This design comes from an exercise in tuning for small area on the open sky130 flow, not from production work.
At most, simulation tests tie the RTL to the original design; equivalence was not proved.
Some runs may be left out. An edit can pass the tests and still lose a function that they never use.
Function not checked in runs 5 to 8: the RTL went through the layout flow alone.
Power and IR drop assume default switching activity.

### design.v
package hex_pkg;
  localparam MEM_ADDR_WIDTH = 21;
  localparam MEM_ADDR_MSB = MEM_ADDR_WIDTH-1;
  localparam MEM_ADDR_WORD_LSB = 2;
  localparam MEM_ADDR_BYTE_LSB = 0;
  localparam MEM_WIDTH = 32;
  localparam MEM_DEPTH = 1 << (MEM_ADDR_WIDTH - 2);
  localparam DATA_WIDTH = 32;
  localparam INSTR_OPC_WIDTH = 4;
  localparam INSTR_OPR_WIDTH = 4;
  localparam INSTR_WIDTH = INSTR_OPC_WIDTH + INSTR_OPR_WIDTH;
  localparam SYSCALL_OPC_WIDTH = 2;
  localparam NUM_LINKS = 4;
  localparam NUM_CORES = 4;
  localparam SLOT_W    = $clog2(NUM_LINKS);  
  localparam CID_W     = $clog2(NUM_CORES);  
  typedef logic [MEM_ADDR_WIDTH-1:0]  iaddr_t;  
  typedef logic [MEM_ADDR_WIDTH-1:2]  waddr_t;  
  typedef logic [MEM_WIDTH-1:0]       data_t;
  typedef logic [INSTR_OPR_WIDTH-1:0] operand_t;
  typedef enum logic [INSTR_OPC_WIDTH-1:0] {
    LDAM = 'h0,
    LDBM = 'h1,
    STAM = 'h2,
    LDAC = 'h3,
    LDBC = 'h4,
    LDAP = 'h5,
    LDAI = 'h6,
    LDBI = 'h7,
    STAI = 'h8,
    BR   = 'h9,
    BRZ  = 'hA,
    BRN  = 'hB,
    OPR  = 'hD,
    PFIX = 'hE,
    NFIX = 'hF
  } opcode_t;
  typedef enum logic [INSTR_OPR_WIDTH-1:0] {
    BRB = 0,
    ADD = 1,
    SUB = 2,
    SVC = 3,
    IN  = 4,
    OUT = 5
  } opr_opcode_t;
  typedef enum logic [SYSCALL_OPC_WIDTH-1:0] {
    EXIT  = 0,
    WRITE = 1,
    READ  = 2
  } syscall_t;
  typedef struct packed {
    opcode_t  opcode;
    operand_t operand;
  } instr_t;
  typedef logic [CID_W-1:0]  core_id_t;
  typedef logic [SLOT_W-1:0] slot_t;
  typedef struct packed {
    core_id_t dst_core;
    slot_t    dst_slot;
    core_id_t src_core;
    data_t    word;
  } data_flit_t;
  typedef struct packed {
    core_id_t dst_core;
  } ack_flit_t;
endpackage
module processor
  (
    input logic               i_rst,
    input logic               i_clk,
    output logic              o_f_valid,
    output hex_pkg::iaddr_t   o_f_addr,
    input  hex_pkg::instr_t   i_f_data,
    output logic              o_d_valid,
    output logic              o_d_we,
    output hex_pkg::waddr_t   o_d_addr,
    output hex_pkg::data_t    o_d_data,
    input  hex_pkg::data_t    i_d_data,
    output logic              o_syscall_valid,
    output hex_pkg::syscall_t o_syscall,
    output logic              o_op_out,
    output logic              o_op_in,
    output hex_pkg::slot_t    o_chan_slot,
    output hex_pkg::data_t    o_chan_areg,
    input  logic              i_liu_busy,
    input  hex_pkg::data_t    i_liu_in_word
  );
  hex_pkg::iaddr_t   pc_q;
  hex_pkg::data_t    areg_q;
  hex_pkg::data_t    breg_q;
  hex_pkg::data_t    oreg_q;
  hex_pkg::instr_t   instr;
  logic              instr_svc;
  logic              instr_in;
  logic              instr_out;
  logic              stall;
  hex_pkg::iaddr_t   pc_d;
  hex_pkg::data_t    areg_d;
  hex_pkg::data_t    breg_d;
  hex_pkg::data_t    oreg_d;
  hex_pkg::data_t    opr_d;
  hex_pkg::iaddr_t   opr_iaddr;
  hex_pkg::opcode_t  instr_opc;
  hex_pkg::operand_t instr_opr;
  always_ff @(posedge i_clk or posedge i_rst)
    if (i_rst) begin
      pc_q   <= '0;
      areg_q <= '0;
      breg_q <= '0;
      oreg_q <= '0;
    end else if (!stall) begin
      pc_q   <= pc_d;
      areg_q <= areg_d;
      breg_q <= breg_d;
      oreg_q <= oreg_d;
    end
  assign o_f_valid = 1'b1;
  assign o_f_addr = pc_q;
  assign instr = i_f_data;
  assign instr_opc = instr.opcode;
  assign instr_opr = instr.operand;
  assign instr_svc = instr.opcode == hex_pkg::OPR && instr.operand == hex_pkg::SVC;
  assign instr_in  = instr.opcode == hex_pkg::OPR && instr.operand == hex_pkg::IN;
  assign instr_out = instr.opcode == hex_pkg::OPR && instr.operand == hex_pkg::OUT;
  assign o_op_out    = instr_out;
  assign o_op_in     = instr_in;
  assign o_chan_slot = breg_q[hex_pkg::SLOT_W-1:0];
  assign o_chan_areg = areg_q;
  assign stall       = (instr_in || instr_out) && i_liu_busy;
  assign opr_d = oreg_q | {28'b0, instr.operand};
  always_comb begin
    pc_d = {pc_q + 20'b1};
    unique case (instr.opcode)
      hex_pkg::BR:
        pc_d = {pc_d + signed'(opr_d[hex_pkg::MEM_ADDR_WIDTH-1:0])};
      hex_pkg::BRZ:
        pc_d = (areg_q == '0) ? {pc_d + signed'(opr_d[hex_pkg::MEM_ADDR_WIDTH-1:0])} : pc_d;
      hex_pkg::BRN:
        pc_d = (signed'(areg_q) < 0) ? {pc_d + signed'(opr_d[hex_pkg::MEM_ADDR_WIDTH-1:0])} : pc_d;
      hex_pkg::OPR:
        pc_d = (instr.operand == hex_pkg::BRB) ? breg_q[hex_pkg::MEM_ADDR_WIDTH-1:0] : pc_d;
      default:;
    endcase
  end
  always_comb begin
    unique case (instr.opcode)
      hex_pkg::PFIX: oreg_d = opr_d << 4;
      hex_pkg::NFIX: oreg_d = 32'hFFFFFF00 | (opr_d << 4);
      default:       oreg_d = 0;
    endcase
  end
  always_comb begin
    areg_d = areg_q;
    unique case (instr.opcode)
      hex_pkg::LDAM: areg_d = i_d_data;
      hex_pkg::LDAC: areg_d = opr_d;
      hex_pkg::LDAP: areg_d = {11'b0, pc_d + signed'(opr_d[hex_pkg::MEM_ADDR_WIDTH-1:0])};
      hex_pkg::LDAI: areg_d = i_d_data;
      hex_pkg::OPR:
        unique case(instr.operand)
          hex_pkg::ADD: areg_d = {areg_q + breg_q};
          hex_pkg::SUB: areg_d = {areg_q - breg_q};
          hex_pkg::IN:  areg_d = i_liu_in_word;
          default:;
        endcase
      default:;
    endcase
  end
  always_comb begin
    breg_d = breg_q;
    unique case (instr.opcode)
      hex_pkg::LDBM,
      hex_pkg::LDBI: breg_d = i_d_data;
      hex_pkg::LDBC: breg_d = opr_d;
      default:;
    endcase
  end
  assign o_d_valid = (instr.opcode == hex_pkg::LDAM) || (instr.opcode == hex_pkg::LDBM) ||
                     (instr.opcode == hex_pkg::STAM) || (instr.opcode == hex_pkg::LDAI) ||
                     (instr.opcode == hex_pkg::LDBI) || (instr.opcode == hex_pkg::STAI);
  assign o_d_we = (instr.opcode == hex_pkg::STAM) || (instr.opcode == hex_pkg::STAI);
  always_comb begin
    o_d_addr = '0;
    unique case (instr.opcode)
      hex_pkg::LDAM,
      hex_pkg::LDBM,
      hex_pkg::STAM:
        o_d_addr = opr_d[hex_pkg::MEM_ADDR_WIDTH-3:0];
      hex_pkg::LDAI:
        o_d_addr = {areg_q[hex_pkg::MEM_ADDR_WIDTH-3:0]
                     + signed'(opr_d[hex_pkg::MEM_ADDR_WIDTH-3:0])};
      hex_pkg::LDBI,
      hex_pkg::STAI:
        o_d_addr = {breg_q[hex_pkg::MEM_ADDR_WIDTH-3:0]
                     + signed'(opr_d[hex_pkg::MEM_ADDR_WIDTH-3:0])};
      default:;
    endcase
  end
  assign o_d_data = areg_q;
  assign o_syscall_valid = instr_svc;
  assign o_syscall = hex_pkg::syscall_t'(areg_q);
endmodule
module link_interface (
    input  logic               i_clk,
    input  logic               i_rst,
    input  hex_pkg::core_id_t  i_core_id,
    input  logic               i_op_out,
    input  logic               i_op_in,
    input  hex_pkg::slot_t     i_slot,
    input  hex_pkg::data_t     i_areg,
    output logic               o_busy,
    output logic               o_done,
    output hex_pkg::data_t     o_in_word,
    input  logic               i_cfg_we,
    input  hex_pkg::slot_t     i_cfg_slot,
    input  hex_pkg::core_id_t  i_cfg_dst_core,
    input  hex_pkg::slot_t     i_cfg_dst_slot,
    output logic                o_dnet_valid,
    output hex_pkg::core_id_t   o_dnet_dst,
    output hex_pkg::data_flit_t o_dnet_flit,
    input  logic                i_dnet_in_ready,
    input  logic                i_dnet_valid,
    input  hex_pkg::data_flit_t i_dnet_flit,
    output logic                o_dnet_out_ready,
    output logic               o_anet_valid,
    output hex_pkg::core_id_t  o_anet_dst,
    output hex_pkg::ack_flit_t o_anet_flit,
    input  logic               i_anet_in_ready,
    input  logic               i_anet_valid,
    input  hex_pkg::ack_flit_t i_anet_flit,
    output logic               o_anet_out_ready
  );
  hex_pkg::core_id_t rt_core [hex_pkg::NUM_LINKS];
  hex_pkg::slot_t    rt_slot [hex_pkg::NUM_LINKS];
  always_ff @(posedge i_clk)
    if (i_cfg_we) begin
      rt_core[i_cfg_slot] <= i_cfg_dst_core;
      rt_slot[i_cfg_slot] <= i_cfg_dst_slot;
    end
  logic [hex_pkg::NUM_LINKS-1:0] rx_valid;
  hex_pkg::core_id_t             rx_src  [hex_pkg::NUM_LINKS];
  hex_pkg::data_t                rx_word [hex_pkg::NUM_LINKS];
  assign o_dnet_out_ready = i_dnet_valid && !rx_valid[i_dnet_flit.dst_slot];
  assign o_anet_out_ready = 1'b1;
  typedef enum logic [1:0] { IDLE, OUT_SEND, OUT_WAIT, IN_ACK } state_t;
  state_t st;
  always_comb begin
    o_dnet_valid = 1'b0;
    o_dnet_dst   = '0;
    o_dnet_flit  = '0;
    o_anet_valid = 1'b0;
    o_anet_dst   = '0;
    o_anet_flit  = '0;
    o_done       = 1'b0;
    o_in_word    = rx_word[i_slot];
    o_busy       = (i_op_out || i_op_in);
    unique case (st)
      OUT_SEND: begin
        o_dnet_valid         = 1'b1;
        o_dnet_dst           = rt_core[i_slot];
        o_dnet_flit.dst_core = rt_core[i_slot];
        o_dnet_flit.dst_slot = rt_slot[i_slot];
        o_dnet_flit.src_core = i_core_id;
        o_dnet_flit.word     = i_areg;
      end
      OUT_WAIT: begin
        if (i_anet_valid) o_done = 1'b1;  
      end
      IN_ACK: begin
        o_anet_valid         = 1'b1;
        o_anet_dst           = rx_src[i_slot];
        o_anet_flit.dst_core = rx_src[i_slot];
        if (i_anet_in_ready) o_done = 1'b1;
      end
      default: ;  
    endcase
    if (o_done) o_busy = 1'b0;
  end
  always_ff @(posedge i_clk or posedge i_rst)
    if (i_rst) begin
      st <= IDLE;
      rx_valid <= '0;
    end else begin
      if (i_dnet_valid && o_dnet_out_ready) begin
        rx_valid[i_dnet_flit.dst_slot] <= 1'b1;
        rx_src  [i_dnet_flit.dst_slot] <= i_dnet_flit.src_core;
        rx_word [i_dnet_flit.dst_slot] <= i_dnet_flit.word;
      end
      unique case (st)
        IDLE: begin
          if (i_op_out)                         st <= OUT_SEND;
          else if (i_op_in && rx_valid[i_slot]) st <= IN_ACK;
        end
        OUT_SEND: if (i_dnet_in_ready) st <= OUT_WAIT;
        OUT_WAIT: if (i_anet_valid)    st <= IDLE;
        IN_ACK:   if (i_anet_in_ready) begin
                    rx_valid[i_slot] <= 1'b0;
                    st <= IDLE;
                  end
      endcase
    end
endmodule
module router #(
    parameter int FLIT_W = 32
  ) (
    input  logic                          i_clk,
    input  logic                          i_rst,
    input  logic [hex_pkg::NUM_CORES-1:0] i_in_valid,
    input  logic [hex_pkg::NUM_CORES*hex_pkg::CID_W-1:0] i_in_dst_flat,
    input  logic [hex_pkg::NUM_CORES*FLIT_W-1:0]         i_in_flit_flat,
    output logic [hex_pkg::NUM_CORES-1:0] o_in_ready,
    output logic [hex_pkg::NUM_CORES-1:0] o_out_valid,
    output logic [hex_pkg::NUM_CORES*FLIT_W-1:0]         o_out_flit_flat,
    input  logic [hex_pkg::NUM_CORES-1:0] i_out_ready
  );
  localparam int N = hex_pkg::NUM_CORES;
  hex_pkg::core_id_t    i_in_dst   [N];
  logic [FLIT_W-1:0]    i_in_flit  [N];
  logic [FLIT_W-1:0]    o_out_flit [N];
  always_comb
    for (int i = 0; i < N; i++) begin
      i_in_dst[i]  = i_in_dst_flat[i*hex_pkg::CID_W +: hex_pkg::CID_W];
      i_in_flit[i] = i_in_flit_flat[i*FLIT_W +: FLIT_W];
      o_out_flit_flat[i*FLIT_W +: FLIT_W] = o_out_flit[i];
    end
  logic [N-1:0]         ibuf_valid;
  hex_pkg::core_id_t    ibuf_dst  [N];
  logic [FLIT_W-1:0]    ibuf_flit [N];
  logic [N-1:0]         obuf_valid;
  logic [FLIT_W-1:0]    obuf_flit [N];
  hex_pkg::core_id_t    rr [N];
  always_comb
    for (int i = 0; i < N; i++)
      o_in_ready[i] = !ibuf_valid[i];
  logic [N-1:0]      grant_vld;
  hex_pkg::core_id_t grant_idx [N];
  hex_pkg::core_id_t cand;
  always_comb begin
    cand = '0;
    for (int j = 0; j < N; j++) begin
      grant_vld[j] = 1'b0;
      grant_idx[j] = '0;
      for (int k = 0; k < N; k++) begin
        cand = hex_pkg::core_id_t'((int'(rr[j]) + k) % N);
        if (!grant_vld[j] && ibuf_valid[cand] && (ibuf_dst[cand] == j[hex_pkg::CID_W-1:0])) begin
          grant_vld[j] = 1'b1;
          grant_idx[j] = cand;
        end
      end
    end
  end
  assign o_out_valid = obuf_valid;
  always_comb
    for (int j = 0; j < N; j++)
      o_out_flit[j] = obuf_flit[j];
  always_ff @(posedge i_clk or posedge i_rst)
    if (i_rst) begin
      ibuf_valid <= '0;
      obuf_valid <= '0;
      for (int i = 0; i < N; i++) rr[i] <= '0;
    end else begin
      for (int i = 0; i < N; i++)
        if (!ibuf_valid[i] && i_in_valid[i]) begin
          ibuf_valid[i] <= 1'b1;
          ibuf_dst[i]   <= i_in_dst[i];
          ibuf_flit[i]  <= i_in_flit[i];
        end
      for (int j = 0; j < N; j++) begin
        if (obuf_valid[j] && i_out_ready[j])
          obuf_valid[j] <= 1'b0;
        if ((!obuf_valid[j] || i_out_ready[j]) && grant_vld[j]) begin
          obuf_valid[j]            <= 1'b1;
          obuf_flit[j]             <= ibuf_flit[grant_idx[j]];
          ibuf_valid[grant_idx[j]] <= 1'b0;
          rr[j]                    <= hex_pkg::core_id_t'((int'(grant_idx[j]) + 1) % N);
        end
      end
    end
endmodule
module hex_network
  (
    input  logic               i_clk,
    input  logic               i_rst,
    output logic [hex_pkg::NUM_CORES*hex_pkg::MEM_ADDR_WIDTH-1:0] o_f_addr,
    input  logic [hex_pkg::NUM_CORES*hex_pkg::INSTR_WIDTH-1:0]    i_f_data,
    output logic [hex_pkg::NUM_CORES-1:0]                         o_d_valid,
    output logic [hex_pkg::NUM_CORES-1:0]                         o_d_we,
    output logic [hex_pkg::NUM_CORES*(hex_pkg::MEM_ADDR_WIDTH-2)-1:0] o_d_addr,
    output logic [hex_pkg::NUM_CORES*hex_pkg::DATA_WIDTH-1:0]     o_d_data,
    input  logic [hex_pkg::NUM_CORES*hex_pkg::DATA_WIDTH-1:0]     i_d_data,
    output logic [hex_pkg::NUM_CORES-1:0]                         o_syscall_valid,
    output logic [hex_pkg::NUM_CORES*hex_pkg::SYSCALL_OPC_WIDTH-1:0] o_syscall,
    input  logic               i_cfg_we,
    input  hex_pkg::core_id_t  i_cfg_core,
    input  hex_pkg::slot_t     i_cfg_slot,
    input  hex_pkg::core_id_t  i_cfg_dst_core,
    input  hex_pkg::slot_t     i_cfg_dst_slot
  );
  localparam int N  = hex_pkg::NUM_CORES;
  localparam int DW = 2*hex_pkg::CID_W + hex_pkg::SLOT_W + hex_pkg::DATA_WIDTH;  
  localparam int AW = hex_pkg::CID_W;                                     
  logic [N-1:0]        dnet_in_valid;
  logic [N*hex_pkg::CID_W-1:0] dnet_in_dst;
  logic [N*DW-1:0]     dnet_in_flit;
  logic [N-1:0]        dnet_in_ready;
  logic [N-1:0]        dnet_out_valid;
  logic [N*DW-1:0]     dnet_out_flit;
  logic [N-1:0]        dnet_out_ready;
  logic [N-1:0]        anet_in_valid;
  logic [N*hex_pkg::CID_W-1:0] anet_in_dst;
  logic [N*AW-1:0]     anet_in_flit;
  logic [N-1:0]        anet_in_ready;
  logic [N-1:0]        anet_out_valid;
  logic [N*AW-1:0]     anet_out_flit;
  logic [N-1:0]        anet_out_ready;
  logic [N-1:0] cfg_we;
  always_comb
    for (int k = 0; k < N; k++)
      cfg_we[k] = i_cfg_we && (i_cfg_core == k[hex_pkg::CID_W-1:0]);
  genvar k;
  generate
    for (k = 0; k < N; k++) begin : g_core
      logic           op_out;
      logic           op_in;
      hex_pkg::slot_t chan_slot;
      hex_pkg::data_t chan_areg;
      logic           liu_busy;
      logic           liu_done;
      hex_pkg::data_t liu_in_word;
      logic           f_valid;
      hex_pkg::data_flit_t dflit_in, dflit_out;
      hex_pkg::ack_flit_t  aflit_in, aflit_out;
      assign dnet_in_flit[k*DW +: DW] = dflit_out;
      assign dflit_in = dnet_out_flit[k*DW +: DW];
      assign anet_in_flit[k*AW +: AW] = aflit_out;
      assign aflit_in = anet_out_flit[k*AW +: AW];
      processor u_processor (
        .i_rst           (i_rst),
        .i_clk           (i_clk),
        .o_f_valid       (f_valid),
        .o_f_addr        (o_f_addr[k*hex_pkg::MEM_ADDR_WIDTH +: hex_pkg::MEM_ADDR_WIDTH]),
        .i_f_data        (i_f_data[k*hex_pkg::INSTR_WIDTH +: hex_pkg::INSTR_WIDTH]),
        .o_d_valid       (o_d_valid[k]),
        .o_d_we          (o_d_we[k]),
        .o_d_addr        (o_d_addr[k*(hex_pkg::MEM_ADDR_WIDTH-2) +: (hex_pkg::MEM_ADDR_WIDTH-2)]),
        .o_d_data        (o_d_data[k*hex_pkg::DATA_WIDTH +: hex_pkg::DATA_WIDTH]),
        .i_d_data        (i_d_data[k*hex_pkg::DATA_WIDTH +: hex_pkg::DATA_WIDTH]),
        .o_syscall_valid (o_syscall_valid[k]),
        .o_syscall       (o_syscall[k*hex_pkg::SYSCALL_OPC_WIDTH +: hex_pkg::SYSCALL_OPC_WIDTH]),
        .o_op_out        (op_out),
        .o_op_in         (op_in),
        .o_chan_slot     (chan_slot),
        .o_chan_areg     (chan_areg),
        .i_liu_busy      (liu_busy),
        .i_liu_in_word   (liu_in_word)
      );
      link_interface u_liu (
        .i_clk            (i_clk),
        .i_rst            (i_rst),
        .i_core_id        (k[hex_pkg::CID_W-1:0]),
        .i_op_out         (op_out),
        .i_op_in          (op_in),
        .i_slot           (chan_slot),
        .i_areg           (chan_areg),
        .o_busy           (liu_busy),
        .o_done           (liu_done),
        .o_in_word        (liu_in_word),
        .i_cfg_we         (cfg_we[k]),
        .i_cfg_slot       (i_cfg_slot),
        .i_cfg_dst_core   (i_cfg_dst_core),
        .i_cfg_dst_slot   (i_cfg_dst_slot),
        .o_dnet_valid     (dnet_in_valid[k]),
        .o_dnet_dst       (dnet_in_dst[k*hex_pkg::CID_W +: hex_pkg::CID_W]),
        .o_dnet_flit      (dflit_out),
        .i_dnet_in_ready  (dnet_in_ready[k]),
        .i_dnet_valid     (dnet_out_valid[k]),
        .i_dnet_flit      (dflit_in),
        .o_dnet_out_ready (dnet_out_ready[k]),
        .o_anet_valid     (anet_in_valid[k]),
        .o_anet_dst       (anet_in_dst[k*hex_pkg::CID_W +: hex_pkg::CID_W]),
        .o_anet_flit      (aflit_out),
        .i_anet_in_ready  (anet_in_ready[k]),
        .i_anet_valid     (anet_out_valid[k]),
        .i_anet_flit      (aflit_in),
        .o_anet_out_ready (anet_out_ready[k])
      );
    end
  endgenerate
  router #(.FLIT_W(DW)) u_dnet (
    .i_clk           (i_clk),
    .i_rst           (i_rst),
    .i_in_valid      (dnet_in_valid),
    .i_in_dst_flat   (dnet_in_dst),
    .i_in_flit_flat  (dnet_in_flit),
    .o_in_ready      (dnet_in_ready),
    .o_out_valid     (dnet_out_valid),
    .o_out_flit_flat (dnet_out_flit),
    .i_out_ready     (dnet_out_ready)
  );
  router #(.FLIT_W(AW)) u_anet (
    .i_clk           (i_clk),
    .i_rst           (i_rst),
    .i_in_valid      (anet_in_valid),
    .i_in_dst_flat   (anet_in_dst),
    .i_in_flit_flat  (anet_in_flit),
    .o_in_ready      (anet_in_ready),
    .o_out_valid     (anet_out_valid),
    .o_out_flit_flat (anet_out_flit),
    .i_out_ready     (anet_out_ready)
  );
endmodule
### config.mk
export PLATFORM = sky130hd
export DESIGN_NAME = hex_network
export DESIGN_NICKNAME = hex_network
export VERILOG_FILES = /design/flow/design.v
export SDC_FILE = /design/flow/constraint.sdc
export NUM_CORES = 8
export LEC_CHECK = 0
export CAP_MARGIN = 20
export CORE_MARGIN = 2
export CORE_UTILIZATION = 40
export PLACE_DENSITY = 0.6
export SLEW_MARGIN = 20
### constraint.sdc
create_clock -name core_clock -period 12.0 [get_ports {i_clk}]
set_input_delay 2.4000 -clock core_clock [delete_from_list [all_inputs] [get_ports {i_clk}]]
set_output_delay 2.4000 -clock core_clock [all_outputs]
set_load 0.01 [all_outputs]
### run.sh
#!/bin/bash
# synth_recipe.tcl (not shown) runs the flow's synth.tcl, then flattens the netlist and writes it again
# the make line also repeats each setting of config.mk as NAME=value (left out here)
make -C /OpenROAD-flow-scripts/flow DESIGN_CONFIG=/design/flow/config.mk WORK_HOME=/design/flow/orfs CLKGATE_MAP_FILE= SYNTH_SCRIPT=/design/flow/synth_recipe.tcl finish
==> run_1/met1.png <==
Bar = 100 µm. Supply wires on this layer in grey.
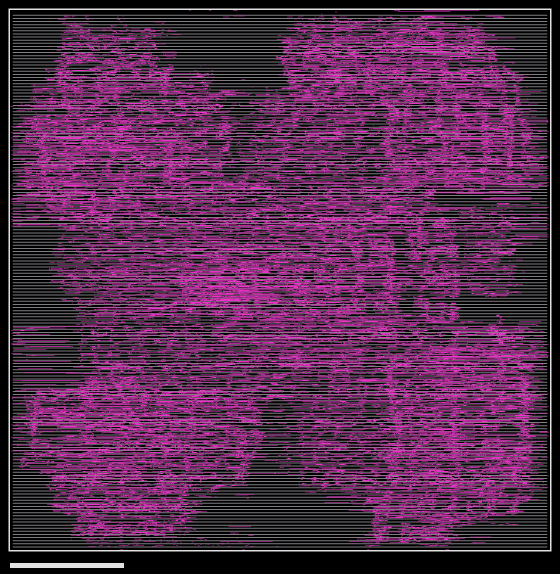
The layer carries 142 mm of wire. The layer holds 42% of the routed length.

==> run_1/final_routing.png <==
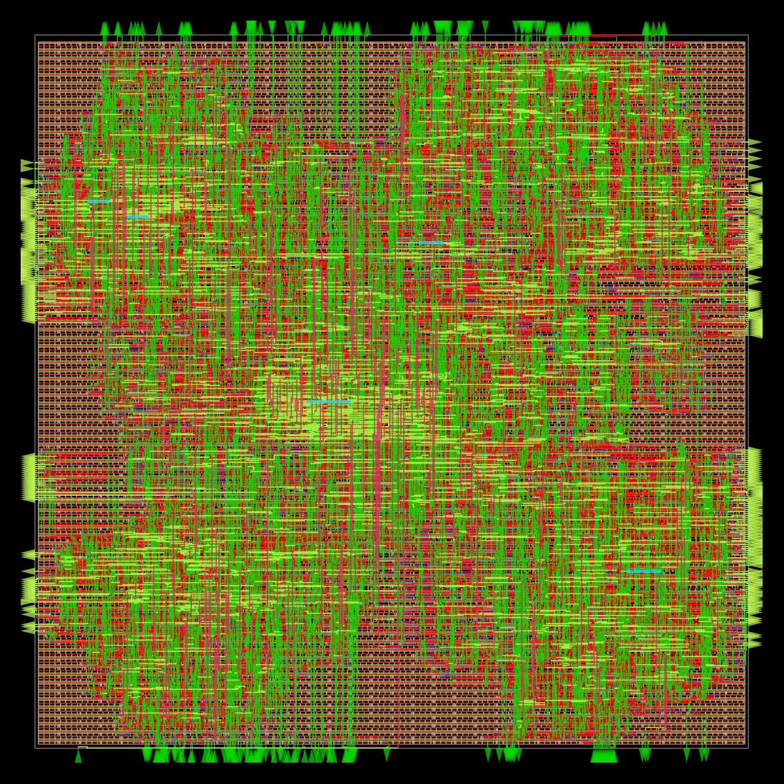
Avg WL per Cell: 28.2 µm
max layer used: met5
Routed WL: 339000 µm
metal3 WL: 31700 µm
GR Util All Layers: 29.4%

==> run_1/wire_density.png <==
The die is cut into 24 by 24 equal tiles; black is low, pale yellow is high, scaled to the fullest tile. Values are wire area over tile area, all layers added.
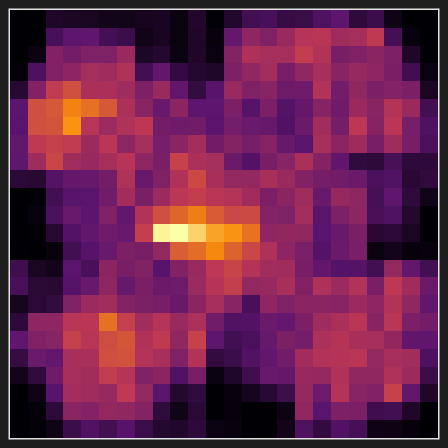
9.0% of the tiles are over half the peak. The emptiest ninth of the die: bottom middle. 6.4% of the tiles are nearly empty. The densest ninth of the die: middle. The mean over all tiles is 0.25. The fullest tile reaches 0.84.
via count: 76000

==> results.toml, run 1 <==
[power_and_ir_drop]
vdd_drop_max_mv = 0.260
p_leak_uw = 0.0398
pwr-share-clk_pct = 25.2
pg_clk_uw = 5110
p_sw_uw = 8190
power-per-cell-area_nw_per_um2 = 200
power-top-group = "combinational logic"
p_seq_share_pct = 31.9
pg_seq_uw = 6470

[logic_synthesis]
yosys_warnings = 23
synth_adder_area_share_pct = 7.45
synthesis.nets = 9374
yosysTopAreaCell = "edfxtp_1"
synth_cell_type_count = 102
synthFlopType = "edfxtp_1"
ys_seq_elements = 1415
synth-simple-area-share_pct = 13.3
synth_edf_count = 907
synth_compound_area_share_pct = 19.7
async_reset_ff_share_pct = 35.9

[critical_path]
ff2ff_setup_slack_ns = 5.19
r2r_cells = 18
slowest_delay_ns = 0.83
cp.depth = 17
reg2reg_from = "g_core[3].u_processor.areg_q[26]"
critPathKind = "input port to output pin"
worstPathRequired_ns = 9.60

[hold_path]
min_path_cells = 0
holdCritPathClass = "flop to flop"

[timing]
worst_slew_pin_slew_ns = 1.10
hold_viol = 0
rsz0062_at_grt = "no"
timing.final.crit_share_pct = 87.4
slew_viol_final = 0
timing.final.ws_setup_ns = 1.51
setup_tns_ns = 0

[finish]
final_cell_area_um2 = 101000
layout_common_cells = "edfxtp_1, nor2_1, a21oi_1"
reg_top3 = "g_core.u_liu.rx_word x512, u_dnet.obuf_flit x144, u_dnet.ibuf_flit x139"
nets = 9699
top_register = "g_core.u_liu.rx_word"

[route]
wl_met2_um = 152000
firstDrtPassIters = 19
wl_met1_um = 142000
drt-vias-per-instance = 6.32

[floorplanning]
dieArea_um2 = 223000
num_rows = 171
fp.dieH_um = 472
fp.dieW_um = 472

[clock_tree]
cts_buffer_depth = 3
clock_latency_ns = 0.85
clkSlewWorstSetupHoldPaths_ns = 0.06
cts.sinks = 1415
htreeDepth = 4

[global_routing]
grt-ovfl-total = 0
grt_pass1_vias = 71700
grt_antenna_before_repair = 25

[run_status]
status = "timing/DRC/antenna clean"
-- run 1: synth_stat cells, drive strengths merged, types with 51 or more instances --
master  instances
clkbuf        465
o211ai         75
nor2          814
o21ai         584
mux2i         297
and3          121
a31oi         113
xnor2         287
a211oi         60
a222oi        338
o31ai          58
a221oi         66
dfrtp         508
o22ai          51
a21o          114
nand2b         91
ha            497
a21oi         703
nand3         131
or3            52
nor3          160
edfxtp        907
nand2         696
inv           258
nor2b          78
o21a           71
and2          184
xor2          195
mux2          101
-- run 1: stage by stage --
| stage | util [%] | std cells | hold WS (ns) |
|---|---|---|---|
| 2_1_floorplan | - | 8690 | 0.452 |
| 3_3_place_gp | 44.1 | 11700 | 0.465 |
| 3_5_place_dp | 44.1 | 11700 | 0.479 |
| 4_1_cts | 46.6 | 12000 | 0.492 |
| 5_1_grt | 46.6 | 12000 | 0.501 |
| 6_report | 46.6 | 12000 | 0.485 |
-- run 1: cell type report --
class | count | area (µm²)
flip-flops and latches | 1415 | 39900
clock inverters | 90 | 1080
diodes | 10 | 25.0
multi-input cells | 6505 | 45200
clock buffers | 206 | 4340
repair buffers | 673 | 6280
fillers | 20100 | 116000
well taps | 2854 | 3570
inverters | 261 | 996
## Run 2: files that changed since run 1, shown whole
==> design.v <==
package hex_pkg;
  localparam MEM_ADDR_WIDTH = 21;
  localparam MEM_ADDR_MSB = MEM_ADDR_WIDTH-1;
  localparam MEM_ADDR_WORD_LSB = 2;
  localparam MEM_ADDR_BYTE_LSB = 0;
  localparam MEM_WIDTH = 32;
  localparam MEM_DEPTH = 1 << (MEM_ADDR_WIDTH - 2);
  localparam DATA_WIDTH = 32;
  localparam INSTR_OPC_WIDTH = 4;
  localparam INSTR_OPR_WIDTH = 4;
  localparam INSTR_WIDTH = INSTR_OPC_WIDTH + INSTR_OPR_WIDTH;
  localparam SYSCALL_OPC_WIDTH = 2;
  localparam NUM_LINKS = 4;
  localparam NUM_CORES = 4;
  localparam SLOT_W    = $clog2(NUM_LINKS);  
  localparam CID_W     = $clog2(NUM_CORES);  
  typedef logic [MEM_ADDR_WIDTH-1:0]  iaddr_t;  
  typedef logic [MEM_ADDR_WIDTH-1:2]  waddr_t;  
  typedef logic [MEM_WIDTH-1:0]       data_t;
  typedef logic [INSTR_OPR_WIDTH-1:0] operand_t;
  typedef enum logic [INSTR_OPC_WIDTH-1:0] {
    LDAM = 'h0,
    LDBM = 'h1,
    STAM = 'h2,
    LDAC = 'h3,
    LDBC = 'h4,
    LDAP = 'h5,
    LDAI = 'h6,
    LDBI = 'h7,
    STAI = 'h8,
    BR   = 'h9,
    BRZ  = 'hA,
    BRN  = 'hB,
    OPR  = 'hD,
    PFIX = 'hE,
    NFIX = 'hF
  } opcode_t;
  typedef enum logic [INSTR_OPR_WIDTH-1:0] {
    BRB = 0,
    ADD = 1,
    SUB = 2,
    SVC = 3,
    IN  = 4,
    OUT = 5
  } opr_opcode_t;
  typedef enum logic [SYSCALL_OPC_WIDTH-1:0] {
    EXIT  = 0,
    WRITE = 1,
    READ  = 2
  } syscall_t;
  typedef struct packed {
    opcode_t  opcode;
    operand_t operand;
  } instr_t;
  typedef logic [CID_W-1:0]  core_id_t;
  typedef logic [SLOT_W-1:0] slot_t;
  typedef struct packed {
    core_id_t dst_core;
    slot_t    dst_slot;
    core_id_t src_core;
    data_t    word;
  } data_flit_t;
  typedef struct packed {
    core_id_t dst_core;
  } ack_flit_t;
endpackage
module hex_network
  (
    input  logic               i_clk,
    input  logic               i_rst,
    output logic [4*21-1:0]    o_f_addr,
    input  logic [4*8-1:0]     i_f_data,
    output logic [3:0]         o_d_valid,
    output logic [3:0]         o_d_we,
    output logic [4*19-1:0]    o_d_addr,
    output logic [4*32-1:0]    o_d_data,
    input  logic [4*32-1:0]    i_d_data,
    output logic [3:0]         o_syscall_valid,
    output logic [4*2-1:0]     o_syscall,
    input  logic               i_cfg_we,
    input  logic [1:0]         i_cfg_core,
    input  logic [1:0]         i_cfg_slot,
    input  logic [1:0]         i_cfg_dst_core,
    input  logic [1:0]         i_cfg_dst_slot
  );
  localparam int N = 4;
  logic [20:0] pc   [N];
  logic [31:0] areg [N];
  logic [31:0] breg [N];
  logic [27:0] oreg [N];    
  localparam logic [1:0] IDLE = 2'd0, OUT_SEND = 2'd1, OUT_WAIT = 2'd2, IN_ACK = 2'd3;
  logic [1:0] st [N];
  logic [1:0] rt_core [N][4];
  logic [1:0] rt_slot [N][4];
  logic [3:0] rx_valid [N];
  logic [1:0] rx_src [N][4];
  logic [N-1:0] ibuf_valid;
  logic [1:0]   ibuf_dst  [N];
  logic [1:0]   ibuf_slot [N];
  logic [N-1:0] obuf_valid;
  logic [1:0]   obuf_slot [N];
  logic [1:0]   obuf_src  [N];
  logic [1:0]   rr [N];
  logic [N-1:0] ack1, ack2;
  logic [1:0]  slot    [N];
  logic        op_in   [N];
  logic        op_out  [N];
  logic        done    [N];
  logic        in_ack  [N];
  logic [1:0]  ack_dst [N];
  logic [31:0] in_word [N];
  logic [N-1:0] out_ready;
  genvar k;
  generate
    for (k = 0; k < N; k++) begin : g_core
      logic [3:0]  op, opd;
      logic [31:0] opr;
      logic        is_opr, alu, sub, taken, stall;
      logic [31:0] x, y, sum;
      logic [20:0] pc_inc;
      assign op     = i_f_data[8*k+4 +: 4];
      assign opd    = i_f_data[8*k +: 4];
      assign opr    = {oreg[k], opd};
      assign is_opr = op == 4'hD;
      assign op_in[k]  = is_opr && opd == 4'd4;
      assign op_out[k] = is_opr && opd == 4'd5;
      assign slot[k]   = breg[k][1:0];
      assign stall  = (op_in[k] || op_out[k]) && !done[k];
      assign alu    = is_opr && (opd == 4'd1 || opd == 4'd2);
      assign sub    = is_opr && opd == 4'd2;
      always_comb begin
        case (op)
          4'h6, 4'hD:         x = areg[k];
          4'h7, 4'h8:         x = breg[k];
          4'h5, 4'h9, 4'hA, 4'hB: x = {11'b0, pc[k]};
          default:            x = '0;
        endcase
        y = alu ? (breg[k] ^ {32{sub}}) : opr;
      end
      assign sum = x + y + {31'b0, sub | (op == 4'h5) | (op == 4'h9) | (op == 4'hA) | (op == 4'hB)};
      assign pc_inc = pc[k] + 21'd1;
      assign taken = (op == 4'h9) || (op == 4'hA && areg[k] == '0) || (op == 4'hB && areg[k][31]);
      always_ff @(posedge i_clk or posedge i_rst)
        if (i_rst) begin
          pc[k]   <= '0;
          areg[k] <= '0;
          breg[k] <= '0;
          oreg[k] <= '0;
        end else if (!stall) begin
          if (taken)                     pc[k] <= sum[20:0];
          else if (is_opr && opd == 4'd0) pc[k] <= breg[k][20:0];
          else                           pc[k] <= pc_inc;
          case (op)
            4'h0, 4'h6: areg[k] <= i_d_data[32*k +: 32];
            4'h3:       areg[k] <= opr;
            4'h5:       areg[k] <= {11'b0, sum[20:0]};
            4'hD: if (alu) areg[k] <= sum;
                  else if (opd == 4'd4) areg[k] <= in_word[k];
            default: ;
          endcase
          case (op)
            4'h1, 4'h7: breg[k] <= i_d_data[32*k +: 32];
            4'h4:       breg[k] <= opr;
            default: ;
          endcase
          case (op)
            4'hE:    oreg[k] <= opr[27:0];
            4'hF:    oreg[k] <= {24'hFFFFFF, opd};
            default: oreg[k] <= '0;
          endcase
        end
      assign o_f_addr[21*k +: 21]  = pc[k];
      assign o_d_valid[k]          = op == 4'h0 || op == 4'h1 || op == 4'h2 ||
                                     op == 4'h6 || op == 4'h7 || op == 4'h8;
      assign o_d_we[k]             = op == 4'h2 || op == 4'h8;
      assign o_d_addr[19*k +: 19]  = sum[18:0];
      assign o_d_data[32*k +: 32]  = areg[k];
      assign o_syscall_valid[k]    = is_opr && opd == 4'd3;
      assign o_syscall[2*k +: 2]   = areg[k][1:0];
      assign in_ack[k]  = st[k] == IN_ACK;
      assign done[k]    = (st[k] == OUT_WAIT && ack2[k]) || in_ack[k];
      assign ack_dst[k] = rx_src[k][slot[k]];
      assign in_word[k] = areg[ack_dst[k]];
      assign out_ready[k] = obuf_valid[k] && !rx_valid[k][obuf_slot[k]];
      always_ff @(posedge i_clk)
        if (i_cfg_we && i_cfg_core == k) begin
          rt_core[k][i_cfg_slot] <= i_cfg_dst_core;
          rt_slot[k][i_cfg_slot] <= i_cfg_dst_slot;
        end
      always_ff @(posedge i_clk)
        if (out_ready[k]) rx_src[k][obuf_slot[k]] <= obuf_src[k];
      always_ff @(posedge i_clk or posedge i_rst)
        if (i_rst) begin
          st[k]       <= IDLE;
          rx_valid[k] <= '0;
        end else begin
          if (out_ready[k]) rx_valid[k][obuf_slot[k]] <= 1'b1;
          case (st[k])
            IDLE:
              if (op_out[k])                                st[k] <= OUT_SEND;
              else if (op_in[k] && rx_valid[k][slot[k]])    st[k] <= IN_ACK;
            OUT_SEND: if (!ibuf_valid[k]) st[k] <= OUT_WAIT;
            OUT_WAIT: if (ack2[k])        st[k] <= IDLE;
            IN_ACK: begin
              rx_valid[k][slot[k]] <= 1'b0;
              st[k] <= IDLE;
            end
          endcase
        end
    end
  endgenerate
  logic [N-1:0] grant_vld;
  logic [1:0]   grant_idx [N];
  always_comb
    for (int j = 0; j < N; j++) begin
      grant_vld[j] = 1'b0;
      grant_idx[j] = '0;
      for (int m = 0; m < N; m++) begin
        logic [1:0] c;
        c = rr[j] + m[1:0];
        if (!grant_vld[j] && ibuf_valid[c] && ibuf_dst[c] == j[1:0]) begin
          grant_vld[j] = 1'b1;
          grant_idx[j] = c;
        end
      end
    end
  always_ff @(posedge i_clk)
    for (int i = 0; i < N; i++)
      if (!ibuf_valid[i] && st[i] == OUT_SEND) begin
        ibuf_dst[i]  <= rt_core[i][slot[i]];
        ibuf_slot[i] <= rt_slot[i][slot[i]];
      end
  always_ff @(posedge i_clk)
    for (int j = 0; j < N; j++)
      if ((!obuf_valid[j] || out_ready[j]) && grant_vld[j]) begin
        obuf_slot[j] <= ibuf_slot[grant_idx[j]];
        obuf_src[j]  <= grant_idx[j];
      end
  always_ff @(posedge i_clk or posedge i_rst)
    if (i_rst) begin
      ibuf_valid <= '0;
      obuf_valid <= '0;
      for (int j = 0; j < N; j++) rr[j] <= '0;
      ack1 <= '0;
      ack2 <= '0;
    end else begin
      for (int i = 0; i < N; i++)
        if (!ibuf_valid[i] && st[i] == OUT_SEND) ibuf_valid[i] <= 1'b1;
      for (int j = 0; j < N; j++) begin
        if (out_ready[j]) obuf_valid[j] <= 1'b0;
        if ((!obuf_valid[j] || out_ready[j]) && grant_vld[j]) begin
          obuf_valid[j]            <= 1'b1;
          ibuf_valid[grant_idx[j]] <= 1'b0;
          rr[j]                    <= grant_idx[j] + 2'd1;
        end
      end
      for (int i = 0; i < N; i++)
        ack1[i] <= in_ack[0] && ack_dst[0] == i || in_ack[1] && ack_dst[1] == i ||
                   in_ack[2] && ack_dst[2] == i || in_ack[3] && ack_dst[3] == i;
      ack2 <= ack1;
    end
endmodule
==> config.mk <==
export PLATFORM = sky130hd
export DESIGN_NAME = hex_network
export DESIGN_NICKNAME = hex_network
export VERILOG_FILES = /design/flow/design.v
export SDC_FILE = /design/flow/constraint.sdc
export NUM_CORES = 8
export LEC_CHECK = 0
export ABC_AREA = 1
export CAP_MARGIN = 20
export CORE_MARGIN = 2
export CORE_UTILIZATION = 40
export PLACE_DENSITY = 0.6
export SLEW_MARGIN = 20
==> run_2/final_routing.png <==
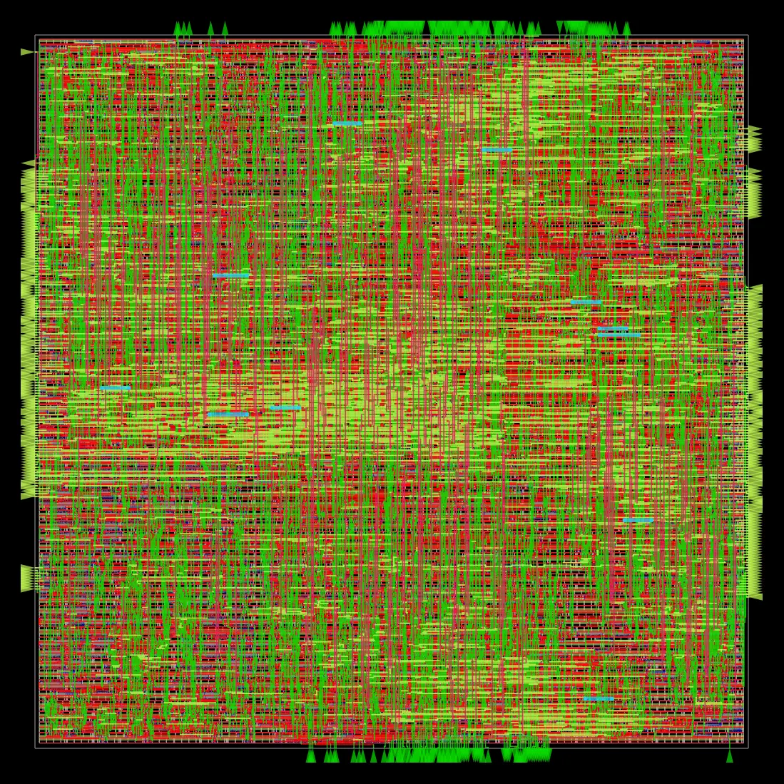
Avg WL per Cell: 27.8 µm
metal3 WL: 32500 µm
WL met1: 112000 µm

==> run 2 against run 1 <==
Net effect:
- register-to-register slack better by 1.3 ns
- critical path depth grew 1
- clock power shrank 45%
- fmax rose by 3.4%
- count of clock-buffer cells in the layout is 107 lower
- worst setup slack improved by 0.35 ns
- power down 43%
- non-clock buffer count shrank 119
- routed wire length decreased by 15%
==> results.toml, run 2 <==
[run_status]
status = "timing/DRC/antenna clean"

[finish]
buffer_area_share_pct = 8.74
n_sequential_cell = 628
inv_count = 1208
regArea_um2 = 16400
final.fill_count = 13700
n_clock_buffer = 99
nets = 8864
final_cells = 10300
seq_area_share_pct = 26.5
final-clk-cell-share_pct = 4.85
top_area_cell_class = "multi-input gates"
n_all_buffers = 554
final_util_pct = 47.2
reg_top3 = "areg x128, breg x128, oreg x112"
final_cell_area_um2 = 61800
multi_input_area_um2 = 30300
multi_input_area_share_pct = 49.0
num-multi-input-gates = 6025
n_antenna_cell = 9
layout_common_cells = "nand2_1, inv_1, o21ai_0"

[logic_synthesis]
synthFlopType = "dfrtp_1"
yosys-top-cells-area = "dfrtp_1, nand2_1, inv_1"
async_reset_ff_share_pct = 79.6
synth-simple-area-share_pct = 32.0
ys_seq_area_share_pct = 31.1
synth_cell_type_count = 62
yosys_warnings = 20
syn-mean-instance-area_um2 = 6.43
yosys.area.top_type_share_pct = 23.8
synthXorXnorAreaFrac_pct = 3.01
synth_edf_count = 128
synth_adder_area_share_pct = 4.77
synth_top_family_by_area = "simple AND/OR/NAND/NOR gates"
yosysTopAreaCell = "dfrtp_1"
synth_compound_area_share_pct = 17.6
yosysMostFrequentCell = "nand2_1"
synthesis.nets = 8559
synth_common_cells = "nand2_1, inv_1, o21ai_0"
ys_seq_elements = 628

[floorplanning]
fp.dieH_um = 367
dieArea_um2 = 135000
ios = 479
start_util_pct = 40.2
tapCellCount = 1755
num_rows = 133
fp.dieW_um = 367

[global_routing]
grt_antenna_before_repair = 22
grt_pass1_vias = 56000
grt_pass1_wl_um = 404000
grt-ovfl-total = 0
grtUsageTotal_pct = 41.2

[timing]
setup_tns_ns = 0
rsz0062_at_grt = "no"
timing.final.crit_share_pct = 84.5
fin_crit_ns = 10.14
slew_viol_final = 0
slew-limit-headroom_pct = 17.6
worst_slew_pin_slew_ns = 1.22
setup_viol = 0
hold_viol = 0

[clock_tree]
cts_setup_buffers = 0
cts_buffers = 80
htreeDepth = 3
clock_latency_ns = 0.74
clkSlewWorstSetupHoldPaths_ns = 0.06
cts.sinks = 628
cts_buffer_depth = 3
ctsHoldBuffers = 0
cts_tree = "yes"

[power_and_ir_drop]
pg_clk_uw = 2800
p_sw_uw = 5420
p_seq_share_pct = 30.4
pwr-share-clk_pct = 24.4
power-per-cell-area_nw_per_um2 = 186
vdd_drop_max_mv = 0.158
pg_seq_uw = 3490
power-top-group = "combinational logic"
intPower_uw = 6060
p_leak_uw = 0.0299

[critical_path]
r2r-end = "areg[3][2]"
critPathKind = "input port to output pin"
cp_max_fo = 53
slowest_delay_ns = 1.17
r2r_cells = 12
ff2ff_setup_slack_ns = 6.44
reg2reg_from = "breg[3][1]"
worstPathRequired_ns = 9.60

[route]
drc = 0
drt-vias-per-instance = 5.85
firstDrtPassIters = 9

[place]
dp_cells = 10200

[hold_path]
holdCritPathClass = "flop to flop"
==> run_2/met1.png <==
Bar = 100 µm. Supply wires on this layer in grey.
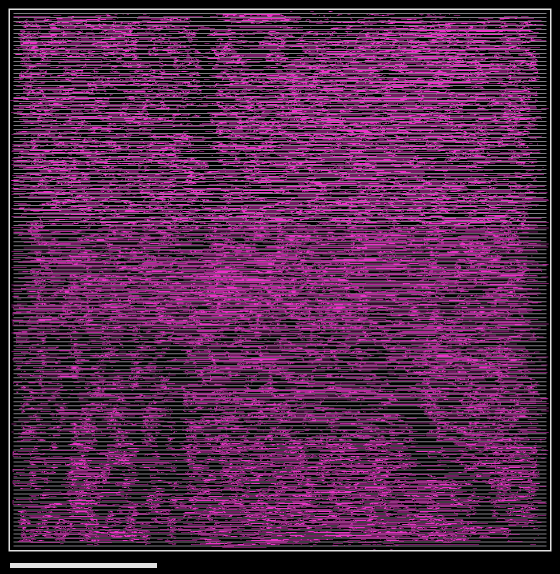
Routed WL: 287000 µm
via count: 60400

==> run 2: worst min path at each step <==
stage / start / depth (start not counted) / end
global placement: ack1[0] / 0 / ack2[0]
global route: ack1[2] / 0 / ack2[2]
finish: ack1[0] / 0 / ack2[0]
floorplan: ack1[0] / 0 / ack2[0]
CTS: ack1[0] / 0 / ack2[0]
detailed placement: ack1[3] / 0 / ack2[3]
==> run 2: per-layer routing <==
layer  vias to the layer above  GRT usage (%)  part of all wire, %
met3                       854           12.4                   11
met5                         -              0                0.057
li1                      27200              -                    -
met4                        22           25.9                  7.6
met2                      3753           61.6                   42
met1                     28500           51.8                   39
==> run 2: critical path: cells and delay by family <==
kind / cells / cell delay [ns]
xor gates and xnor gates: 1 / 0.41
buffers and inverters: 6 / 2.69
and+or+nand+nor: 9 / 1.35
adders and majority gates: 1 / 0.49
AOI/OAI and AO/OA: 1 / 0.35
==> run 2: metrics by stage <==
| step | setup WS [ns] | hold slack, ns |
|---|---|---|
| 2_1_floorplan | 2.82 | 0.331 |
| 3_3_place_gp | 2.15 | 0.341 |
| 3_5_place_dp | 1.99 | 0.337 |
| 4_1_cts | 1.99 | 0.357 |
| 5_1_grt | 1.59 | 0.367 |
| 6_report | 1.86 | 0.355 |
## Run 3: files that changed since run 2, shown whole
removed: run.sh
==> design.v <==
package hex_pkg;
  localparam MEM_ADDR_WIDTH = 21;
  localparam MEM_ADDR_MSB = MEM_ADDR_WIDTH-1;
  localparam MEM_ADDR_WORD_LSB = 2;
  localparam MEM_ADDR_BYTE_LSB = 0;
  localparam MEM_WIDTH = 32;
  localparam MEM_DEPTH = 1 << (MEM_ADDR_WIDTH - 2);
  localparam DATA_WIDTH = 32;
  localparam INSTR_OPC_WIDTH = 4;
  localparam INSTR_OPR_WIDTH = 4;
  localparam INSTR_WIDTH = INSTR_OPC_WIDTH + INSTR_OPR_WIDTH;
  localparam SYSCALL_OPC_WIDTH = 2;
  localparam NUM_LINKS = 4;
  localparam NUM_CORES = 4;
  localparam SLOT_W    = $clog2(NUM_LINKS);  
  localparam CID_W     = $clog2(NUM_CORES);  
  typedef logic [MEM_ADDR_WIDTH-1:0]  iaddr_t;  
  typedef logic [MEM_ADDR_WIDTH-1:2]  waddr_t;  
  typedef logic [MEM_WIDTH-1:0]       data_t;
  typedef logic [INSTR_OPR_WIDTH-1:0] operand_t;
  typedef enum logic [INSTR_OPC_WIDTH-1:0] {
    LDAM = 'h0,
    LDBM = 'h1,
    STAM = 'h2,
    LDAC = 'h3,
    LDBC = 'h4,
    LDAP = 'h5,
    LDAI = 'h6,
    LDBI = 'h7,
    STAI = 'h8,
    BR   = 'h9,
    BRZ  = 'hA,
    BRN  = 'hB,
    OPR  = 'hD,
    PFIX = 'hE,
    NFIX = 'hF
  } opcode_t;
  typedef enum logic [INSTR_OPR_WIDTH-1:0] {
    BRB = 0,
    ADD = 1,
    SUB = 2,
    SVC = 3,
    IN  = 4,
    OUT = 5
  } opr_opcode_t;
  typedef enum logic [SYSCALL_OPC_WIDTH-1:0] {
    EXIT  = 0,
    WRITE = 1,
    READ  = 2
  } syscall_t;
  typedef struct packed {
    opcode_t  opcode;
    operand_t operand;
  } instr_t;
  typedef logic [CID_W-1:0]  core_id_t;
  typedef logic [SLOT_W-1:0] slot_t;
  typedef struct packed {
    core_id_t dst_core;
    slot_t    dst_slot;
    core_id_t src_core;
    data_t    word;
  } data_flit_t;
  typedef struct packed {
    core_id_t dst_core;
  } ack_flit_t;
endpackage
module processor (
    input  logic        i_clk,
    input  logic        i_rst,
    input  logic [7:0]  i_instr,
    input  logic [31:0] i_d_data,
    input  logic        i_done,
    input  logic [2:0]  i_in_sel,
    input  logic [95:0] i_in_words,
    output logic [20:0] o_pc,
    output logic [31:0] o_areg,
    output logic [1:0]  o_slot,
    output logic        o_op_in,
    output logic        o_op_out,
    output logic        o_d_valid,
    output logic        o_d_we,
    output logic [18:0] o_d_addr,
    output logic        o_syscall_valid
  );
  logic [20:0] pc;
  logic [31:0] areg, breg;
  logic [27:0] oreg;    
  logic [3:0]  op, opd;
  logic [31:0] opr, x, y, sum;
  logic [20:0] pc_inc;
  logic        is_opr, alu, sub, cin, taken, brb, stall;
  logic        sel_a, sel_b, sel_pc;
  logic        ld_a_mem, ld_a_sum, ld_a_in, ld_b_mem, ld_b_sum;
  logic [31:0] in_word;
  assign op     = i_instr[7:4];
  assign opd    = i_instr[3:0];
  assign opr    = {oreg, opd};
  assign is_opr = op == 4'hD;
  assign o_op_in  = is_opr && opd == 4'd4;
  assign o_op_out = is_opr && opd == 4'd5;
  assign alu    = is_opr && (opd == 4'd1 || opd == 4'd2);
  assign sub    = is_opr && opd == 4'd2;
  assign brb    = is_opr && opd == 4'd0;
  assign stall  = (o_op_in || o_op_out) && !i_done;
  assign sel_a  = op == 4'h6 || alu;
  assign sel_b  = op == 4'h7 || op == 4'h8;
  assign sel_pc = op == 4'h5 || op == 4'h9 || op == 4'hA || op == 4'hB;
  assign cin    = sub || sel_pc;
  assign x = ({32{sel_a}} & areg) | ({32{sel_b}} & breg) | ({32{sel_pc}} & {11'b0, pc});
  assign y = alu ? (breg ^ {32{sub}}) : opr;
  always_comb begin
    logic c, cb;
    logic [31:0] s0, t;
    s0 = '0;
    t = '0;
    c = cin;
    for (int b = 0; b < 11; b++) begin
      sum[b] = x[b] ^ y[b] ^ c;
      c      = (x[b] & y[b]) | (c & (x[b] ^ y[b]));
    end
    cb = c;
    c = 1'b0;
    for (int b = 11; b < 21; b++) begin
      s0[b] = x[b] ^ y[b] ^ c;
      c     = (x[b] & y[b]) | (c & (x[b] ^ y[b]));
    end
    t[11] = 1'b1;
    for (int b = 12; b < 21; b++) t[b] = t[b-1] & s0[b-1];
    for (int b = 11; b < 21; b++) sum[b] = s0[b] ^ (cb & t[b]);
    cb = c | (cb & t[20] & s0[20]);
    c = 1'b0;
    for (int b = 21; b < 32; b++) begin
      s0[b] = x[b] ^ y[b] ^ c;
      c     = (x[b] & y[b]) | (c & (x[b] ^ y[b]));
    end
    t[21] = 1'b1;
    for (int b = 22; b < 32; b++) t[b] = t[b-1] & s0[b-1];
    for (int b = 21; b < 32; b++) sum[b] = s0[b] ^ (cb & t[b]);
    cb = c | (cb & t[31] & s0[31]);
  end
  always_comb begin
    logic c;
    c = 1'b1;
    for (int b = 0; b < 21; b++) begin
      pc_inc[b] = pc[b] ^ c;
      c         = pc[b] & c;
    end
  end
  assign taken = (op == 4'h9) || (op == 4'hA && areg == '0) || (op == 4'hB && areg[31]);
  assign ld_a_mem = op == 4'h0 || op == 4'h6;
  assign ld_a_sum = op == 4'h3 || op == 4'h5 || alu;
  assign ld_a_in  = |i_in_sel;
  assign ld_b_mem = op == 4'h1 || op == 4'h7;
  assign ld_b_sum = op == 4'h4;
  always_comb begin
    in_word = '0;
    for (int i = 0; i < 3; i++)
      in_word = in_word | ({32{i_in_sel[i]}} & i_in_words[32*i +: 32]);
  end
  always_ff @(posedge i_clk or posedge i_rst)
    if (i_rst) begin
      pc   <= '0;
      areg <= '0;
      breg <= '0;
      oreg <= '0;
    end else begin
      pc <= ({21{!stall && taken}} & sum[20:0]) |
            ({21{!stall && brb}} & breg[20:0]) |
            ({21{!stall && !taken && !brb}} & pc_inc) |
            ({21{stall}} & pc);
      areg <= ({32{ld_a_mem}} & i_d_data) |
              ({32{ld_a_sum}} & {sum[31:21] & {11{op != 4'h5}}, sum[20:0]}) |
              ({32{!(ld_a_mem || ld_a_sum || ld_a_in)}} & areg) |
              in_word;
      breg <= ({32{ld_b_mem}} & i_d_data) | ({32{ld_b_sum}} & sum) |
              ({32{!(ld_b_mem || ld_b_sum)}} & breg);
      case (op)
        4'hE:    oreg <= opr[27:0];
        4'hF:    oreg <= {24'hFFFFFF, opd};
        default: oreg <= '0;
      endcase
    end
  assign o_pc            = pc;
  assign o_areg          = areg;
  assign o_slot          = breg[1:0];
  assign o_d_valid       = op == 4'h0 || op == 4'h1 || op == 4'h2 ||
                           op == 4'h6 || op == 4'h7 || op == 4'h8;
  assign o_d_we          = op == 4'h2 || op == 4'h8;
  assign o_d_addr        = sum[18:0];
  assign o_syscall_valid = is_opr && opd == 4'd3;
endmodule
module router (
    input  logic       i_clk,
    input  logic       i_rst,
    input  logic [3:0] i_op_in,
    input  logic [3:0] i_op_out,
    input  logic [7:0] i_slot,
    input  logic       i_cfg_we,
    input  logic [1:0] i_cfg_core,
    input  logic [1:0] i_cfg_slot,
    input  logic [1:0] i_cfg_dst_core,
    input  logic [1:0] i_cfg_dst_slot,
    output logic [3:0] o_done,
    output logic [15:0] o_in_src    
  );
  localparam int N = 4;
  localparam logic [2:0] IDLE = 3'd0, IN_ACK = 3'd1, SEND = 3'd2, IBUF = 3'd3,
                         OBUF = 3'd4, RX = 3'd5, ACK1 = 3'd6, ACK2 = 3'd7;
  logic [2:0] st [N];
  logic [1:0] dcore [N];    
  logic [1:0] dslot [N];
  logic [1:0] rt_core [N][4];
  logic [1:0] rt_slot [N][4];
  logic [1:0] rr [N];
  logic [1:0]   slot [N];
  logic [N-1:0] in_ibuf, in_obuf, in_rx;
  logic [N-1:0] match [N];      
  logic [N-1:0] deliver;        
  logic [N-1:0] busy_out;       
  logic [N-1:0] grant;          
  logic [N-1:0] win [N];        
  logic [N-1:0] gvld;           
  logic [N-1:0] taken;          
  always_comb begin
    for (int i = 0; i < N; i++) begin
      slot[i]    = i_slot[2*i +: 2];
      in_ibuf[i] = st[i] == IBUF;
      in_obuf[i] = st[i] == OBUF;
      in_rx[i]   = st[i] == RX;
    end
    for (int j = 0; j < N; j++)
      for (int i = 0; i < N; i++)
        match[j][i] = i != j && in_rx[i] && dcore[i] == j && dslot[i] == slot[j];
    for (int i = 0; i < N; i++) begin
      deliver[i] = in_obuf[i];
      for (int m = 0; m < N; m++)
        if (m != i && in_rx[m] && dcore[m] == dcore[i] && dslot[m] == dslot[i])
          deliver[i] = 1'b0;
    end
    for (int j = 0; j < N; j++) begin
      busy_out[j] = 1'b0;
      for (int i = 0; i < N; i++)
        if (in_obuf[i] && !deliver[i] && dcore[i] == j) busy_out[j] = 1'b1;
    end
    for (int j = 0; j < N; j++) begin
      logic [N-1:0] cand;
      for (int i = 0; i < N; i++) cand[i] = in_ibuf[i] && dcore[i] == j;
      win[j] = '0;
      for (int p = 0; p < N; p++)
        if (rr[j] == p) begin
          logic found;
          found = 1'b0;
          for (int m = 0; m < N; m++)
            if (!found && cand[(p + m) % N]) begin
              found = 1'b1;
              win[j][(p + m) % N] = 1'b1;
            end
        end
      gvld[j] = |cand && !busy_out[j];
    end
    for (int i = 0; i < N; i++) begin
      grant[i]  = 1'b0;
      taken[i] = 1'b0;
      for (int j = 0; j < N; j++) begin
        grant[i] = grant[i] || (win[j][i] && gvld[j]);
        taken[i] = taken[i] || (st[j] == IN_ACK && match[j][i]);
      end
    end
    for (int j = 0; j < N; j++) begin
      o_done[j] = st[j] == ACK2 || st[j] == IN_ACK;
      for (int i = 0; i < N; i++)
        o_in_src[4*j+i] = st[j] == IN_ACK && match[j][i];
    end
  end
  always_ff @(posedge i_clk)
    for (int k = 0; k < N; k++)
      if (i_cfg_we && i_cfg_core == k) begin
        rt_core[k][i_cfg_slot] <= i_cfg_dst_core;
        rt_slot[k][i_cfg_slot] <= i_cfg_dst_slot;
      end
  always_ff @(posedge i_clk)
    for (int k = 0; k < N; k++)
      if (st[k] == SEND) begin
        dcore[k] <= rt_core[k][slot[k]];
        dslot[k] <= rt_slot[k][slot[k]];
      end
  always_ff @(posedge i_clk or posedge i_rst)
    if (i_rst) begin
      for (int k = 0; k < N; k++) begin
        st[k] <= IDLE;
        rr[k] <= '0;
      end
    end else begin
      for (int j = 0; j < N; j++)
        if (gvld[j])
          for (int i = 0; i < N; i++)
            if (win[j][i]) rr[j] <= 2'((i + 1) % N);
      for (int k = 0; k < N; k++)
        case (st[k])
          IDLE:
            if (i_op_out[k])                   st[k] <= SEND;
            else if (i_op_in[k] && |match[k]) st[k] <= IN_ACK;
          IN_ACK: st[k] <= IDLE;
          SEND:   st[k] <= IBUF;
          IBUF:   if (grant[k]) st[k] <= OBUF;
          OBUF:   if (deliver[k]) st[k] <= RX;
          RX:     if (taken[k]) st[k] <= ACK1;
          ACK1:   st[k] <= ACK2;
          ACK2:   st[k] <= IDLE;
        endcase
    end
endmodule
module hex_network
  (
    input  logic               i_clk,
    input  logic               i_rst,
    output logic [4*21-1:0]    o_f_addr,
    input  logic [4*8-1:0]     i_f_data,
    output logic [3:0]         o_d_valid,
    output logic [3:0]         o_d_we,
    output logic [4*19-1:0]    o_d_addr,
    output logic [4*32-1:0]    o_d_data,
    input  logic [4*32-1:0]    i_d_data,
    output logic [3:0]         o_syscall_valid,
    output logic [4*2-1:0]     o_syscall,
    input  logic               i_cfg_we,
    input  logic [1:0]         i_cfg_core,
    input  logic [1:0]         i_cfg_slot,
    input  logic [1:0]         i_cfg_dst_core,
    input  logic [1:0]         i_cfg_dst_slot
  );
  logic [3:0]  op_in, op_out, done;
  logic [7:0]  slot;
  logic [15:0] in_src;
  genvar k;
  generate
    for (k = 0; k < 4; k++) begin : g_core
      logic [95:0] in_words;
      logic [2:0]  in_sel;
      for (genvar i = 0; i < 4; i++) begin : g_src
        if (i != k) begin : g_o
          localparam int M = (i < k) ? i : i - 1;
          assign in_words[32*M +: 32] = o_d_data[32*i +: 32];
          assign in_sel[M] = in_src[4*k+i];
        end
      end
      processor u_processor (
        .i_clk           (i_clk),
        .i_rst           (i_rst),
        .i_instr         (i_f_data[8*k +: 8]),
        .i_d_data        (i_d_data[32*k +: 32]),
        .i_done          (done[k]),
        .i_in_sel        (in_sel),
        .i_in_words      (in_words),
        .o_pc            (o_f_addr[21*k +: 21]),
        .o_areg          (o_d_data[32*k +: 32]),
        .o_slot          (slot[2*k +: 2]),
        .o_op_in         (op_in[k]),
        .o_op_out        (op_out[k]),
        .o_d_valid       (o_d_valid[k]),
        .o_d_we          (o_d_we[k]),
        .o_d_addr        (o_d_addr[19*k +: 19]),
        .o_syscall_valid (o_syscall_valid[k])
      );
      assign o_syscall[2*k +: 2] = o_d_data[32*k +: 2];
    end
  endgenerate
  router u_net (
    .i_clk          (i_clk),
    .i_rst          (i_rst),
    .i_op_in        (op_in),
    .i_op_out       (op_out),
    .i_slot         (slot),
    .i_cfg_we       (i_cfg_we),
    .i_cfg_core     (i_cfg_core),
    .i_cfg_slot     (i_cfg_slot),
    .i_cfg_dst_core (i_cfg_dst_core),
    .i_cfg_dst_slot (i_cfg_dst_slot),
    .o_done         (done),
    .o_in_src       (in_src)
  );
endmodule
==> flow/run.sh <==
#!/bin/bash
# The standard layout, with plain buf_1 cells as the port buffers (the
# standard flow picks a delay cell, clkdlybuf4s50_1, for them) and a clock
# tree of clkbuf_8 cells in larger clusters, without dummy loads.
set -euo pipefail
export BUFFER_PORTS_ARGS="-buffer_cell sky130_fd_sc_hd__buf_1"
export CTS_ARGS="-sink_clustering_enable -repair_clock_nets -dont_use_dummy_load -sink_clustering_size 20 -sink_clustering_max_diameter 60 -buf_list sky130_fd_sc_hd__clkbuf_8"
bash standard.sh > standard_flow.log 2>&1
==> standard.sh <==
#!/bin/bash
# synth_recipe.tcl (not shown) runs the flow's synth.tcl, then flattens the netlist and writes it again
# the make line also repeats each setting of config.mk as NAME=value (left out here)
make -C /OpenROAD-flow-scripts/flow DESIGN_CONFIG=/design/flow/config.mk WORK_HOME=/design/flow/orfs CLKGATE_MAP_FILE= SYNTH_SCRIPT=/design/flow/synth_recipe.tcl "${@:-finish}"
==> config.mk <==
export PLATFORM = sky130hd
export DESIGN_NAME = hex_network
export DESIGN_NICKNAME = hex_network
export VERILOG_FILES = /design/flow/design.v
export SDC_FILE = /design/flow/constraint.sdc
export NUM_CORES = 8
export LEC_CHECK = 0
export CAP_MARGIN = 20
export CORE_MARGIN = 2
export CORE_UTILIZATION = 40
export PLACE_DENSITY = 0.6
export SLEW_MARGIN = 20
==> run_3/met1.png <==
Bar = 100 µm. Supply wires on this layer in grey.
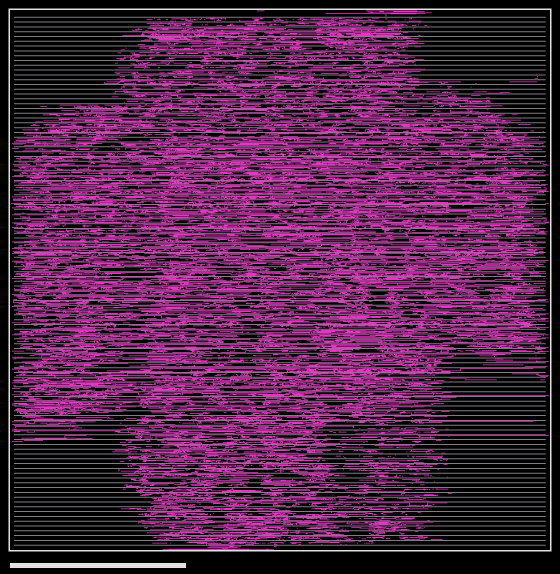
4188 nets have wire on it. The layer holds 38% of the routed length. The longest straight run is 91.1 µm. The wires run mostly horizontal.
Routed WL: 172000 µm
via count: 36100

==> run 3 against run 2 <==
Net effect:
- worst setup slack got worse by 1.7 ns
- final cell count decreased by 48%
- sequential share of layout area increased by 8.1 points
- critical path depth increased by 6
- combinational power decreased by 58%
- global-route usage decreased by 5.4 points
- clock skew increased by 0.092 ns
- largest power group is now sequential cells
==> results.toml, run 3 <==
[run_status]
status = "timing/DRC/antenna clean"

[finish]
reg_top3 = "g_core.u_processor.areg x128, g_core.u_processor.breg x128, g_core.u_processor.oreg x112"
layout_common_cells = "dfrtp_1, buf_1, nor2_1"
final_util_pct = 45.6
regArea_um2 = 14200
final_cells = 5409

[route]
drc = 0
firstDrtPassIters = 9
wl_met1_um = 64800
wl_met2_um = 72600

[logic_synthesis]
yosys_warnings = 9
yosys.area.top_type_share_pct = 32.4
synthXorXnorAreaFrac_pct = 5.59
yosys-top-cells-area = "dfrtp_1, a22oi_1, edfxtp_1"
synth_adder_area_share_pct = 9.65
synth_compound_area_share_pct = 25.2
async_reset_ff_share_pct = 85.5
synth-simple-area-share_pct = 13.8
synthFlopType = "dfrtp_1"
yosysMostFrequentCell = "dfrtp_1"
synth_edf_count = 80
synth_top_family_by_area = "compound AO/OA/AOI/OAI gates"
yosysTopAreaCell = "dfrtp_1"

[power_and_ir_drop]
vdd_drop_max_mv = 0.102
p_sw_uw = 3090
pg_clk_uw = 1210
intPower_uw = 3600
power-per-cell-area_nw_per_um2 = 163

[timing]
slew_viol_final = 0
timing.final.ws_setup_ns = 0.212
slew-limit-headroom_pct = 29.5
hold_viol = 0
setup_tns_ns = 0
setup_viol = 0
worst_slew_pin_slew_ns = 1.05

[global_routing]
grt.busiest_layer = "met2"
grt_antenna_before_repair = 29
grt_pass1_wl_um = 245000

[hold_path]
hold_end = "g_core[3].u_processor.oreg[5]"
hp-start = "g_core[3].u_processor.oreg[1]"

[critical_path]
critPathKind = "input port to output pin"
ff2ff_setup_slack_ns = 2.95
slowest_delay_ns = 0.51
cp_max_fo = 4
reg2reg_from = "g_core[3].u_processor.breg[0]"

[clock_tree]
cts_setup_buffers = 1
htreeDepth = 3
ctsHoldBuffers = 0
cts.sinks = 552

[place]
pre_cts_slack_ns = -0.120
==> run_3/density.png <==
The die is cut into 31 by 31 equal tiles; black is low, pale yellow is high, 0 to 100% covered.
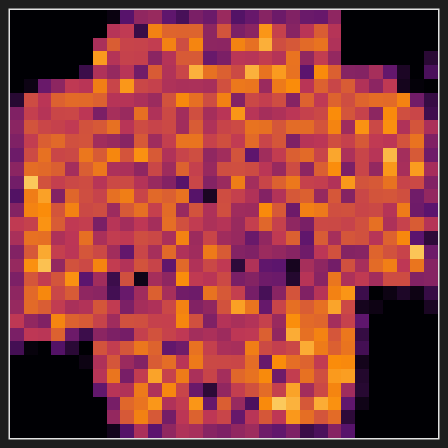
The fullest tile reaches 88%. 16% of the tiles are nearly empty. 4.8% of the tiles are over 75% full. The mean over all tiles is 42%.

-- run 3: changes by cell type in the layout (fill, tap and decap cells not counted), sizes merged, moves of 238 or more --
cell / change
buf: +578
o21ai: -670
a22oi: +336
inv: -1040
nand3: -385
nor2: -238
nand2: -2335
clkdlybuf4s50: -478
-- run 3: cell type report --
| class | instances | area share, % |
|---|---|---|
| repair buffers | 660 | 7.82 |
| clock buffers | 66 | 2.21 |
| inverters | 172 | 1.58 |
| well taps | 1176 | 3.58 |
| multi-input cells | 2764 | 50.1 |
| flip-flops and latches | 552 | 34.6 |
| diodes | 19 | 0.116 |
-- run 3: worst max-delay path by stage --
| stage | endpoint | slack [ns] | cells past startpoint |
|---|---|---|---|
| floorplan | o_d_addr[56] | 0.002 | 24 |
| finish | o_d_addr[56] | 0.21 | 24 |
| detailed placement | o_d_addr[56] | -0.12 | 24 |
| CTS | o_d_addr[56] | -0.02 | 24 |
| global route | o_d_addr[56] | -0.03 | 24 |
| global placement | o_d_addr[56] | -0.03 | 24 |
-- run 3: worst max-delay path: cells and delay by family --
kind            cells  cell delay (ns)
fa+ha+maj          11             4.72
simple gates        6             1.43
buf+inv             4             0.36
compound gates      2             0.27
xor+xnor            1             0.19
## Run 4: what changed since run 3
==> flow/run.sh (replaced) <==
#!/bin/bash
# The standard layout, with plain buf_1 cells as the port buffers (the
# standard flow picks a delay cell, clkdlybuf4s50_1, for them).
set -euo pipefail
export BUFFER_PORTS_ARGS="-buffer_cell sky130_fd_sc_hd__buf_1"
bash standard.sh > standard_flow.log 2>&1
==> run_4/drive_strength.png <==
Bar = 100 µm.
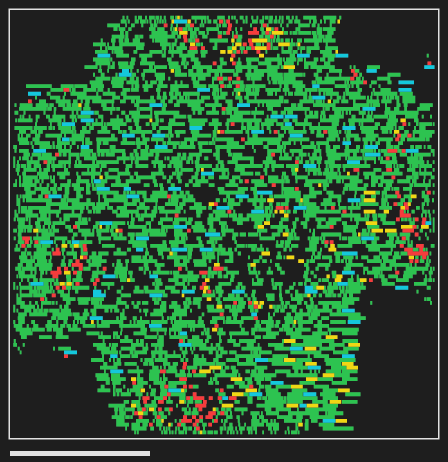
drive 1 or less: shown in green, cells 3836. drive 6 and up: shown in cyan, cells 98, most used clkbuf_16. drive 2: shown in yellow, cells 131, most used fa_2. drive 3 to 4: shown in red, cells 207, most used buf_4.
Non-clock buffers: 659
Non-Filler Cell Area, Final: 42500 µm²
setup ws final: 0.221 ns
area grow syn2layout: 16.5%

==> run_4/density.png <==
The die is cut into 31 by 31 equal tiles; black is low, pale yellow is high, 0 to 100% covered.
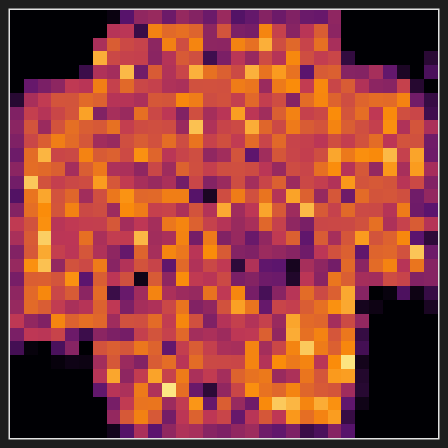
16% of the tiles are nearly empty. 6.5% of the tiles are over 75% full. The fullest tile reaches 95%. The mean over all tiles is 44%.
Core Util, Final: 47.2%
Core Region: 90100 µm²
Initial Utilization: 40.5%

==> run 4 against run 3 <==
Net effect:
- count of clock-buffer cells in the layout grew 26
- clock power increased by 82%
- combinational power hardly changed
- flip-flop and latch count stayed put
- final area up 3.5%
- register-to-register slack worse by 0.02 ns
- critical path depth did not move
- routed wire length increased by 0.51%
- final cell count up 1.2%
==> results.toml, run 4 <==
[logic_synthesis]
synthesis.nets = 4196
synthXorXnorAreaFrac_pct = 5.59
synthFlopType = "dfrtp_1"
ys_seq_area_share_pct = 38.9
ys_seq_elements = 552
yosys_warnings = 9
async_reset_ff_share_pct = 85.5
synth_top_family_by_area = "compound AO/OA/AOI/OAI gates"
yosys-top-cells-area = "dfrtp_1, a22oi_1, edfxtp_1"
synth_compound_area_share_pct = 25.2
synth_cell_type_count = 83

[critical_path]
r2r_cells = 28
crit_path_end = "o_d_addr[56]"
reg2reg_from = "g_core[2].u_processor.breg[0]"
r2r-end = "g_core[2].u_processor.areg[31]"
cp.depth = 24
cp_max_fo = 4
worst-path-buf-inv = 4
ff2ff_setup_slack_ns = 2.93
slowest_delay_ns = 0.51
crit_family = "adder cells"

[route]
finalWirelength_um = 173000
drc = 0
detail_route.wl_per_cell_um = 31.6

[hold_path]
hold_end = "g_core[0].u_processor.oreg[21]"
hp-start = "g_core[0].u_processor.oreg[17]"
holdCritPathClass = "flop to flop"
min_path_cells = 2

[clock_tree]
cts_buffer_depth = 3
cts.sinks = 552
cts_tree = "yes"
ctsHoldBuffers = 0

[global_routing]
grt-ovfl-total = 0
grt_pass1_vias = 34500
grtUsageTotal_pct = 35.9
grt_pass1_wl_um = 247000

[timing]
hold_viol = 0
setup_viol = 0
fin_crit_ns = 11.78

[finish]
reg_top3 = "g_core.u_processor.areg x128, g_core.u_processor.breg x128, g_core.u_processor.oreg x112"
nets = 4601
layout_common_cells = "dfrtp_1, buf_1, nor2_1"

[place]
dp_cells = 5321

[power_and_ir_drop]
power-per-cell-area_nw_per_um2 = 181
p_leak_uw = 0.0179

[floorplanning]
num_rows = 110
fp.dieW_um = 306
fp.dieH_um = 306

[run_status]
status = "timing/DRC/antenna clean"
[run 4: cell counts after synthesis]
Identical to the previous run, type by type.
[run 4: area by class of cell]
| cell class | count | area [µm²] |
|---|---|---|
| clock buffers | 92 | 1930 |
| inverters | 172 | 649 |
| fillers | 8614 | 47600 |
| clock inverters | 33 | 407 |
| multi-input cells | 2764 | 20600 |
| well taps | 1176 | 1470 |
| diodes | 24 | 60.1 |
| flip-flops and latches | 552 | 14200 |
| repair buffers | 659 | 3200 |
[run 4: report_power, final]
group | total [µW] | leakage [µW] | internal (µW) | switching, µW
logic | 2190 | 0.00997 | 857 | 1330
clock network | 2200 | 0.00113 | 1280 | 923
registers | 3290 | 0.00684 | 2250 | 1040
[run 4: per-layer routing]
layer	wire (µm)	vias up	global-route usage (%)
li1	-	15100	-
met1	65100	17800	46.9
met2	72700	2819	51.9
met5	155	-	0
met3	22300	604	11.5
met4	12700	20	21.7
[run 4: repair_timing]
action | 4_1_cts | 5_1_grt
pin swaps | 3 | 8
endpoints found under the setup margin | 5 | 13
gates resized for setup | 7 | 29
buffers inserted | 1 | 1
## Run 5: what changed since run 4
--- a/design.v
+++ b/design.v
@@ -112,5 +112,5 @@
     logic c, cb;
-    logic [31:0] s0, t;
+    logic [31:0] s0, u;
     s0 = '0;
-    t = '0;
+    u = '0;
     c = cin;
@@ -126,6 +126,6 @@
     end
-    t[11] = 1'b1;
-    for (int b = 12; b < 21; b++) t[b] = t[b-1] & s0[b-1];
-    for (int b = 11; b < 21; b++) sum[b] = s0[b] ^ (cb & t[b]);
-    cb = c | (cb & t[20] & s0[20]);
+    u[11] = cb;
+    for (int b = 12; b < 21; b++) u[b] = u[b-1] & s0[b-1];
+    for (int b = 11; b < 21; b++) sum[b] = s0[b] ^ u[b];
+    cb = c | (u[20] & s0[20]);
     c = 1'b0;
@@ -135,6 +135,6 @@
     end
-    t[21] = 1'b1;
-    for (int b = 22; b < 32; b++) t[b] = t[b-1] & s0[b-1];
-    for (int b = 21; b < 32; b++) sum[b] = s0[b] ^ (cb & t[b]);
-    cb = c | (cb & t[31] & s0[31]);
+    u[21] = cb;
+    for (int b = 22; b < 32; b++) u[b] = u[b-1] & s0[b-1];
+    for (int b = 21; b < 32; b++) sum[b] = s0[b] ^ u[b];
+    cb = c | (u[31] & s0[31]);
   end
==> flow/run.sh (replaced) <==
#!/bin/bash
# The standard layout with three changes:
#  - the combinational logic of the standard synthesis is mapped again with
#    an area-oriented ABC script (flow/remap.tcl, flow/area.abc); registers
#    and adder cells are kept as the standard synthesis made them, with
#    their names;
#  - plain buf_1 cells as the port buffers (the standard flow picks a delay
#    cell, clkdlybuf4s50_1, for them);
#  - a clock tree of clkbuf_8 cells in larger clusters, without dummy loads.
# Each tool's output goes to a log file here (and ORFS's own logs under orfs/).
set -euo pipefail
export BUFFER_PORTS_ARGS="-buffer_cell sky130_fd_sc_hd__buf_1"
export CTS_ARGS="-sink_clustering_enable -repair_clock_nets -dont_use_dummy_load -sink_clustering_size 12 -sink_clustering_max_diameter 60 -buf_list sky130_fd_sc_hd__clkbuf_8"
YOSYS=$(command -v yosys || echo "$FLOW_HOME/../tools/install/yosys/bin/yosys")
R=orfs/results/$FLOW_PLATFORM/hex_network/base

bash standard.sh synth > flow_1_standard_synth.log 2>&1
cp "$R/1_2_yosys.v" "$R/1_2_yosys_standard.v"
LIB="$FLOW_HOME/platforms/$FLOW_PLATFORM/lib/sky130_fd_sc_hd__tt_025C_1v80.lib" \
IN_V="$R/1_2_yosys_standard.v" OUT_V="$R/1_2_yosys.v" TOP="$FLOW_TOP" \
ABC_SCRIPT="$PWD/flow/area.abc" STAT="$PWD/flow_2_remap_stat.txt" \
  "$YOSYS" -c flow/remap.tcl > flow_2_remap.log 2>&1
bash standard.sh > flow_3_standard_layout.log 2>&1
==> flow/area.abc (new file) <==
strash
&get -n
&st
&syn2
&dch
&nf -a
&st
&syn2
&dch
&nf -a
&put
topo
==> flow/remap.tcl (new file) <==
# Re-map the combinational logic of the standard synthesis with an
# area-oriented ABC script. Registers (and the full/half adder cells) are
# kept as they are, with their names.
yosys read_liberty -ignore_miss_func $::env(LIB)
yosys read_verilog $::env(IN_V)
yosys hierarchy -top $::env(TOP)
yosys blackbox sky130_fd_sc_hd__dfrtp_1 sky130_fd_sc_hd__dfstp_1 sky130_fd_sc_hd__dfxtp_1 sky130_fd_sc_hd__edfxtp_1 sky130_fd_sc_hd__fa_1 sky130_fd_sc_hd__fa_2 sky130_fd_sc_hd__ha_1 sky130_fd_sc_hd__conb_1
yosys flatten
yosys opt_clean -purge
yosys abc -script $::env(ABC_SCRIPT) -liberty $::env(LIB) -dont_use sky130_fd_sc_hd__probe_p_8 -dont_use sky130_fd_sc_hd__probec_p_8 -dont_use sky130_fd_sc_hd__lpflow_bleeder_1 -dont_use sky130_fd_sc_hd__lpflow_clkbufkapwr_1 -dont_use sky130_fd_sc_hd__lpflow_clkbufkapwr_16 -dont_use sky130_fd_sc_hd__lpflow_clkbufkapwr_2 -dont_use sky130_fd_sc_hd__lpflow_clkbufkapwr_4 -dont_use sky130_fd_sc_hd__lpflow_clkbufkapwr_8 -dont_use sky130_fd_sc_hd__lpflow_clkinvkapwr_1 -dont_use sky130_fd_sc_hd__lpflow_clkinvkapwr_16 -dont_use sky130_fd_sc_hd__lpflow_clkinvkapwr_2 -dont_use sky130_fd_sc_hd__lpflow_clkinvkapwr_4 -dont_use sky130_fd_sc_hd__lpflow_clkinvkapwr_8 -dont_use sky130_fd_sc_hd__lpflow_decapkapwr_12 -dont_use sky130_fd_sc_hd__lpflow_decapkapwr_3 -dont_use sky130_fd_sc_hd__lpflow_decapkapwr_4 -dont_use sky130_fd_sc_hd__lpflow_decapkapwr_6 -dont_use sky130_fd_sc_hd__lpflow_decapkapwr_8 -dont_use sky130_fd_sc_hd__lpflow_inputiso0n_1 -dont_use sky130_fd_sc_hd__lpflow_inputiso0p_1 -dont_use sky130_fd_sc_hd__lpflow_inputiso1n_1 -dont_use sky130_fd_sc_hd__lpflow_inputiso1p_1 -dont_use sky130_fd_sc_hd__lpflow_inputisolatch_1 -dont_use sky130_fd_sc_hd__lpflow_isobufsrc_1 -dont_use sky130_fd_sc_hd__lpflow_isobufsrc_16 -dont_use sky130_fd_sc_hd__lpflow_isobufsrc_2 -dont_use sky130_fd_sc_hd__lpflow_isobufsrc_4 -dont_use sky130_fd_sc_hd__lpflow_isobufsrc_8 -dont_use sky130_fd_sc_hd__lpflow_isobufsrckapwr_16 -dont_use sky130_fd_sc_hd__lpflow_lsbuf_lh_hl_isowell_tap_1 -dont_use sky130_fd_sc_hd__lpflow_lsbuf_lh_hl_isowell_tap_2 -dont_use sky130_fd_sc_hd__lpflow_lsbuf_lh_hl_isowell_tap_4 -dont_use sky130_fd_sc_hd__lpflow_lsbuf_lh_isowell_4 -dont_use sky130_fd_sc_hd__lpflow_lsbuf_lh_isowell_tap_1 -dont_use sky130_fd_sc_hd__lpflow_lsbuf_lh_isowell_tap_2 -dont_use sky130_fd_sc_hd__lpflow_lsbuf_lh_isowell_tap_4 
yosys setundef -zero
yosys hilomap -singleton -hicell sky130_fd_sc_hd__conb_1 HI -locell sky130_fd_sc_hd__conb_1 LO
yosys splitnets
yosys rename -hide w:_*
yosys opt_clean -purge
yosys tee -o $::env(STAT) stat -liberty $::env(LIB)
yosys select $::env(TOP)
yosys write_verilog -noattr -nohex -nodec -selected $::env(OUT_V)
==> run_5/final_routing.png <==
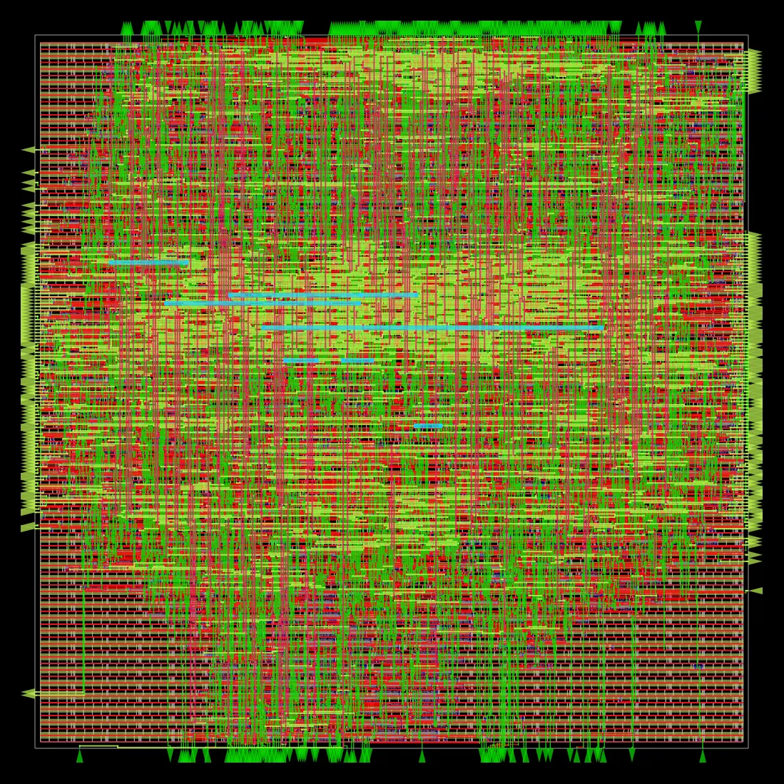
Routed WL: 177000 µm
WL met1: 63400 µm
Avg WL per Cell: 33.0 µm
Met2 Wirelength: 73400 µm

==> run 5 against run 4 <==
Net effect:
- largest cell class unchanged
- worst hold slack hardly changed
- synthesized cell count shrank 10%
- final cell count is 2.4% lower
- global-route usage grew 3.1 points
- critical path type unchanged
- still clean
==> results.toml, run 5 <==
[clock_tree]
cts_buffers = 66
htreeDepth = 3
cts.sinks = 552
clock_latency_ns = 0.73
clkSlewWorstSetupHoldPaths_ns = 0.08
ctsHoldBuffers = 0
cts_buffer_depth = 3
cts_tree = "yes"

[global_routing]
grt_pass1_vias = 34500
grt_antenna_before_repair = 24
grt_max_degree = 137
grt_pass1_wl_um = 251000
grtUsageTotal_pct = 39.1

[power_and_ir_drop]
comb_power_share_pct = 37.2
intPower_uw = 3590
vdd_drop_max_mv = 0.0725
swShare_pct = 46.9
power-per-cell-area_nw_per_um2 = 165
p_seq_share_pct = 44.8
p_sw_uw = 3170

[route]
firstDrtPassIters = 13
drc = 0
drt-vias-per-instance = 6.72
num_vias = 35900

[place]
dp_cells = 5237
pre_cts_slack_ns = 0.102

[critical_path]
worst-path-buf-inv = 4
slowest_delay_ns = 0.42
cp_max_fo = 11
critPathKind = "input port to output pin"
worstPathRequired_ns = 9.60
crit_family = "adder cells"

[finish]
regArea_um2 = 14200
n_clock_buffer = 66
n_sequential_cell = 552
multi_input_area_share_pct = 50.1
buffer_area_share_pct = 7.90
area_growth_pct = 19.0
layout_common_cells = "nand2_1, dfrtp_1, buf_1"
final.fill_count = 8419
n_antenna_cell = 36
nets = 4614
seq_area_share_pct = 34.8
reg_top3 = "g_core.u_processor.areg x128, g_core.u_processor.breg x128, g_core.u_processor.oreg x112"
n_all_buffers = 665
final_cell_area_um2 = 40900
final_cells = 5341
num-multi-input-gates = 2736
multi_input_area_um2 = 20500
top_area_cell_class = "multi-input gates"
inv_count = 142
final-clk-cell-share_pct = 2.22

[timing]
fin_crit_ns = 11.75
worst_slew_pin_slew_ns = 1.14
rsz0062_at_grt = "no"
setup_viol = 0
slew-limit-headroom_pct = 23.7
slew_viol_final = 0
timing.final.crit_share_pct = 97.9
finClkSkew_ns = 0.111
finalHoldWorstSlack_ns = 0.481
setup_tns_ns = 0

[floorplanning]
num_rows = 107
fp.dieW_um = 297
fp.dieH_um = 297
dieArea_um2 = 88200
ios = 479
tapCellCount = 1144

[hold_path]
holdCritPathClass = "flop to flop"

[logic_synthesis]
syn-mean-instance-area_um2 = 10.0
synthesis.nets = 3881
yosys_warnings = 9

[run_status]
status = "timing/DRC/antenna clean"
==> run_5/density.png <==
The die is cut into 30 by 30 equal tiles; black is low, pale yellow is high, 0 to 100% covered.
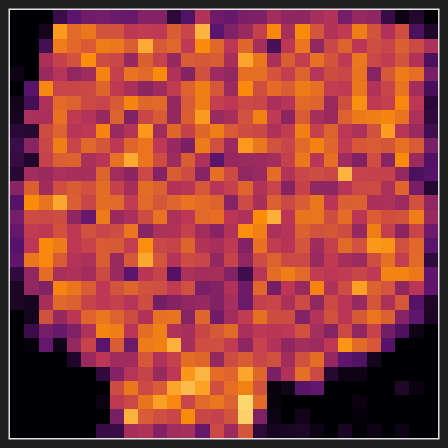
Core Region: 85100 µm²
Core Util, Final: 48.0%
Initial Utilization: 40.3%

==> run 5: repair_timing <==
action / CTS / global route
buffers inserted: 0 / 2
setup endpoints to repair: 0 / 4
resized for setup: 0 / 8
==> run 5: power by group through the flow <==
stage | Sequential, µW | Clock, µW | Combinational (µW)
2_1_floorplan | 2830 | 0 | 1100
4_1_cts | 2970 | 1220 | 2410
3_3_place_gp | 3000 | 0 | 2360
6_report | 3030 | 1220 | 2510
5_1_grt | 3040 | 1290 | 2620
3_5_place_dp | 3010 | 0 | 2400
==> run 5: final timing paths <==
path / start / endpoint / cells past startpoint
min in group asynchronous: i_rst / g_core[1].u_processor.areg[7] / 2
worst max register to register: g_core[3].u_processor.areg[0] / g_core[3].u_processor.areg[31] / 39
worst max-delay path: i_f_data[16] / o_d_addr[56] / 26
max in group asynchronous: i_rst / g_core[0].u_processor.areg[23] / 4
worst min-delay path: g_core[1].u_processor.oreg[3] / g_core[1].u_processor.oreg[7] / 2
worst min register to register: g_core[1].u_processor.oreg[3] / g_core[1].u_processor.oreg[7] / 2
==> run 5: routing by layer <==
metal,routed length [µm],global-route usage [%]
met1,63400,46.7
met2,73400,54.9
met3,24800,17.2
met4,14600,29.5
met5,364,2.92
## Run 6: what changed since run 5
--- a/flow/run.sh
+++ b/flow/run.sh
@@ -1,3 +1,3 @@
 #!/bin/bash
-# The standard layout with three changes:
+# The standard layout with these changes:
 #  - the combinational logic of the standard synthesis is mapped again with
@@ -8,2 +8,3 @@
 #    cell, clkdlybuf4s50_1, for them);
+#  - no timing repair at the floorplan (later steps repair timing);
 #  - a clock tree of clkbuf_8 cells in larger clusters, without dummy loads.
@@ -12,2 +13,3 @@
 export BUFFER_PORTS_ARGS="-buffer_cell sky130_fd_sc_hd__buf_1"
+export REMOVE_ABC_BUFFERS=1
 export CTS_ARGS="-sink_clustering_enable -repair_clock_nets -dont_use_dummy_load -sink_clustering_size 12 -sink_clustering_max_diameter 60 -buf_list sky130_fd_sc_hd__clkbuf_8"
==> run_6/wire_density.png <==
The die is cut into 30 by 30 equal tiles; black is low, pale yellow is high, scaled to the fullest tile. Values are wire area over tile area, all layers added.
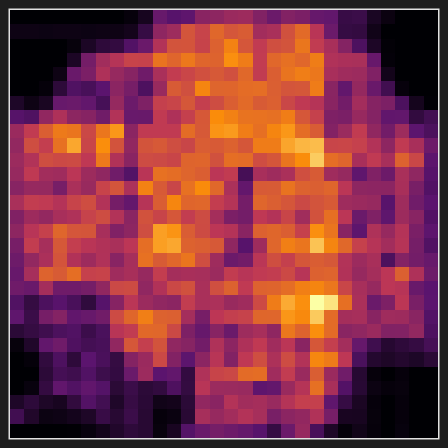
The mean over all tiles is 0.34. 35% of the tiles are over half the peak. The fullest tile reaches 0.88.
GR Util All Layers: 37.3%
Avg WL per Cell: 31.7 µm

==> run 6 against run 5 <==
Net effect:
- utilization fell by 0.40 points
- first-iteration DRC count increased by 0.59%
- largest power group unchanged
- count of clock-buffer cells in the layout is 2 higher
- clock power is essentially flat
- still clean on timing, DRC and antenna
- final cell count fell by 0.15%
- die area is the same
- worst hold slack lost 0.0018 ns
- global-route usage is 1.8 points lower
- flip-flop and latch count unchanged
- clock skew is 0.024 ns lower
==> results.toml, run 6 <==
[critical_path]
crit_family = "adder cells"
cp_max_fo = 9
worstPathRequired_ns = 9.60
worst-path-buf-inv = 4
critPathKind = "input port to output pin"

[finish]
num-multi-input-gates = 2736
buffer_area_share_pct = 8.24
final_cells = 5333
n_sequential_cell = 552
inv_count = 142
n_clock_buffer = 68
multi_input_area_um2 = 20000
seq_area_share_pct = 35.1
n_antenna_cell = 13
top_area_cell_class = "multi-input gates"
regArea_um2 = 14200
multi_input_area_share_pct = 49.4
layout_common_cells = "nand2_1, dfrtp_1, buf_1"
final_util_pct = 47.6
nets = 4629
reg_top3 = "g_core.u_processor.areg x128, g_core.u_processor.breg x128, g_core.u_processor.oreg x112"
final-clk-cell-share_pct = 2.31

[global_routing]
grt_pass1_wl_um = 243000
met2_usage_pct = 53.3
met1_usage_pct = 50.5
grt_antenna_before_repair = 27
grtUsageMet3_pct = 11.8
grt-ovfl-total = 0
grt_pass1_vias = 33600

[floorplanning]
ios = 479
dieArea_um2 = 88200
fp.dieH_um = 297
coreArea_um2 = 85100
fp.dieW_um = 297
tapCellCount = 1144
start_util_pct = 40.3

[power_and_ir_drop]
power-per-cell-area_nw_per_um2 = 160
p_leak_uw = 0.0172
vdd_drop_max_mv = 0.0830

[timing]
finClkSkew_ns = 0.0865
timing.final.crit_share_pct = 98.2
fin_crit_ns = 11.78
worst_slew_pin_slew_ns = 1.11
finalHoldWorstSlack_ns = 0.479
rsz0062_at_grt = "no"
slew-limit-headroom_pct = 25.7
setup_viol = 0
hold_viol = 0
slew_viol_final = 0

[logic_synthesis]
yosys_warnings = 9
syn-mean-instance-area_um2 = 10.0

[route]
firstDrtPassIters = 11
drc = 0
drt-vias-per-instance = 6.66
wl_met1_um = 65200
wl_met2_um = 70500
top_layer = "met5"
finalWirelength_um = 169000
num_vias = 35500
dr_wl_met3_um = 23100

[clock_tree]
cts_buffer_depth = 3
cts.sinks = 552
ctsHoldBuffers = 0
htreeDepth = 3
clock_latency_ns = 0.72
cts_buffers = 68
clkSlewWorstSetupHoldPaths_ns = 0.09

[hold_path]
holdCritPathClass = "flop to flop"

[run_status]
status = "timing/DRC/antenna clean"

[place]
dp_cells = 5251
pre_cts_slack_ns = -0.671
==> run_6/drive_strength.png <==
Bar = 100 µm.
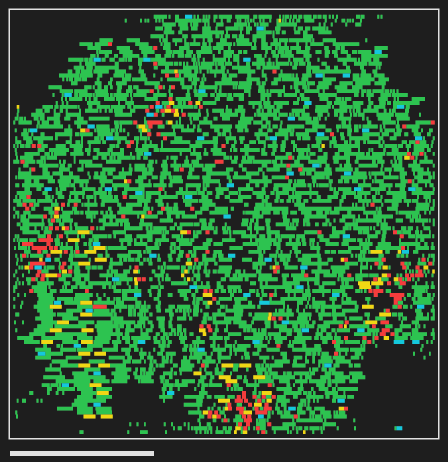
drive 6 and up: shown in cyan, cells 73, most used clkbuf_8. drive 3 to 4: shown in red, cells 210, most used buf_4. drive 2: shown in yellow, cells 100, most used nor2_2. drive 1 or less: shown in green, cells 3793, most used nand2_1.
setup ws final: 0.221 ns
Non-clock buffers: 678
Non-Filler Cell Area, Final: 40500 µm²
area grow syn2layout: 18.0%

run 6: cell types whose count changed in the layout (fill, tap and decap cells not counted), sizes merged:
cell,previous run,this run
buf,659,673
clkbuf,72,73
diode,36,13
run 6: worst paths after layout:
check / start / slack [ns] / to / cells past startpoint
min reg2reg: g_core[2].u_processor.oreg[1] / 0.48 / g_core[2].u_processor.oreg[5] / 2
max in group asynchronous: i_rst / 7.88 / g_core[0].u_processor.pc[14] / 4
max reg2reg: g_core[3].u_processor.breg[0] / 2.12 / g_core[3].u_processor.areg[31] / 40
min in group asynchronous: i_rst / 1.88 / g_core[1].u_processor.pc[1] / 2
min: g_core[2].u_processor.oreg[1] / 0.48 / g_core[2].u_processor.oreg[5] / 2
max: i_f_data[7] / 0.22 / o_d_addr[18] / 27
run 6: report_power, final:
group          total (µW)  switching [µW]  internal [µW]  leakage, µW
Sequential           3210             954           2250      0.00684
Clock                1220             717            503     0.000489
Combinational        2070            1290            789      0.00987
run 6: timing repair:
action	4_1_cts	5_1_grt
hold endpoints to repair	0	0
endpoints found under the setup margin	7	8
pin swaps	4	10
gates resized for setup	17	29
setup buffers	0	2
cloned	0	0
## Run 7: what changed since run 6
--- a/config.mk
+++ b/config.mk
@@ -7,3 +7,3 @@
 export LEC_CHECK = 0
-export CAP_MARGIN = 20
+export CAP_MARGIN = 0
 export CORE_MARGIN = 2
@@ -11,2 +11,2 @@
 export PLACE_DENSITY = 0.6
-export SLEW_MARGIN = 20
+export SLEW_MARGIN = 0
==> run 7 against run 6 <==
Net effect:
- die area unchanged
- clock skew stayed put
- worst hold slack unchanged
- non-clock buffer count unchanged
- power did not move
- worst setup slack unchanged
- highest routed layer unchanged
==> results.toml, run 7 <==
[clock_tree]
clkSlewWorstSetupHoldPaths_ns = 0.09
cts_buffers = 68
cts_tree = "yes"
clock_latency_ns = 0.72
cts.sinks = 552
cts-root-buf = "clkbuf_8"
cts_buffer_depth = 3
ctsHoldBuffers = 0
htreeDepth = 3

[timing]
slew-limit-headroom_pct = 25.7
setup_tns_ns = 0
setup_viol = 0
finClkSkew_ns = 0.0865
slew_viol_final = 0
finalHoldWorstSlack_ns = 0.479
fin_crit_ns = 11.78
worst_slew_pin_slew_ns = 1.11
hold_viol = 0

[floorplanning]
dieArea_um2 = 88200
coreArea_um2 = 85100
fp.dieH_um = 297
start_util_pct = 40.3
fp.dieW_um = 297
ios = 479
num_rows = 107

[power_and_ir_drop]
p_seq_share_pct = 49.3
p_sw_uw = 2960
intPower_uw = 3540
p_leak_uw = 0.0172
pwr-share-clk_pct = 18.8
power-per-cell-area_nw_per_um2 = 160
pg_clk_uw = 1220
power-top-group = "sequential cells"
swShare_pct = 45.5

[finish]
reg_top3 = "g_core.u_processor.areg x128, g_core.u_processor.breg x128, g_core.u_processor.oreg x112"
final_common_cell = "nand2_1"
nets = 4629
final_cell_area_um2 = 40500
final_cells = 5333
layout_common_cells = "nand2_1, dfrtp_1, buf_1"
final.fill_count = 8332
area_growth_pct = 18.0

[critical_path]
slowest_delay_ns = 0.47
crit_family = "adder cells"
cp_max_fo = 9
critPathKind = "input port to output pin"
worstPathRequired_ns = 9.60
worst-path-buf-inv = 4

[global_routing]
grt-ovfl-total = 0
grt_pass1_wl_um = 243000
grt_antenna_before_repair = 27
grt.busiest_layer = "met2"
met2_usage_pct = 53.3
grtUsageMet3_pct = 11.8
grtUsageTotal_pct = 37.3
grt_pass1_vias = 33600
met1_usage_pct = 50.5

[route]
finalWirelength_um = 169000
detail_route.wl_per_cell_um = 31.7
top_layer = "met5"
drt-vias-per-instance = 6.66
firstDrtPassIters = 11

[hold_path]
holdCritPathClass = "flop to flop"

[logic_synthesis]
syn-mean-instance-area_um2 = 10.0
yosys_warnings = 9

[place]
dp_cells = 5251

[run_status]
status = "timing/DRC/antenna clean"
## run 7: timing repair
item,CTS,global route
endpoints found under the hold margin,0,0
endpoints found under the setup margin,7,8
setup buffers,0,2
pin swaps,4,10
gates resized for setup,17,29
## run 7: worst paths after layout
check	startpoint	to	slack [ns]	depth (start not counted)
min	g_core[2].u_processor.oreg[1]	g_core[2].u_processor.oreg[5]	0.48	2
min reg2reg	g_core[2].u_processor.oreg[1]	g_core[2].u_processor.oreg[5]	0.48	2
max reg2reg	g_core[3].u_processor.breg[0]	g_core[3].u_processor.areg[31]	2.12	40
max in group asynchronous	i_rst	g_core[0].u_processor.pc[14]	7.88	4
min in group asynchronous	i_rst	g_core[1].u_processor.pc[1]	1.88	2
max	i_f_data[7]	o_d_addr[18]	0.22	27
## run 7: layout make-up
class                      instances  area [µm²]  share of cell area, %
inverter                         142         541                   1.33
clock buffer                      68         936                   2.31
tap                             1144        1430                   3.53
multi-input combinational       2736       20000                   49.4
sequential                       552       14200                   35.1
antenna                           13        32.5                 0.0803
timing repair buffer             678        3340                   8.24
==> run_7/density.png <==
The die is cut into 30 by 30 equal tiles; black is low, pale yellow is high, 0 to 100% covered.
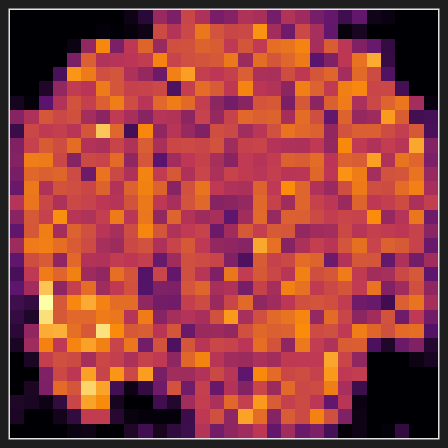
Core Util, Final: 47.6%

==> run_7/final_routing.png <==
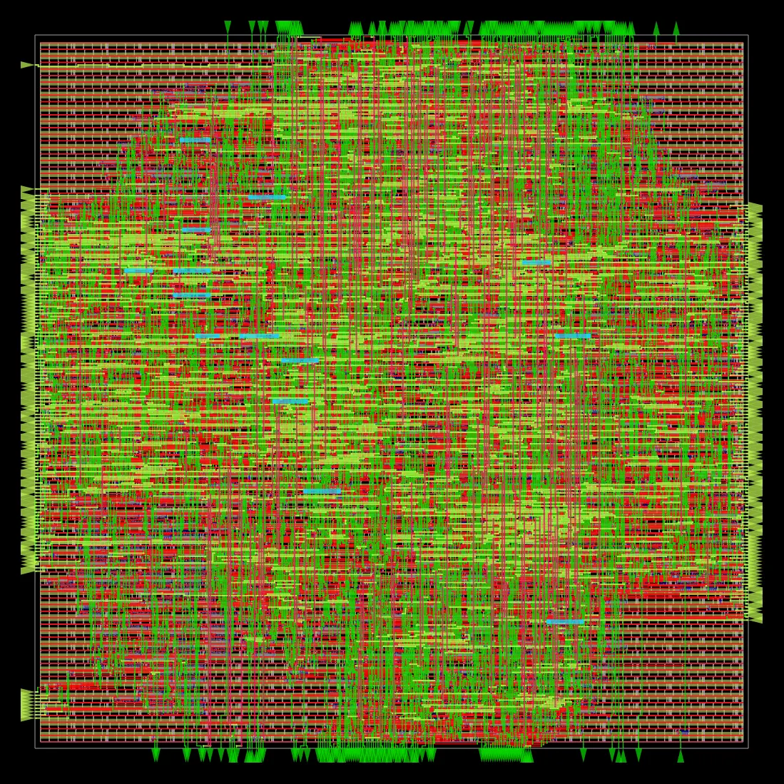
via count: 35500
WL met1: 65200 µm
Met2 Wirelength: 70500 µm
metal3 WL: 23100 µm

==> run_7/met1.png <==
Bar = 100 µm. Supply wires on this layer in grey.
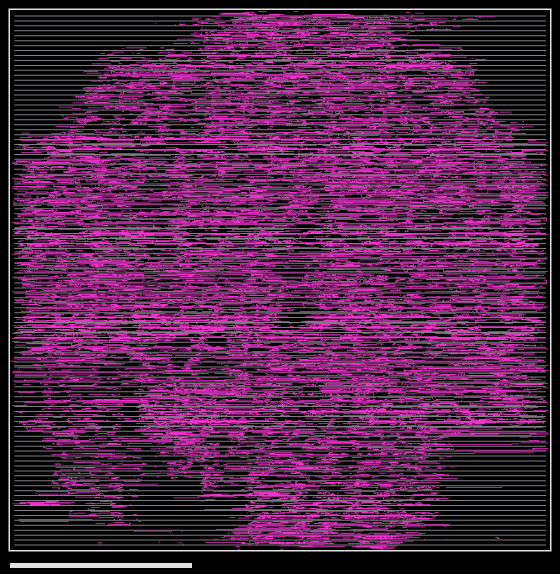

## Run 8: what changed since run 7
--- a/config.mk
+++ b/config.mk
@@ -7,6 +7,6 @@
 export LEC_CHECK = 0
-export CAP_MARGIN = 0
+export CAP_MARGIN = 20
 export CORE_MARGIN = 2
-export CORE_UTILIZATION = 40
-export PLACE_DENSITY = 0.6
-export SLEW_MARGIN = 0
+export CORE_UTILIZATION = 50
+export PLACE_DENSITY = 0.65
+export SLEW_MARGIN = 20
==> run_8/met1.png <==
Bar = 100 µm. Supply wires on this layer in grey.
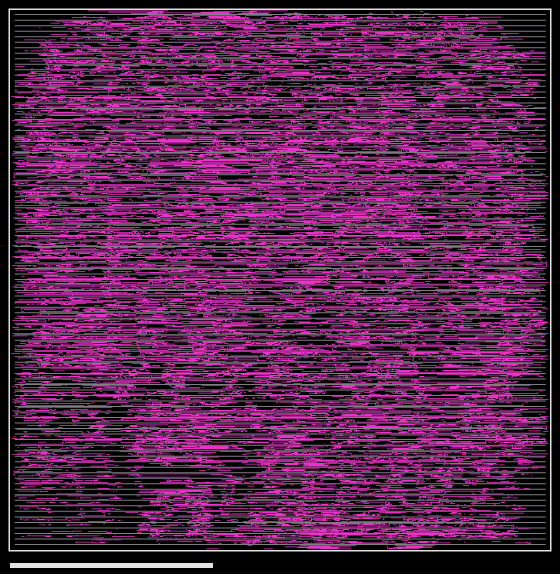
The layer holds 38% of the routed length. 4182 nets have wire on it. The layer carries 61.2 mm of wire.

==> run_8/final_routing.png <==
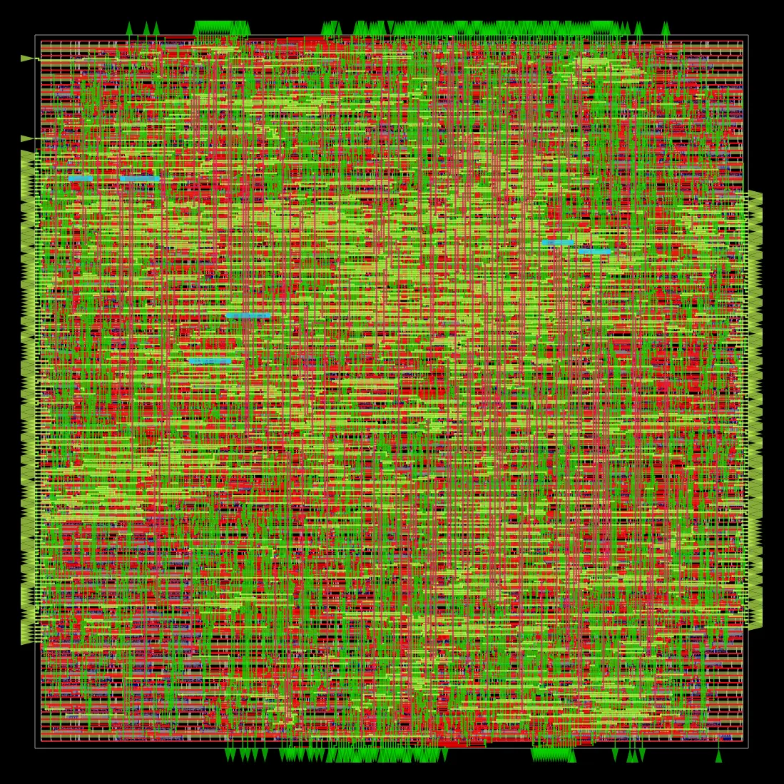
WL met1: 61200 µm
Routed WL: 162000 µm
via count: 35600

==> run 8 against run 7 <==
Net effect:
- flip-flop and latch count unchanged
- count of clock-buffer cells in the layout down 8
- worst setup slack worse by 0.0012 ns
- clock skew up 0.014 ns
- largest power group unchanged
==> results.toml, run 8 <==
[floorplanning]
fp.dieW_um = 266
ios = 479
dieArea_um2 = 70800
fp.dieH_um = 266
start_util_pct = 50.3
coreArea_um2 = 68300
num_rows = 96
tapCellCount = 882

[critical_path]
cp_max_fo = 5
slowest_delay_ns = 0.44
crit_family = "adder cells"
critPathKind = "input port to output pin"
worst-path-buf-inv = 3
worstPathRequired_ns = 9.60

[finish]
n_all_buffers = 683
final_common_cell = "nand2_1"
reg_top3 = "g_core.u_processor.areg x128, g_core.u_processor.breg x128, g_core.u_processor.oreg x112"
layout_common_cells = "nand2_1, dfrtp_1, buf_1"
buffer_area_share_pct = 8.46
area_growth_pct = 16.9
regArea_um2 = 14200
final_util_pct = 58.7
final.fill_count = 6242
n_sequential_cell = 552
final-clk-cell-share_pct = 2.06
num-multi-input-gates = 2736
seq_area_share_pct = 35.4
inv_count = 142
final_cells = 5066
multi_input_area_um2 = 20000
nets = 4626
top_area_cell_class = "multi-input gates"

[logic_synthesis]
syn-instance-count = 3430
syn-mean-instance-area_um2 = 10.0
yosys_warnings = 9

[run_status]
status = "timing/DRC/antenna clean"

[route]
detail_route.wl_per_cell_um = 31.9
top_layer = "met5"
dr_wl_met3_um = 22500
firstDrtPassIters = 13
drc = 0
antenna_left = 0
drt-vias-per-instance = 7.02
wl_met2_um = 67000

[clock_tree]
cts_buffers = 60
cts.sinks = 552
clkSlewWorstSetupHoldPaths_ns = 0.08
htreeDepth = 2
cts_tree = "yes"
cts_buffer_depth = 3
clock_latency_ns = 0.75
ctsHoldBuffers = 0

[power_and_ir_drop]
p_sw_uw = 2930
power-per-cell-area_nw_per_um2 = 160
pwr-share-clk_pct = 17.7
comb_power_share_pct = 33.4
vdd_drop_max_mv = 0.125
intPower_uw = 3500
p_seq_share_pct = 48.9
swShare_pct = 45.6
p_leak_uw = 0.0172

[global_routing]
grt-ovfl-total = 0
grtUsageMet3_pct = 14.1
met1_usage_pct = 60.9
met2_usage_pct = 63.1
grtUsageTotal_pct = 44.9
grt.busiest_layer = "met2"
grt_pass1_vias = 33500
grt_max_degree = 174
grt_antenna_before_repair = 11
grt_pass1_wl_um = 234000

[timing]
fin_crit_ns = 11.78
worst_slew_pin_slew_ns = 1.15
setup_viol = 0
finalHoldWorstSlack_ns = 0.495
setup_tns_ns = 0
hold_viol = 0
timing.final.ws_setup_ns = 0.220
slew-limit-headroom_pct = 22.3
rsz0062_at_grt = "no"
slew_viol_final = 0
timing.final.crit_share_pct = 98.2
finClkSkew_ns = 0.101

[hold_path]
holdCritPathClass = "flop to flop"

[job]
max_cap_violations = 0

[place]
pre_cts_slack_ns = -0.497
dp_cells = 4989
run 8: what timing repair did:
action,in CTS,in global routing
resized for setup,15,33
pin swaps,3,12
endpoints found under the setup margin,6,9
buffers inserted,1,5
gates cloned,0,0
run 8: path summary, 6_finish.rpt:
path,from,end,slack [ns],cells after the start
worst max-delay path,i_f_data[7],o_d_addr[18],0.22,26
worst min-delay path,g_core[0].u_processor.oreg[17],g_core[0].u_processor.oreg[21],0.50,2
worst max register to register,g_core[1].u_processor.breg[0],g_core[1].u_processor.areg[31],2.32,38
worst min register to register,g_core[0].u_processor.oreg[17],g_core[0].u_processor.oreg[21],0.50,2
max in group asynchronous,i_rst,g_core[0].u_processor.pc[7],8.03,4
min in group asynchronous,i_rst,g_core[3].u_processor.pc[19],1.78,2
run 8: power by group through the flow:
stage          Combinational, µW  Sequential (µW)  Clock (µW)
3_5_place_dp                2070             3110           0
5_1_grt                     2300             3140        1200
3_3_place_gp                2050             3110           0
6_report                    2150             3140        1140
2_1_floorplan               1080             2830           0
4_1_cts                     2090             3070        1130
run 8: worst min-delay path, stage by stage, from the launching register on:
cell and delay [ns]:
dfrtp_1 0.35, nor2_1 0.04, nor2_1 0.07
## Run 9: what changed since run 8
--- a/design.v
+++ b/design.v
@@ -109,3 +109,3 @@
   assign x = ({32{sel_a}} & areg) | ({32{sel_b}} & breg) | ({32{sel_pc}} & {11'b0, pc});
-  assign y = alu ? (breg ^ {32{sub}}) : opr;
+  assign y = (alu ? breg : opr) ^ {32{sub}};
   always_comb begin
==> flow/area.abc (replaced) <==
strash
&get -n
&st
&deepsyn -T 120
&dch
&nf -a
&put
topo
--- a/config.mk
+++ b/config.mk
@@ -9,4 +9,4 @@
 export CORE_MARGIN = 2
-export CORE_UTILIZATION = 50
-export PLACE_DENSITY = 0.65
+export CORE_UTILIZATION = 45
+export PLACE_DENSITY = 0.8
 export SLEW_MARGIN = 20
==> run_9/final_routing.png <==
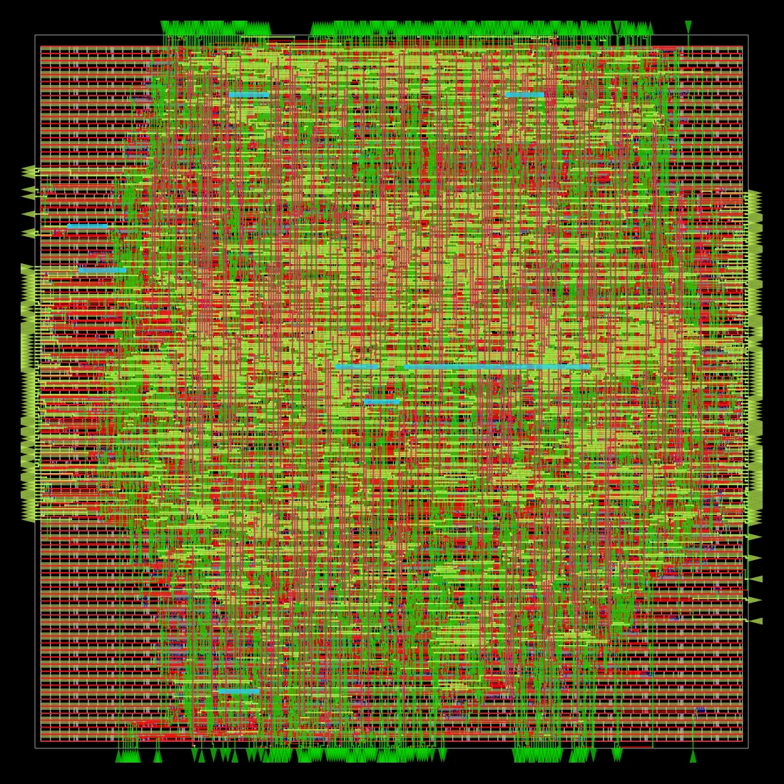
Routed WL: 165000 µm
via count: 35900
WL met1: 55700 µm
Met2 Wirelength: 67100 µm

==> run_9/drive_strength.png <==
Bar = 100 µm.
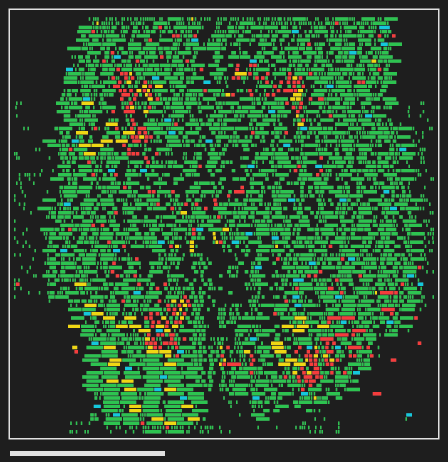
drive 2: shown in yellow, cells 106, most used fa_2. drive 1 or less: shown in green, cells 3609, most used nand2_1. drive 3 to 4: shown in red, cells 272, most used buf_4. drive 6 and up: shown in cyan, cells 66, most used clkbuf_8.

==> run 9 against run 8 <==
Net effect:
- still clean on timing, DRC and antenna
- via count is 0.83% higher
- register-to-register slack worse by 0.35 ns
- first-iteration DRC count is 9.6% higher
- global-route usage fell by 3.0 points
- sequential share of layout area up 0.29 points
- power decreased by 1.6%
- utilization shrank 4.3 points
- final area down 0.82%
- worst setup slack worse by 0.069 ns
- clock skew decreased by 0.0056 ns
- critical endpoint is now o_d_addr[75]
- largest cell class unchanged
==> results.toml, run 9 <==
[run_status]
status = "timing/DRC/antenna clean"

[power_and_ir_drop]
pwr-share-clk_pct = 17.5
pg_clk_uw = 1110
power-top-group = "sequential cells"
p_sw_uw = 2900
p_seq_share_pct = 47.6
vdd_drop_max_mv = 0.0772
p_comb_uw = 2210
comb_power_share_pct = 34.9
power-per-cell-area_nw_per_um2 = 159
pg_seq_uw = 3010
p_leak_uw = 0.0170
intPower_uw = 3420

[critical_path]
r2r_cells = 40
critPathKind = "input port to output pin"
crit_family = "adder cells"
slowest_delay_ns = 0.42
worst-path-buf-inv = 4
cp_max_fo = 5
cp.depth = 30
worstPathRequired_ns = 9.60

[finish]
final_common_cell = "nand2_1"
area_growth_pct = 19.2
layout_common_cells = "nand2_1, dfrtp_1, buf_1"
final_util_pct = 54.4
reg_top3 = "g_core.u_processor.areg x128, g_core.u_processor.breg x128, g_core.u_processor.oreg x112"
final_cell_area_um2 = 39800
final_cells = 5049
nets = 4506

[logic_synthesis]
yosys_warnings = 9
syn-mean-instance-area_um2 = 10.2

[hold_path]
holdCritPathClass = "flop to flop"
min_path_cells = 2

[timing]
timing.final.ws_setup_ns = 0.151
setup_viol = 0
finClkSkew_ns = 0.0949
hold_viol = 0
slew-limit-headroom_pct = 17.9
setup_tns_ns = 0
finalHoldWorstSlack_ns = 0.469
slew_viol_final = 0
fin_crit_ns = 11.85
timing.final.crit_share_pct = 98.7
worst_slew_pin_slew_ns = 1.23

[route]
dr_wl_met3_um = 26300
detail_route.wl_per_cell_um = 32.7
drt-vias-per-instance = 7.10
antenna_left = 0
top_layer = "met5"
firstDrtPassIters = 15
drc = 0

[clock_tree]
htreeDepth = 2
cts.sinks = 552
cts_tree = "yes"
cts_buffers = 58
ctsHoldBuffers = 0
clock_latency_ns = 0.77
cts_buffer_depth = 3
cts-root-buf = "clkbuf_8"

[global_routing]
met2_usage_pct = 57.5
grt_pass1_wl_um = 236000
met1_usage_pct = 50.3
grt-ovfl-total = 0
grt_antenna_before_repair = 28
grtUsageMet3_pct = 19.1
grt.busiest_layer = "met2"
grt_max_degree = 151
grtUsageTotal_pct = 41.9
grt_pass1_vias = 34000

[floorplanning]
coreArea_um2 = 73200
start_util_pct = 45.6
ios = 479
num_rows = 99
fp.dieH_um = 276
fp.dieW_um = 276
dieArea_um2 = 76400

[place]
port_buffers = 478
dp_cells = 4948

[job]
max_cap_violations = 0
[run 9: repair_timing]
| item | 4_1_cts | 5_1_grt |
|---|---|---|
| gates cloned | 0 | 0 |
| resized for setup | 38 | 42 |
| setup buffers | 3 | 3 |
| endpoints found under the setup margin | 16 | 11 |
| pin swaps | 16 | 30 |
[run 9: final cells by class]
| cell class | instances | area (µm²) |
|---|---|---|
| multi-input cells | 2570 | 19200 |
| inverters | 147 | 559 |
| fillers | 6425 | 33400 |
| well taps | 959 | 1200 |
| clock buffers | 58 | 798 |
| repair buffers | 726 | 3720 |
| diodes | 37 | 92.6 |
| flip-flops and latches | 552 | 14200 |
[run 9: final timing paths]
path | startpoint | endpoint | slack [ns]
hold / removal | g_core[1].u_processor.oreg[6] | g_core[1].u_processor.oreg[10] | 0.47
min in group asynchronous | i_rst | g_core[3].u_processor.pc[14] | 1.89
hold reg to reg | g_core[1].u_processor.oreg[6] | g_core[1].u_processor.oreg[10] | 0.47
setup reg to reg | g_core[1].u_processor.breg[0] | g_core[1].u_processor.areg[31] | 1.97
max in group asynchronous | i_rst | g_core[1].u_processor.pc[10] | 7.59
setup / recovery | i_f_data[29] | o_d_addr[75] | 0.15
## Run 10: what changed since run 9
--- a/config.mk
+++ b/config.mk
@@ -9,4 +9,4 @@
 export CORE_MARGIN = 2
-export CORE_UTILIZATION = 45
-export PLACE_DENSITY = 0.8
+export CORE_UTILIZATION = 40
+export PLACE_DENSITY = 0.6
 export SLEW_MARGIN = 20
==> run_10/final_routing.png <==
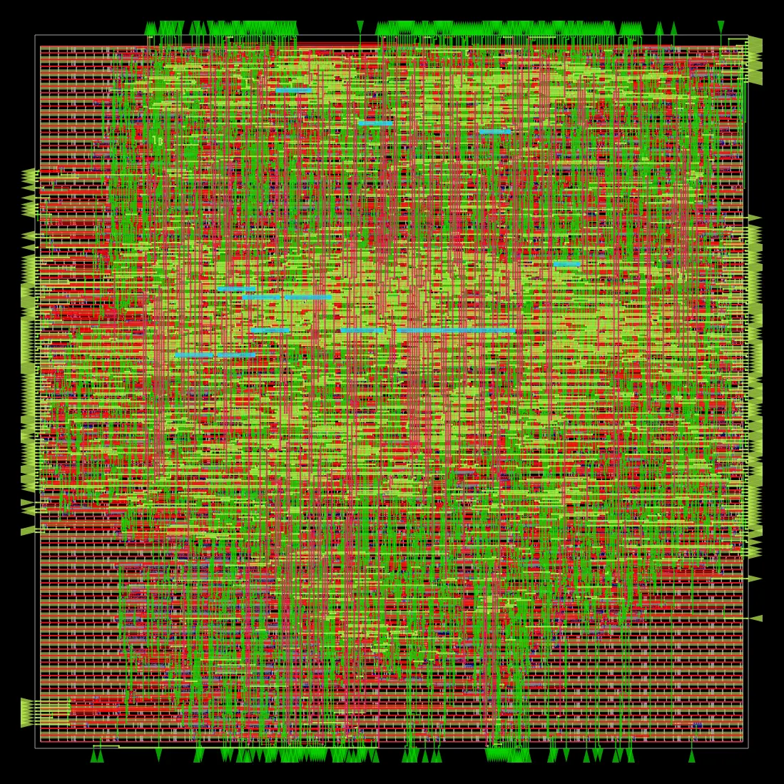
via count: 35500
metal3 WL: 24900 µm
GR Util All Layers: 39.4%
Routed WL: 174000 µm
WL met1: 63100 µm

==> run 10 against run 9 <==
Net effect:
- still clean on timing, DRC and antenna
- worst setup slack improved by 0.086 ns
- routed wire length is 5.5% higher
- clock skew is essentially flat
- first-iteration DRC count shrank 12%
- critical path depth increased by 1
- worst hold slack gained 0.013 ns
- final area is 1.3% higher
- power rose by 2.4%
- critical path type unchanged
==> results.toml, run 10 <==
[timing]
slew_viol_final = 0
slew-limit-headroom_pct = 17.2
finClkSkew_ns = 0.0945
setup_viol = 0
timing.final.crit_share_pct = 98.0
rsz0062_at_grt = "no"
hold_viol = 0
worst_slew_pin_slew_ns = 1.24
fin_crit_ns = 11.76
timing.final.ws_setup_ns = 0.237
finalHoldWorstSlack_ns = 0.483
setup_tns_ns = 0

[floorplanning]
fp.dieH_um = 293
coreArea_um2 = 82400
ios = 479
tapCellCount = 1070
start_util_pct = 40.6
dieArea_um2 = 85900
fp.dieW_um = 293
num_rows = 105

[clock_tree]
clock_latency_ns = 0.73
cts_buffer_depth = 3
clkSlewWorstSetupHoldPaths_ns = 0.09
cts.sinks = 552
htreeDepth = 3
cts-root-buf = "clkbuf_8"
cts_tree = "yes"
cts_buffers = 66

[place]
dpl_cell_area_um2 = 38800
dp_cells = 5078
dp_hpwl_um = 119000
pre_cts_slack_ns = -1.08
port_buffers = 478
place_congestion = 0.972

[critical_path]
slowest_delay_ns = 0.41
crit_slowest_cell = "fa_2"
ff2ff_setup_slack_ns = 2.20
worstPathRequired_ns = 9.60
cp.arrival_ns = 9.36
cp_common_cell = "fa_2"
critPathKind = "input port to output pin"
startpoint_type = "input port"
critPathCaptureType = "output pin"
cp_max_fo = 30

[finish]
seq_area_share_pct = 35.3
n_antenna_cell = 28
final-clk-cell-share_pct = 2.25
area_growth_pct = 20.7
n_sequential_cell = 552
final_cell_area_um2 = 40300
layout-drive-gt1-share_pct = 12.1
nets = 4544
reg_top3 = "g_core.u_processor.areg x128, g_core.u_processor.breg x128, g_core.u_processor.oreg x112"
final_util_pct = 48.9
inv_count = 147
num-multi-input-gates = 2570
top_area_cell_class = "multi-input gates"
multi_input_area_um2 = 19300
n_all_buffers = 756
buffer_area_share_pct = 9.79
multi_input_area_share_pct = 47.8
final_common_cell = "nand2_1"
final.fill_count = 7934
final_cells = 5189
n_clock_buffer = 66
regArea_um2 = 14200
layout_common_cells = "nand2_1, dfrtp_1, buf_1"

[power_and_ir_drop]
pg_seq_uw = 3040
intPower_uw = 3490
total_power_uw = 6470
pg_clk_uw = 1210
p_sw_uw = 2990
p_seq_share_pct = 46.9
comb_power_share_pct = 34.4
swShare_pct = 46.1
vdd_drop_max_mv = 0.0749
pwr-share-clk_pct = 18.8
power-per-cell-area_nw_per_um2 = 161
p_comb_uw = 2220
p_leak_uw = 0.0172
power-top-group = "sequential cells"

[global_routing]
met1_usage_pct = 50.0
grt_pass1_wl_um = 243000
grtUsageMet3_pct = 14.4
grt-ovfl-total = 0
grt_pass1_vias = 32900
grt_antenna_before_repair = 27
grt.busiest_layer = "met2"
grt_max_degree = 131
met2_usage_pct = 55.5

[route]
detail_route.wl_per_cell_um = 33.6
drt-vias-per-instance = 6.83
wl_met2_um = 71900
top_layer = "met5"
drc = 0
antenna_left = 0
firstDrtPassIters = 14

[run_status]
status = "timing/DRC/antenna clean"

[job]
max_cap_violations = 0

[hold_path]
holdCritPathClass = "flop to flop"

[logic_synthesis]
syn-mean-instance-area_um2 = 10.2
yosys_warnings = 9
syn-cell-area_um2 = 33400
syn-instance-count = 3269
==> run_10/wire_density.png <==
The die is cut into 29 by 29 equal tiles; black is low, pale yellow is high, scaled to the fullest tile. Values are wire area over tile area, all layers added.
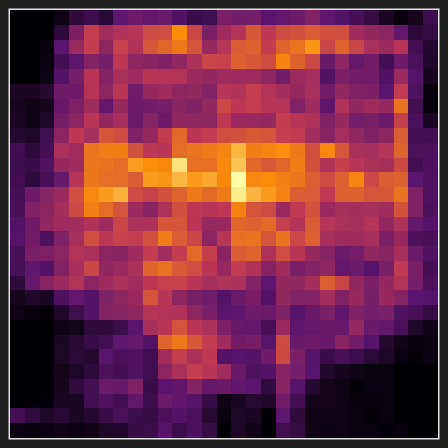
24% of the tiles are over half the peak. The fullest tile reaches 1.1. The mean over all tiles is 0.37. 6.9% of the tiles are nearly empty. The densest ninth of the die: middle.

## run 10: cell types whose count changed in the layout (fill, tap and decap cells not counted), moves of 3 or more
| cell | change |
|---|---|
| diode_2 | -9 |
| buf_6 | -3 |
| xnor2_1 | -3 |
| ha_1 | -3 |
| buf_4 | +29 |
| xnor2_2 | +3 |
| nor2_4 | -3 |
| clkbuf_8 | +8 |
## run 10: timing repair
item                       4_1_cts  5_1_grt
hold buffers                     0        0
resized for setup               35       52
buffers inserted                15        2
cloned                           0        0
pin swaps                       15       35
setup endpoints to repair       14       16
## run 10: final timing paths
path / startpoint / endpoint / depth (start not counted)
worst max register to register: g_core[0].u_processor.areg[0] / g_core[0].u_processor.areg[31] / 39
min in group asynchronous: i_rst / g_core[3].u_processor.breg[15] / 2
worst min-delay path: g_core[0].u_processor.oreg[23] / g_core[0].u_processor.oreg[27] / 2
worst min register to register: g_core[0].u_processor.oreg[23] / g_core[0].u_processor.oreg[27] / 2
worst max-delay path: i_f_data[29] / o_d_addr[75] / 31
max in group asynchronous: i_rst / g_core[1].u_processor.areg[0] / 4
## run 10: critical path, delay by kind of cell
family	cells	cell delay [ns]
simple gates	5	0.96
compound gates	2	0.28
fa+ha+maj	18	4.96
buf+inv	6	0.77
## Run 11: what changed since run 10
--- a/flow/run.sh
+++ b/flow/run.sh
@@ -9,2 +9,4 @@
 #  - no timing repair at the floorplan (later steps repair timing);
+#  - after global routing, gates off the critical paths are downsized
+#    (RECOVER_POWER);
 #  - a clock tree of clkbuf_8 cells in larger clusters, without dummy loads.
@@ -14,2 +16,3 @@
 export REMOVE_ABC_BUFFERS=1
+export RECOVER_POWER=100
 export CTS_ARGS="-sink_clustering_enable -repair_clock_nets -dont_use_dummy_load -sink_clustering_size 12 -sink_clustering_max_diameter 60 -buf_list sky130_fd_sc_hd__clkbuf_8"
==> run_11/final_routing.png <==
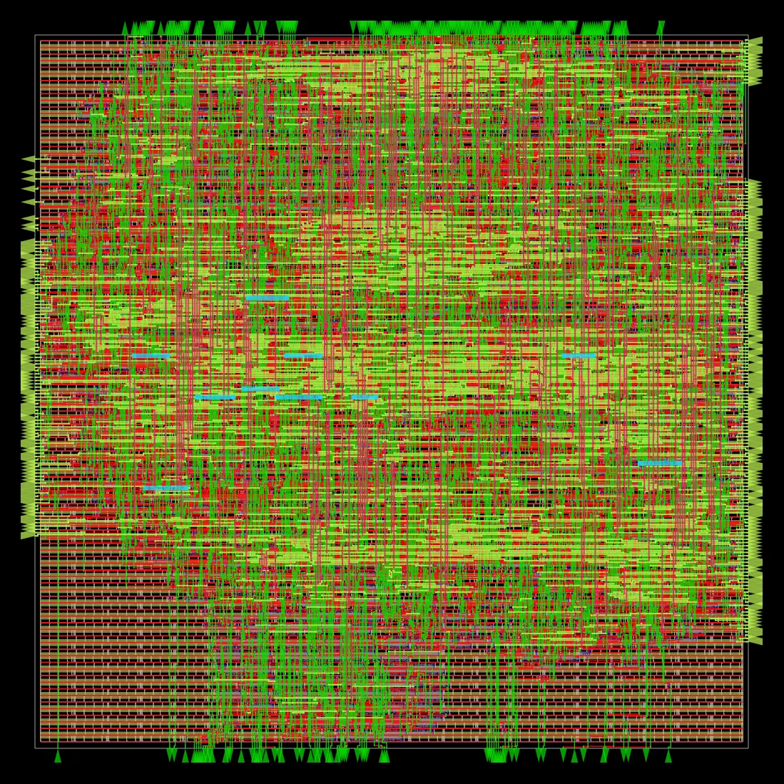
Met2 Wirelength: 72600 µm
Avg WL per Cell: 33.2 µm

==> run 11 against run 10 <==
Net effect:
- now fails the layout checks on capacitance limit, slew limit
- final cell count down 0.13%
- largest cell class unchanged
- sequential power about the same
- worst hold slack worse by 0.0039 ns
- flip-flop and latch count unchanged
- worst setup slack worse by 0.0010 ns
- utilization down 1.2 points
- final area down 1.4%
- fmax about the same
- global-route usage down 0.33 points
- clock power down 7%
- synthesized area up 0.31%
==> results.toml, run 11 <==
[place]
place_congestion = 0.974
dpl_cell_area_um2 = 38700
dp_hpwl_um = 120000
port_buffers = 478

[timing]
slew_viol_final = 298
finClkSkew_ns = 0.134
setup_viol = 0
slew-limit-headroom_pct = -285
worst_slew_pin_slew_ns = 5.77
hold_viol = 0
finalHoldWorstSlack_ns = 0.479
fin_crit_ns = 11.76
setup_tns_ns = 0
timing.final.crit_share_pct = 98.0
max_freq_mhz = 85.0

[run_status]
status = "failed layout checks"
violations = "capacitance limit, slew limit"

[critical_path]
crit_slowest_cell = "fa_1"
worst-path-buf-inv = 4
cp_max_fo = 4
worstPathRequired_ns = 9.60
crit_family = "adder cells"
critPathKind = "input port to output pin"
startpoint_type = "input port"
cp.arrival_ns = 9.36
cp_common_cell = "fa_1"
slowest_delay_ns = 0.46
critPathCaptureType = "output pin"
ff2ff_setup_slack_ns = 2.10

[power_and_ir_drop]
pg_seq_uw = 3070
p_seq_share_pct = 47.8
power-per-cell-area_nw_per_um2 = 162
p_sw_uw = 3000
power-top-group = "sequential cells"
swShare_pct = 46.7
intPower_uw = 3420
comb_power_share_pct = 34.6
p_leak_uw = 0.0167
p_comb_uw = 2220
pg_clk_uw = 1130
pwr-share-clk_pct = 17.6
vdd_drop_max_mv = 0.0810

[global_routing]
grt_pass1_wl_um = 243000
met2_usage_pct = 55.9
grt-ovfl-total = 0
met1_usage_pct = 48.5
grtUsageMet3_pct = 16.8
grt_max_degree = 113
grt.busiest_layer = "met2"
grt_pass1_vias = 33300
grt_antenna_before_repair = 26
grtUsageTotal_pct = 39.0

[route]
top_layer = "met5"
firstDrtPassIters = 14
num_vias = 35200
dr_wl_met3_um = 25200
finalWirelength_um = 172000
drt-vias-per-instance = 6.79
antenna_left = 0
wl_met1_um = 62400
drtIter0Drc = 6252
drc = 0

[logic_synthesis]
syn-mean-instance-area_um2 = 10.1
yosys_warnings = 9
syn-cell-area_um2 = 33500
syn-instance-count = 3306

[clock_tree]
cts.sinks = 552
clkSlewWorstSetupHoldPaths_ns = 0.09
clock_latency_ns = 0.80
ctsResizeCount = 38
cts_buffers = 59
cts_setup_buffers = 0
cts_buffer_depth = 3
ctsHoldBuffers = 0
cts-root-buf = "clkbuf_8"
htreeDepth = 2
cts_tree = "yes"

[floorplanning]
fp.dieH_um = 293
coreArea_um2 = 83300
num_rows = 106
start_util_pct = 40.2
dieArea_um2 = 86100
ios = 479
fp.dieW_um = 293

[job]
max_cap_violations = 4

[finish]
final_common_cell = "nand2_1"
final_util_pct = 47.7
reg_top3 = "g_core.u_processor.areg x128, g_core.u_processor.breg x128, g_core.u_processor.oreg x112"
layout_common_cells = "nand2_1, dfrtp_1, buf_1"
multi_input_area_um2 = 19300
final.fill_count = 8152
nets = 4531
layout-drive-gt1-share_pct = 10.0
regArea_um2 = 14200

[hold_path]
holdCritPathClass = "flop to flop"
==> run_11/drive_strength.png <==
Bar = 100 µm.
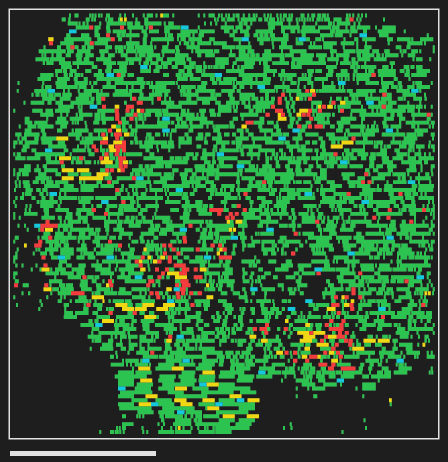
drive 1 or less: shown in green, cells 3670, most used nand2_1. drive 6 and up: shown in cyan, cells 61, most used clkbuf_8. drive 3 to 4: shown in red, cells 230, most used buf_4. drive 2: shown in yellow, cells 117, most used fa_2.
area grow syn2layout: 18.6%
Non-Filler Cell Area, Final: 39700 µm²

-- run 11: cell type report --
| cell class | instances | share of cell area, % |
|---|---|---|
| inverters | 146 | 1.38 |
| repair buffers | 713 | 8.81 |
| clock buffers | 59 | 2.04 |
| multi-input cells | 2608 | 48.5 |
| diodes | 24 | 0.151 |
| flip-flops and latches | 552 | 35.8 |
| well taps | 1080 | 3.40 |
-- run 11: metrics by stage --
step / power (µW) / setup slack [ns] / std cells
after CTS: 6280 / 0.00707 / 5154
after global placement: 5140 / -1.19 / 5095
after detailed placement: 5170 / -1.19 / 5095
after global routing: 6610 / -0.0251 / 5169
after floorplan: 3770 / -3.03 / 3306
final: 6420 / 0.236 / 5182
-- run 11: final timing paths --
kind / from / end / cells after the start
max: i_f_data[5] / o_d_addr[18] / 28
min: g_core[2].u_processor.oreg[14] / g_core[2].u_processor.oreg[18] / 2
max reg2reg: g_core[3].u_processor.areg[0] / g_core[3].u_processor.areg[31] / 43
min in group asynchronous: i_rst / g_core[2].u_processor.pc[9] / 2
max in group asynchronous: i_rst / g_core[1].u_processor.oreg[2] / 3
min reg2reg: g_core[2].u_processor.oreg[14] / g_core[2].u_processor.oreg[18] / 2

[what the ideal ports hide]
How much do the figures lean on ideal ports? The routed layouts below were timed once more, with nothing changed but the port constraints. Step 1 assumes that a clkbuf_16 drives the clock port and a buf_2 every other input. Step 2 moves the port delays by t, midway between the first and last clock arrival at a register: inputs arrive t later, outputs are due t later. That takes back most of the time a late clock gives input paths. Slacks: ideal / step 1 / step 2; pairs: ideal / step 1.
run | t (ns) | slack for setup (ns) | hold WS [ns] | worst setup path after step 2
run 1 | 0.907 | 1.515 / 1.439 / 1.439 | 0.485 / 0.485 / 0.485 | input to output
run 2 | 0.808 | 1.863 / 1.841 / 1.841 | 0.355 / 0.355 / 0.355 | input to output
run 3 | 0.776 | 0.212 / 0.186 / 0.186 | 0.464 / 0.464 / 0.464 | input to output
run 4 | 0.714 | 0.221 / 0.197 / 0.197 | 0.481 / 0.481 / 0.481 | input to output
run 5 | 0.728 | 0.253 / 0.167 / 0.095 | 0.481 / 0.481 / 0.481 | input to register
run 6 | 0.740 | 0.221 / 0.113 / -0.067 | 0.479 / 0.479 / 0.479 | input to register
run 7 | 0.740 | 0.221 / 0.113 / -0.067 | 0.479 / 0.479 / 0.479 | input to register
run 8 | 0.768 | 0.220 / 0.194 / 0.194 | 0.495 / 0.495 / 0.495 | input to output
run 9 | 0.785 | 0.151 / 0.112 / -0.453 | 0.469 / 0.469 / 0.469 | input to register
run 10 | 0.748 | 0.237 / 0.190 / -0.302 | 0.483 / 0.483 / 0.483 | input to register
run 11 | 0.791 | 0.236 / 0.198 / -0.345 | 0.479 / 0.479 / 0.479 | input to register
The setup slack of run 9, which loses most, moves by -0.039 ns with the drivers and by -0.604 ns with both steps.
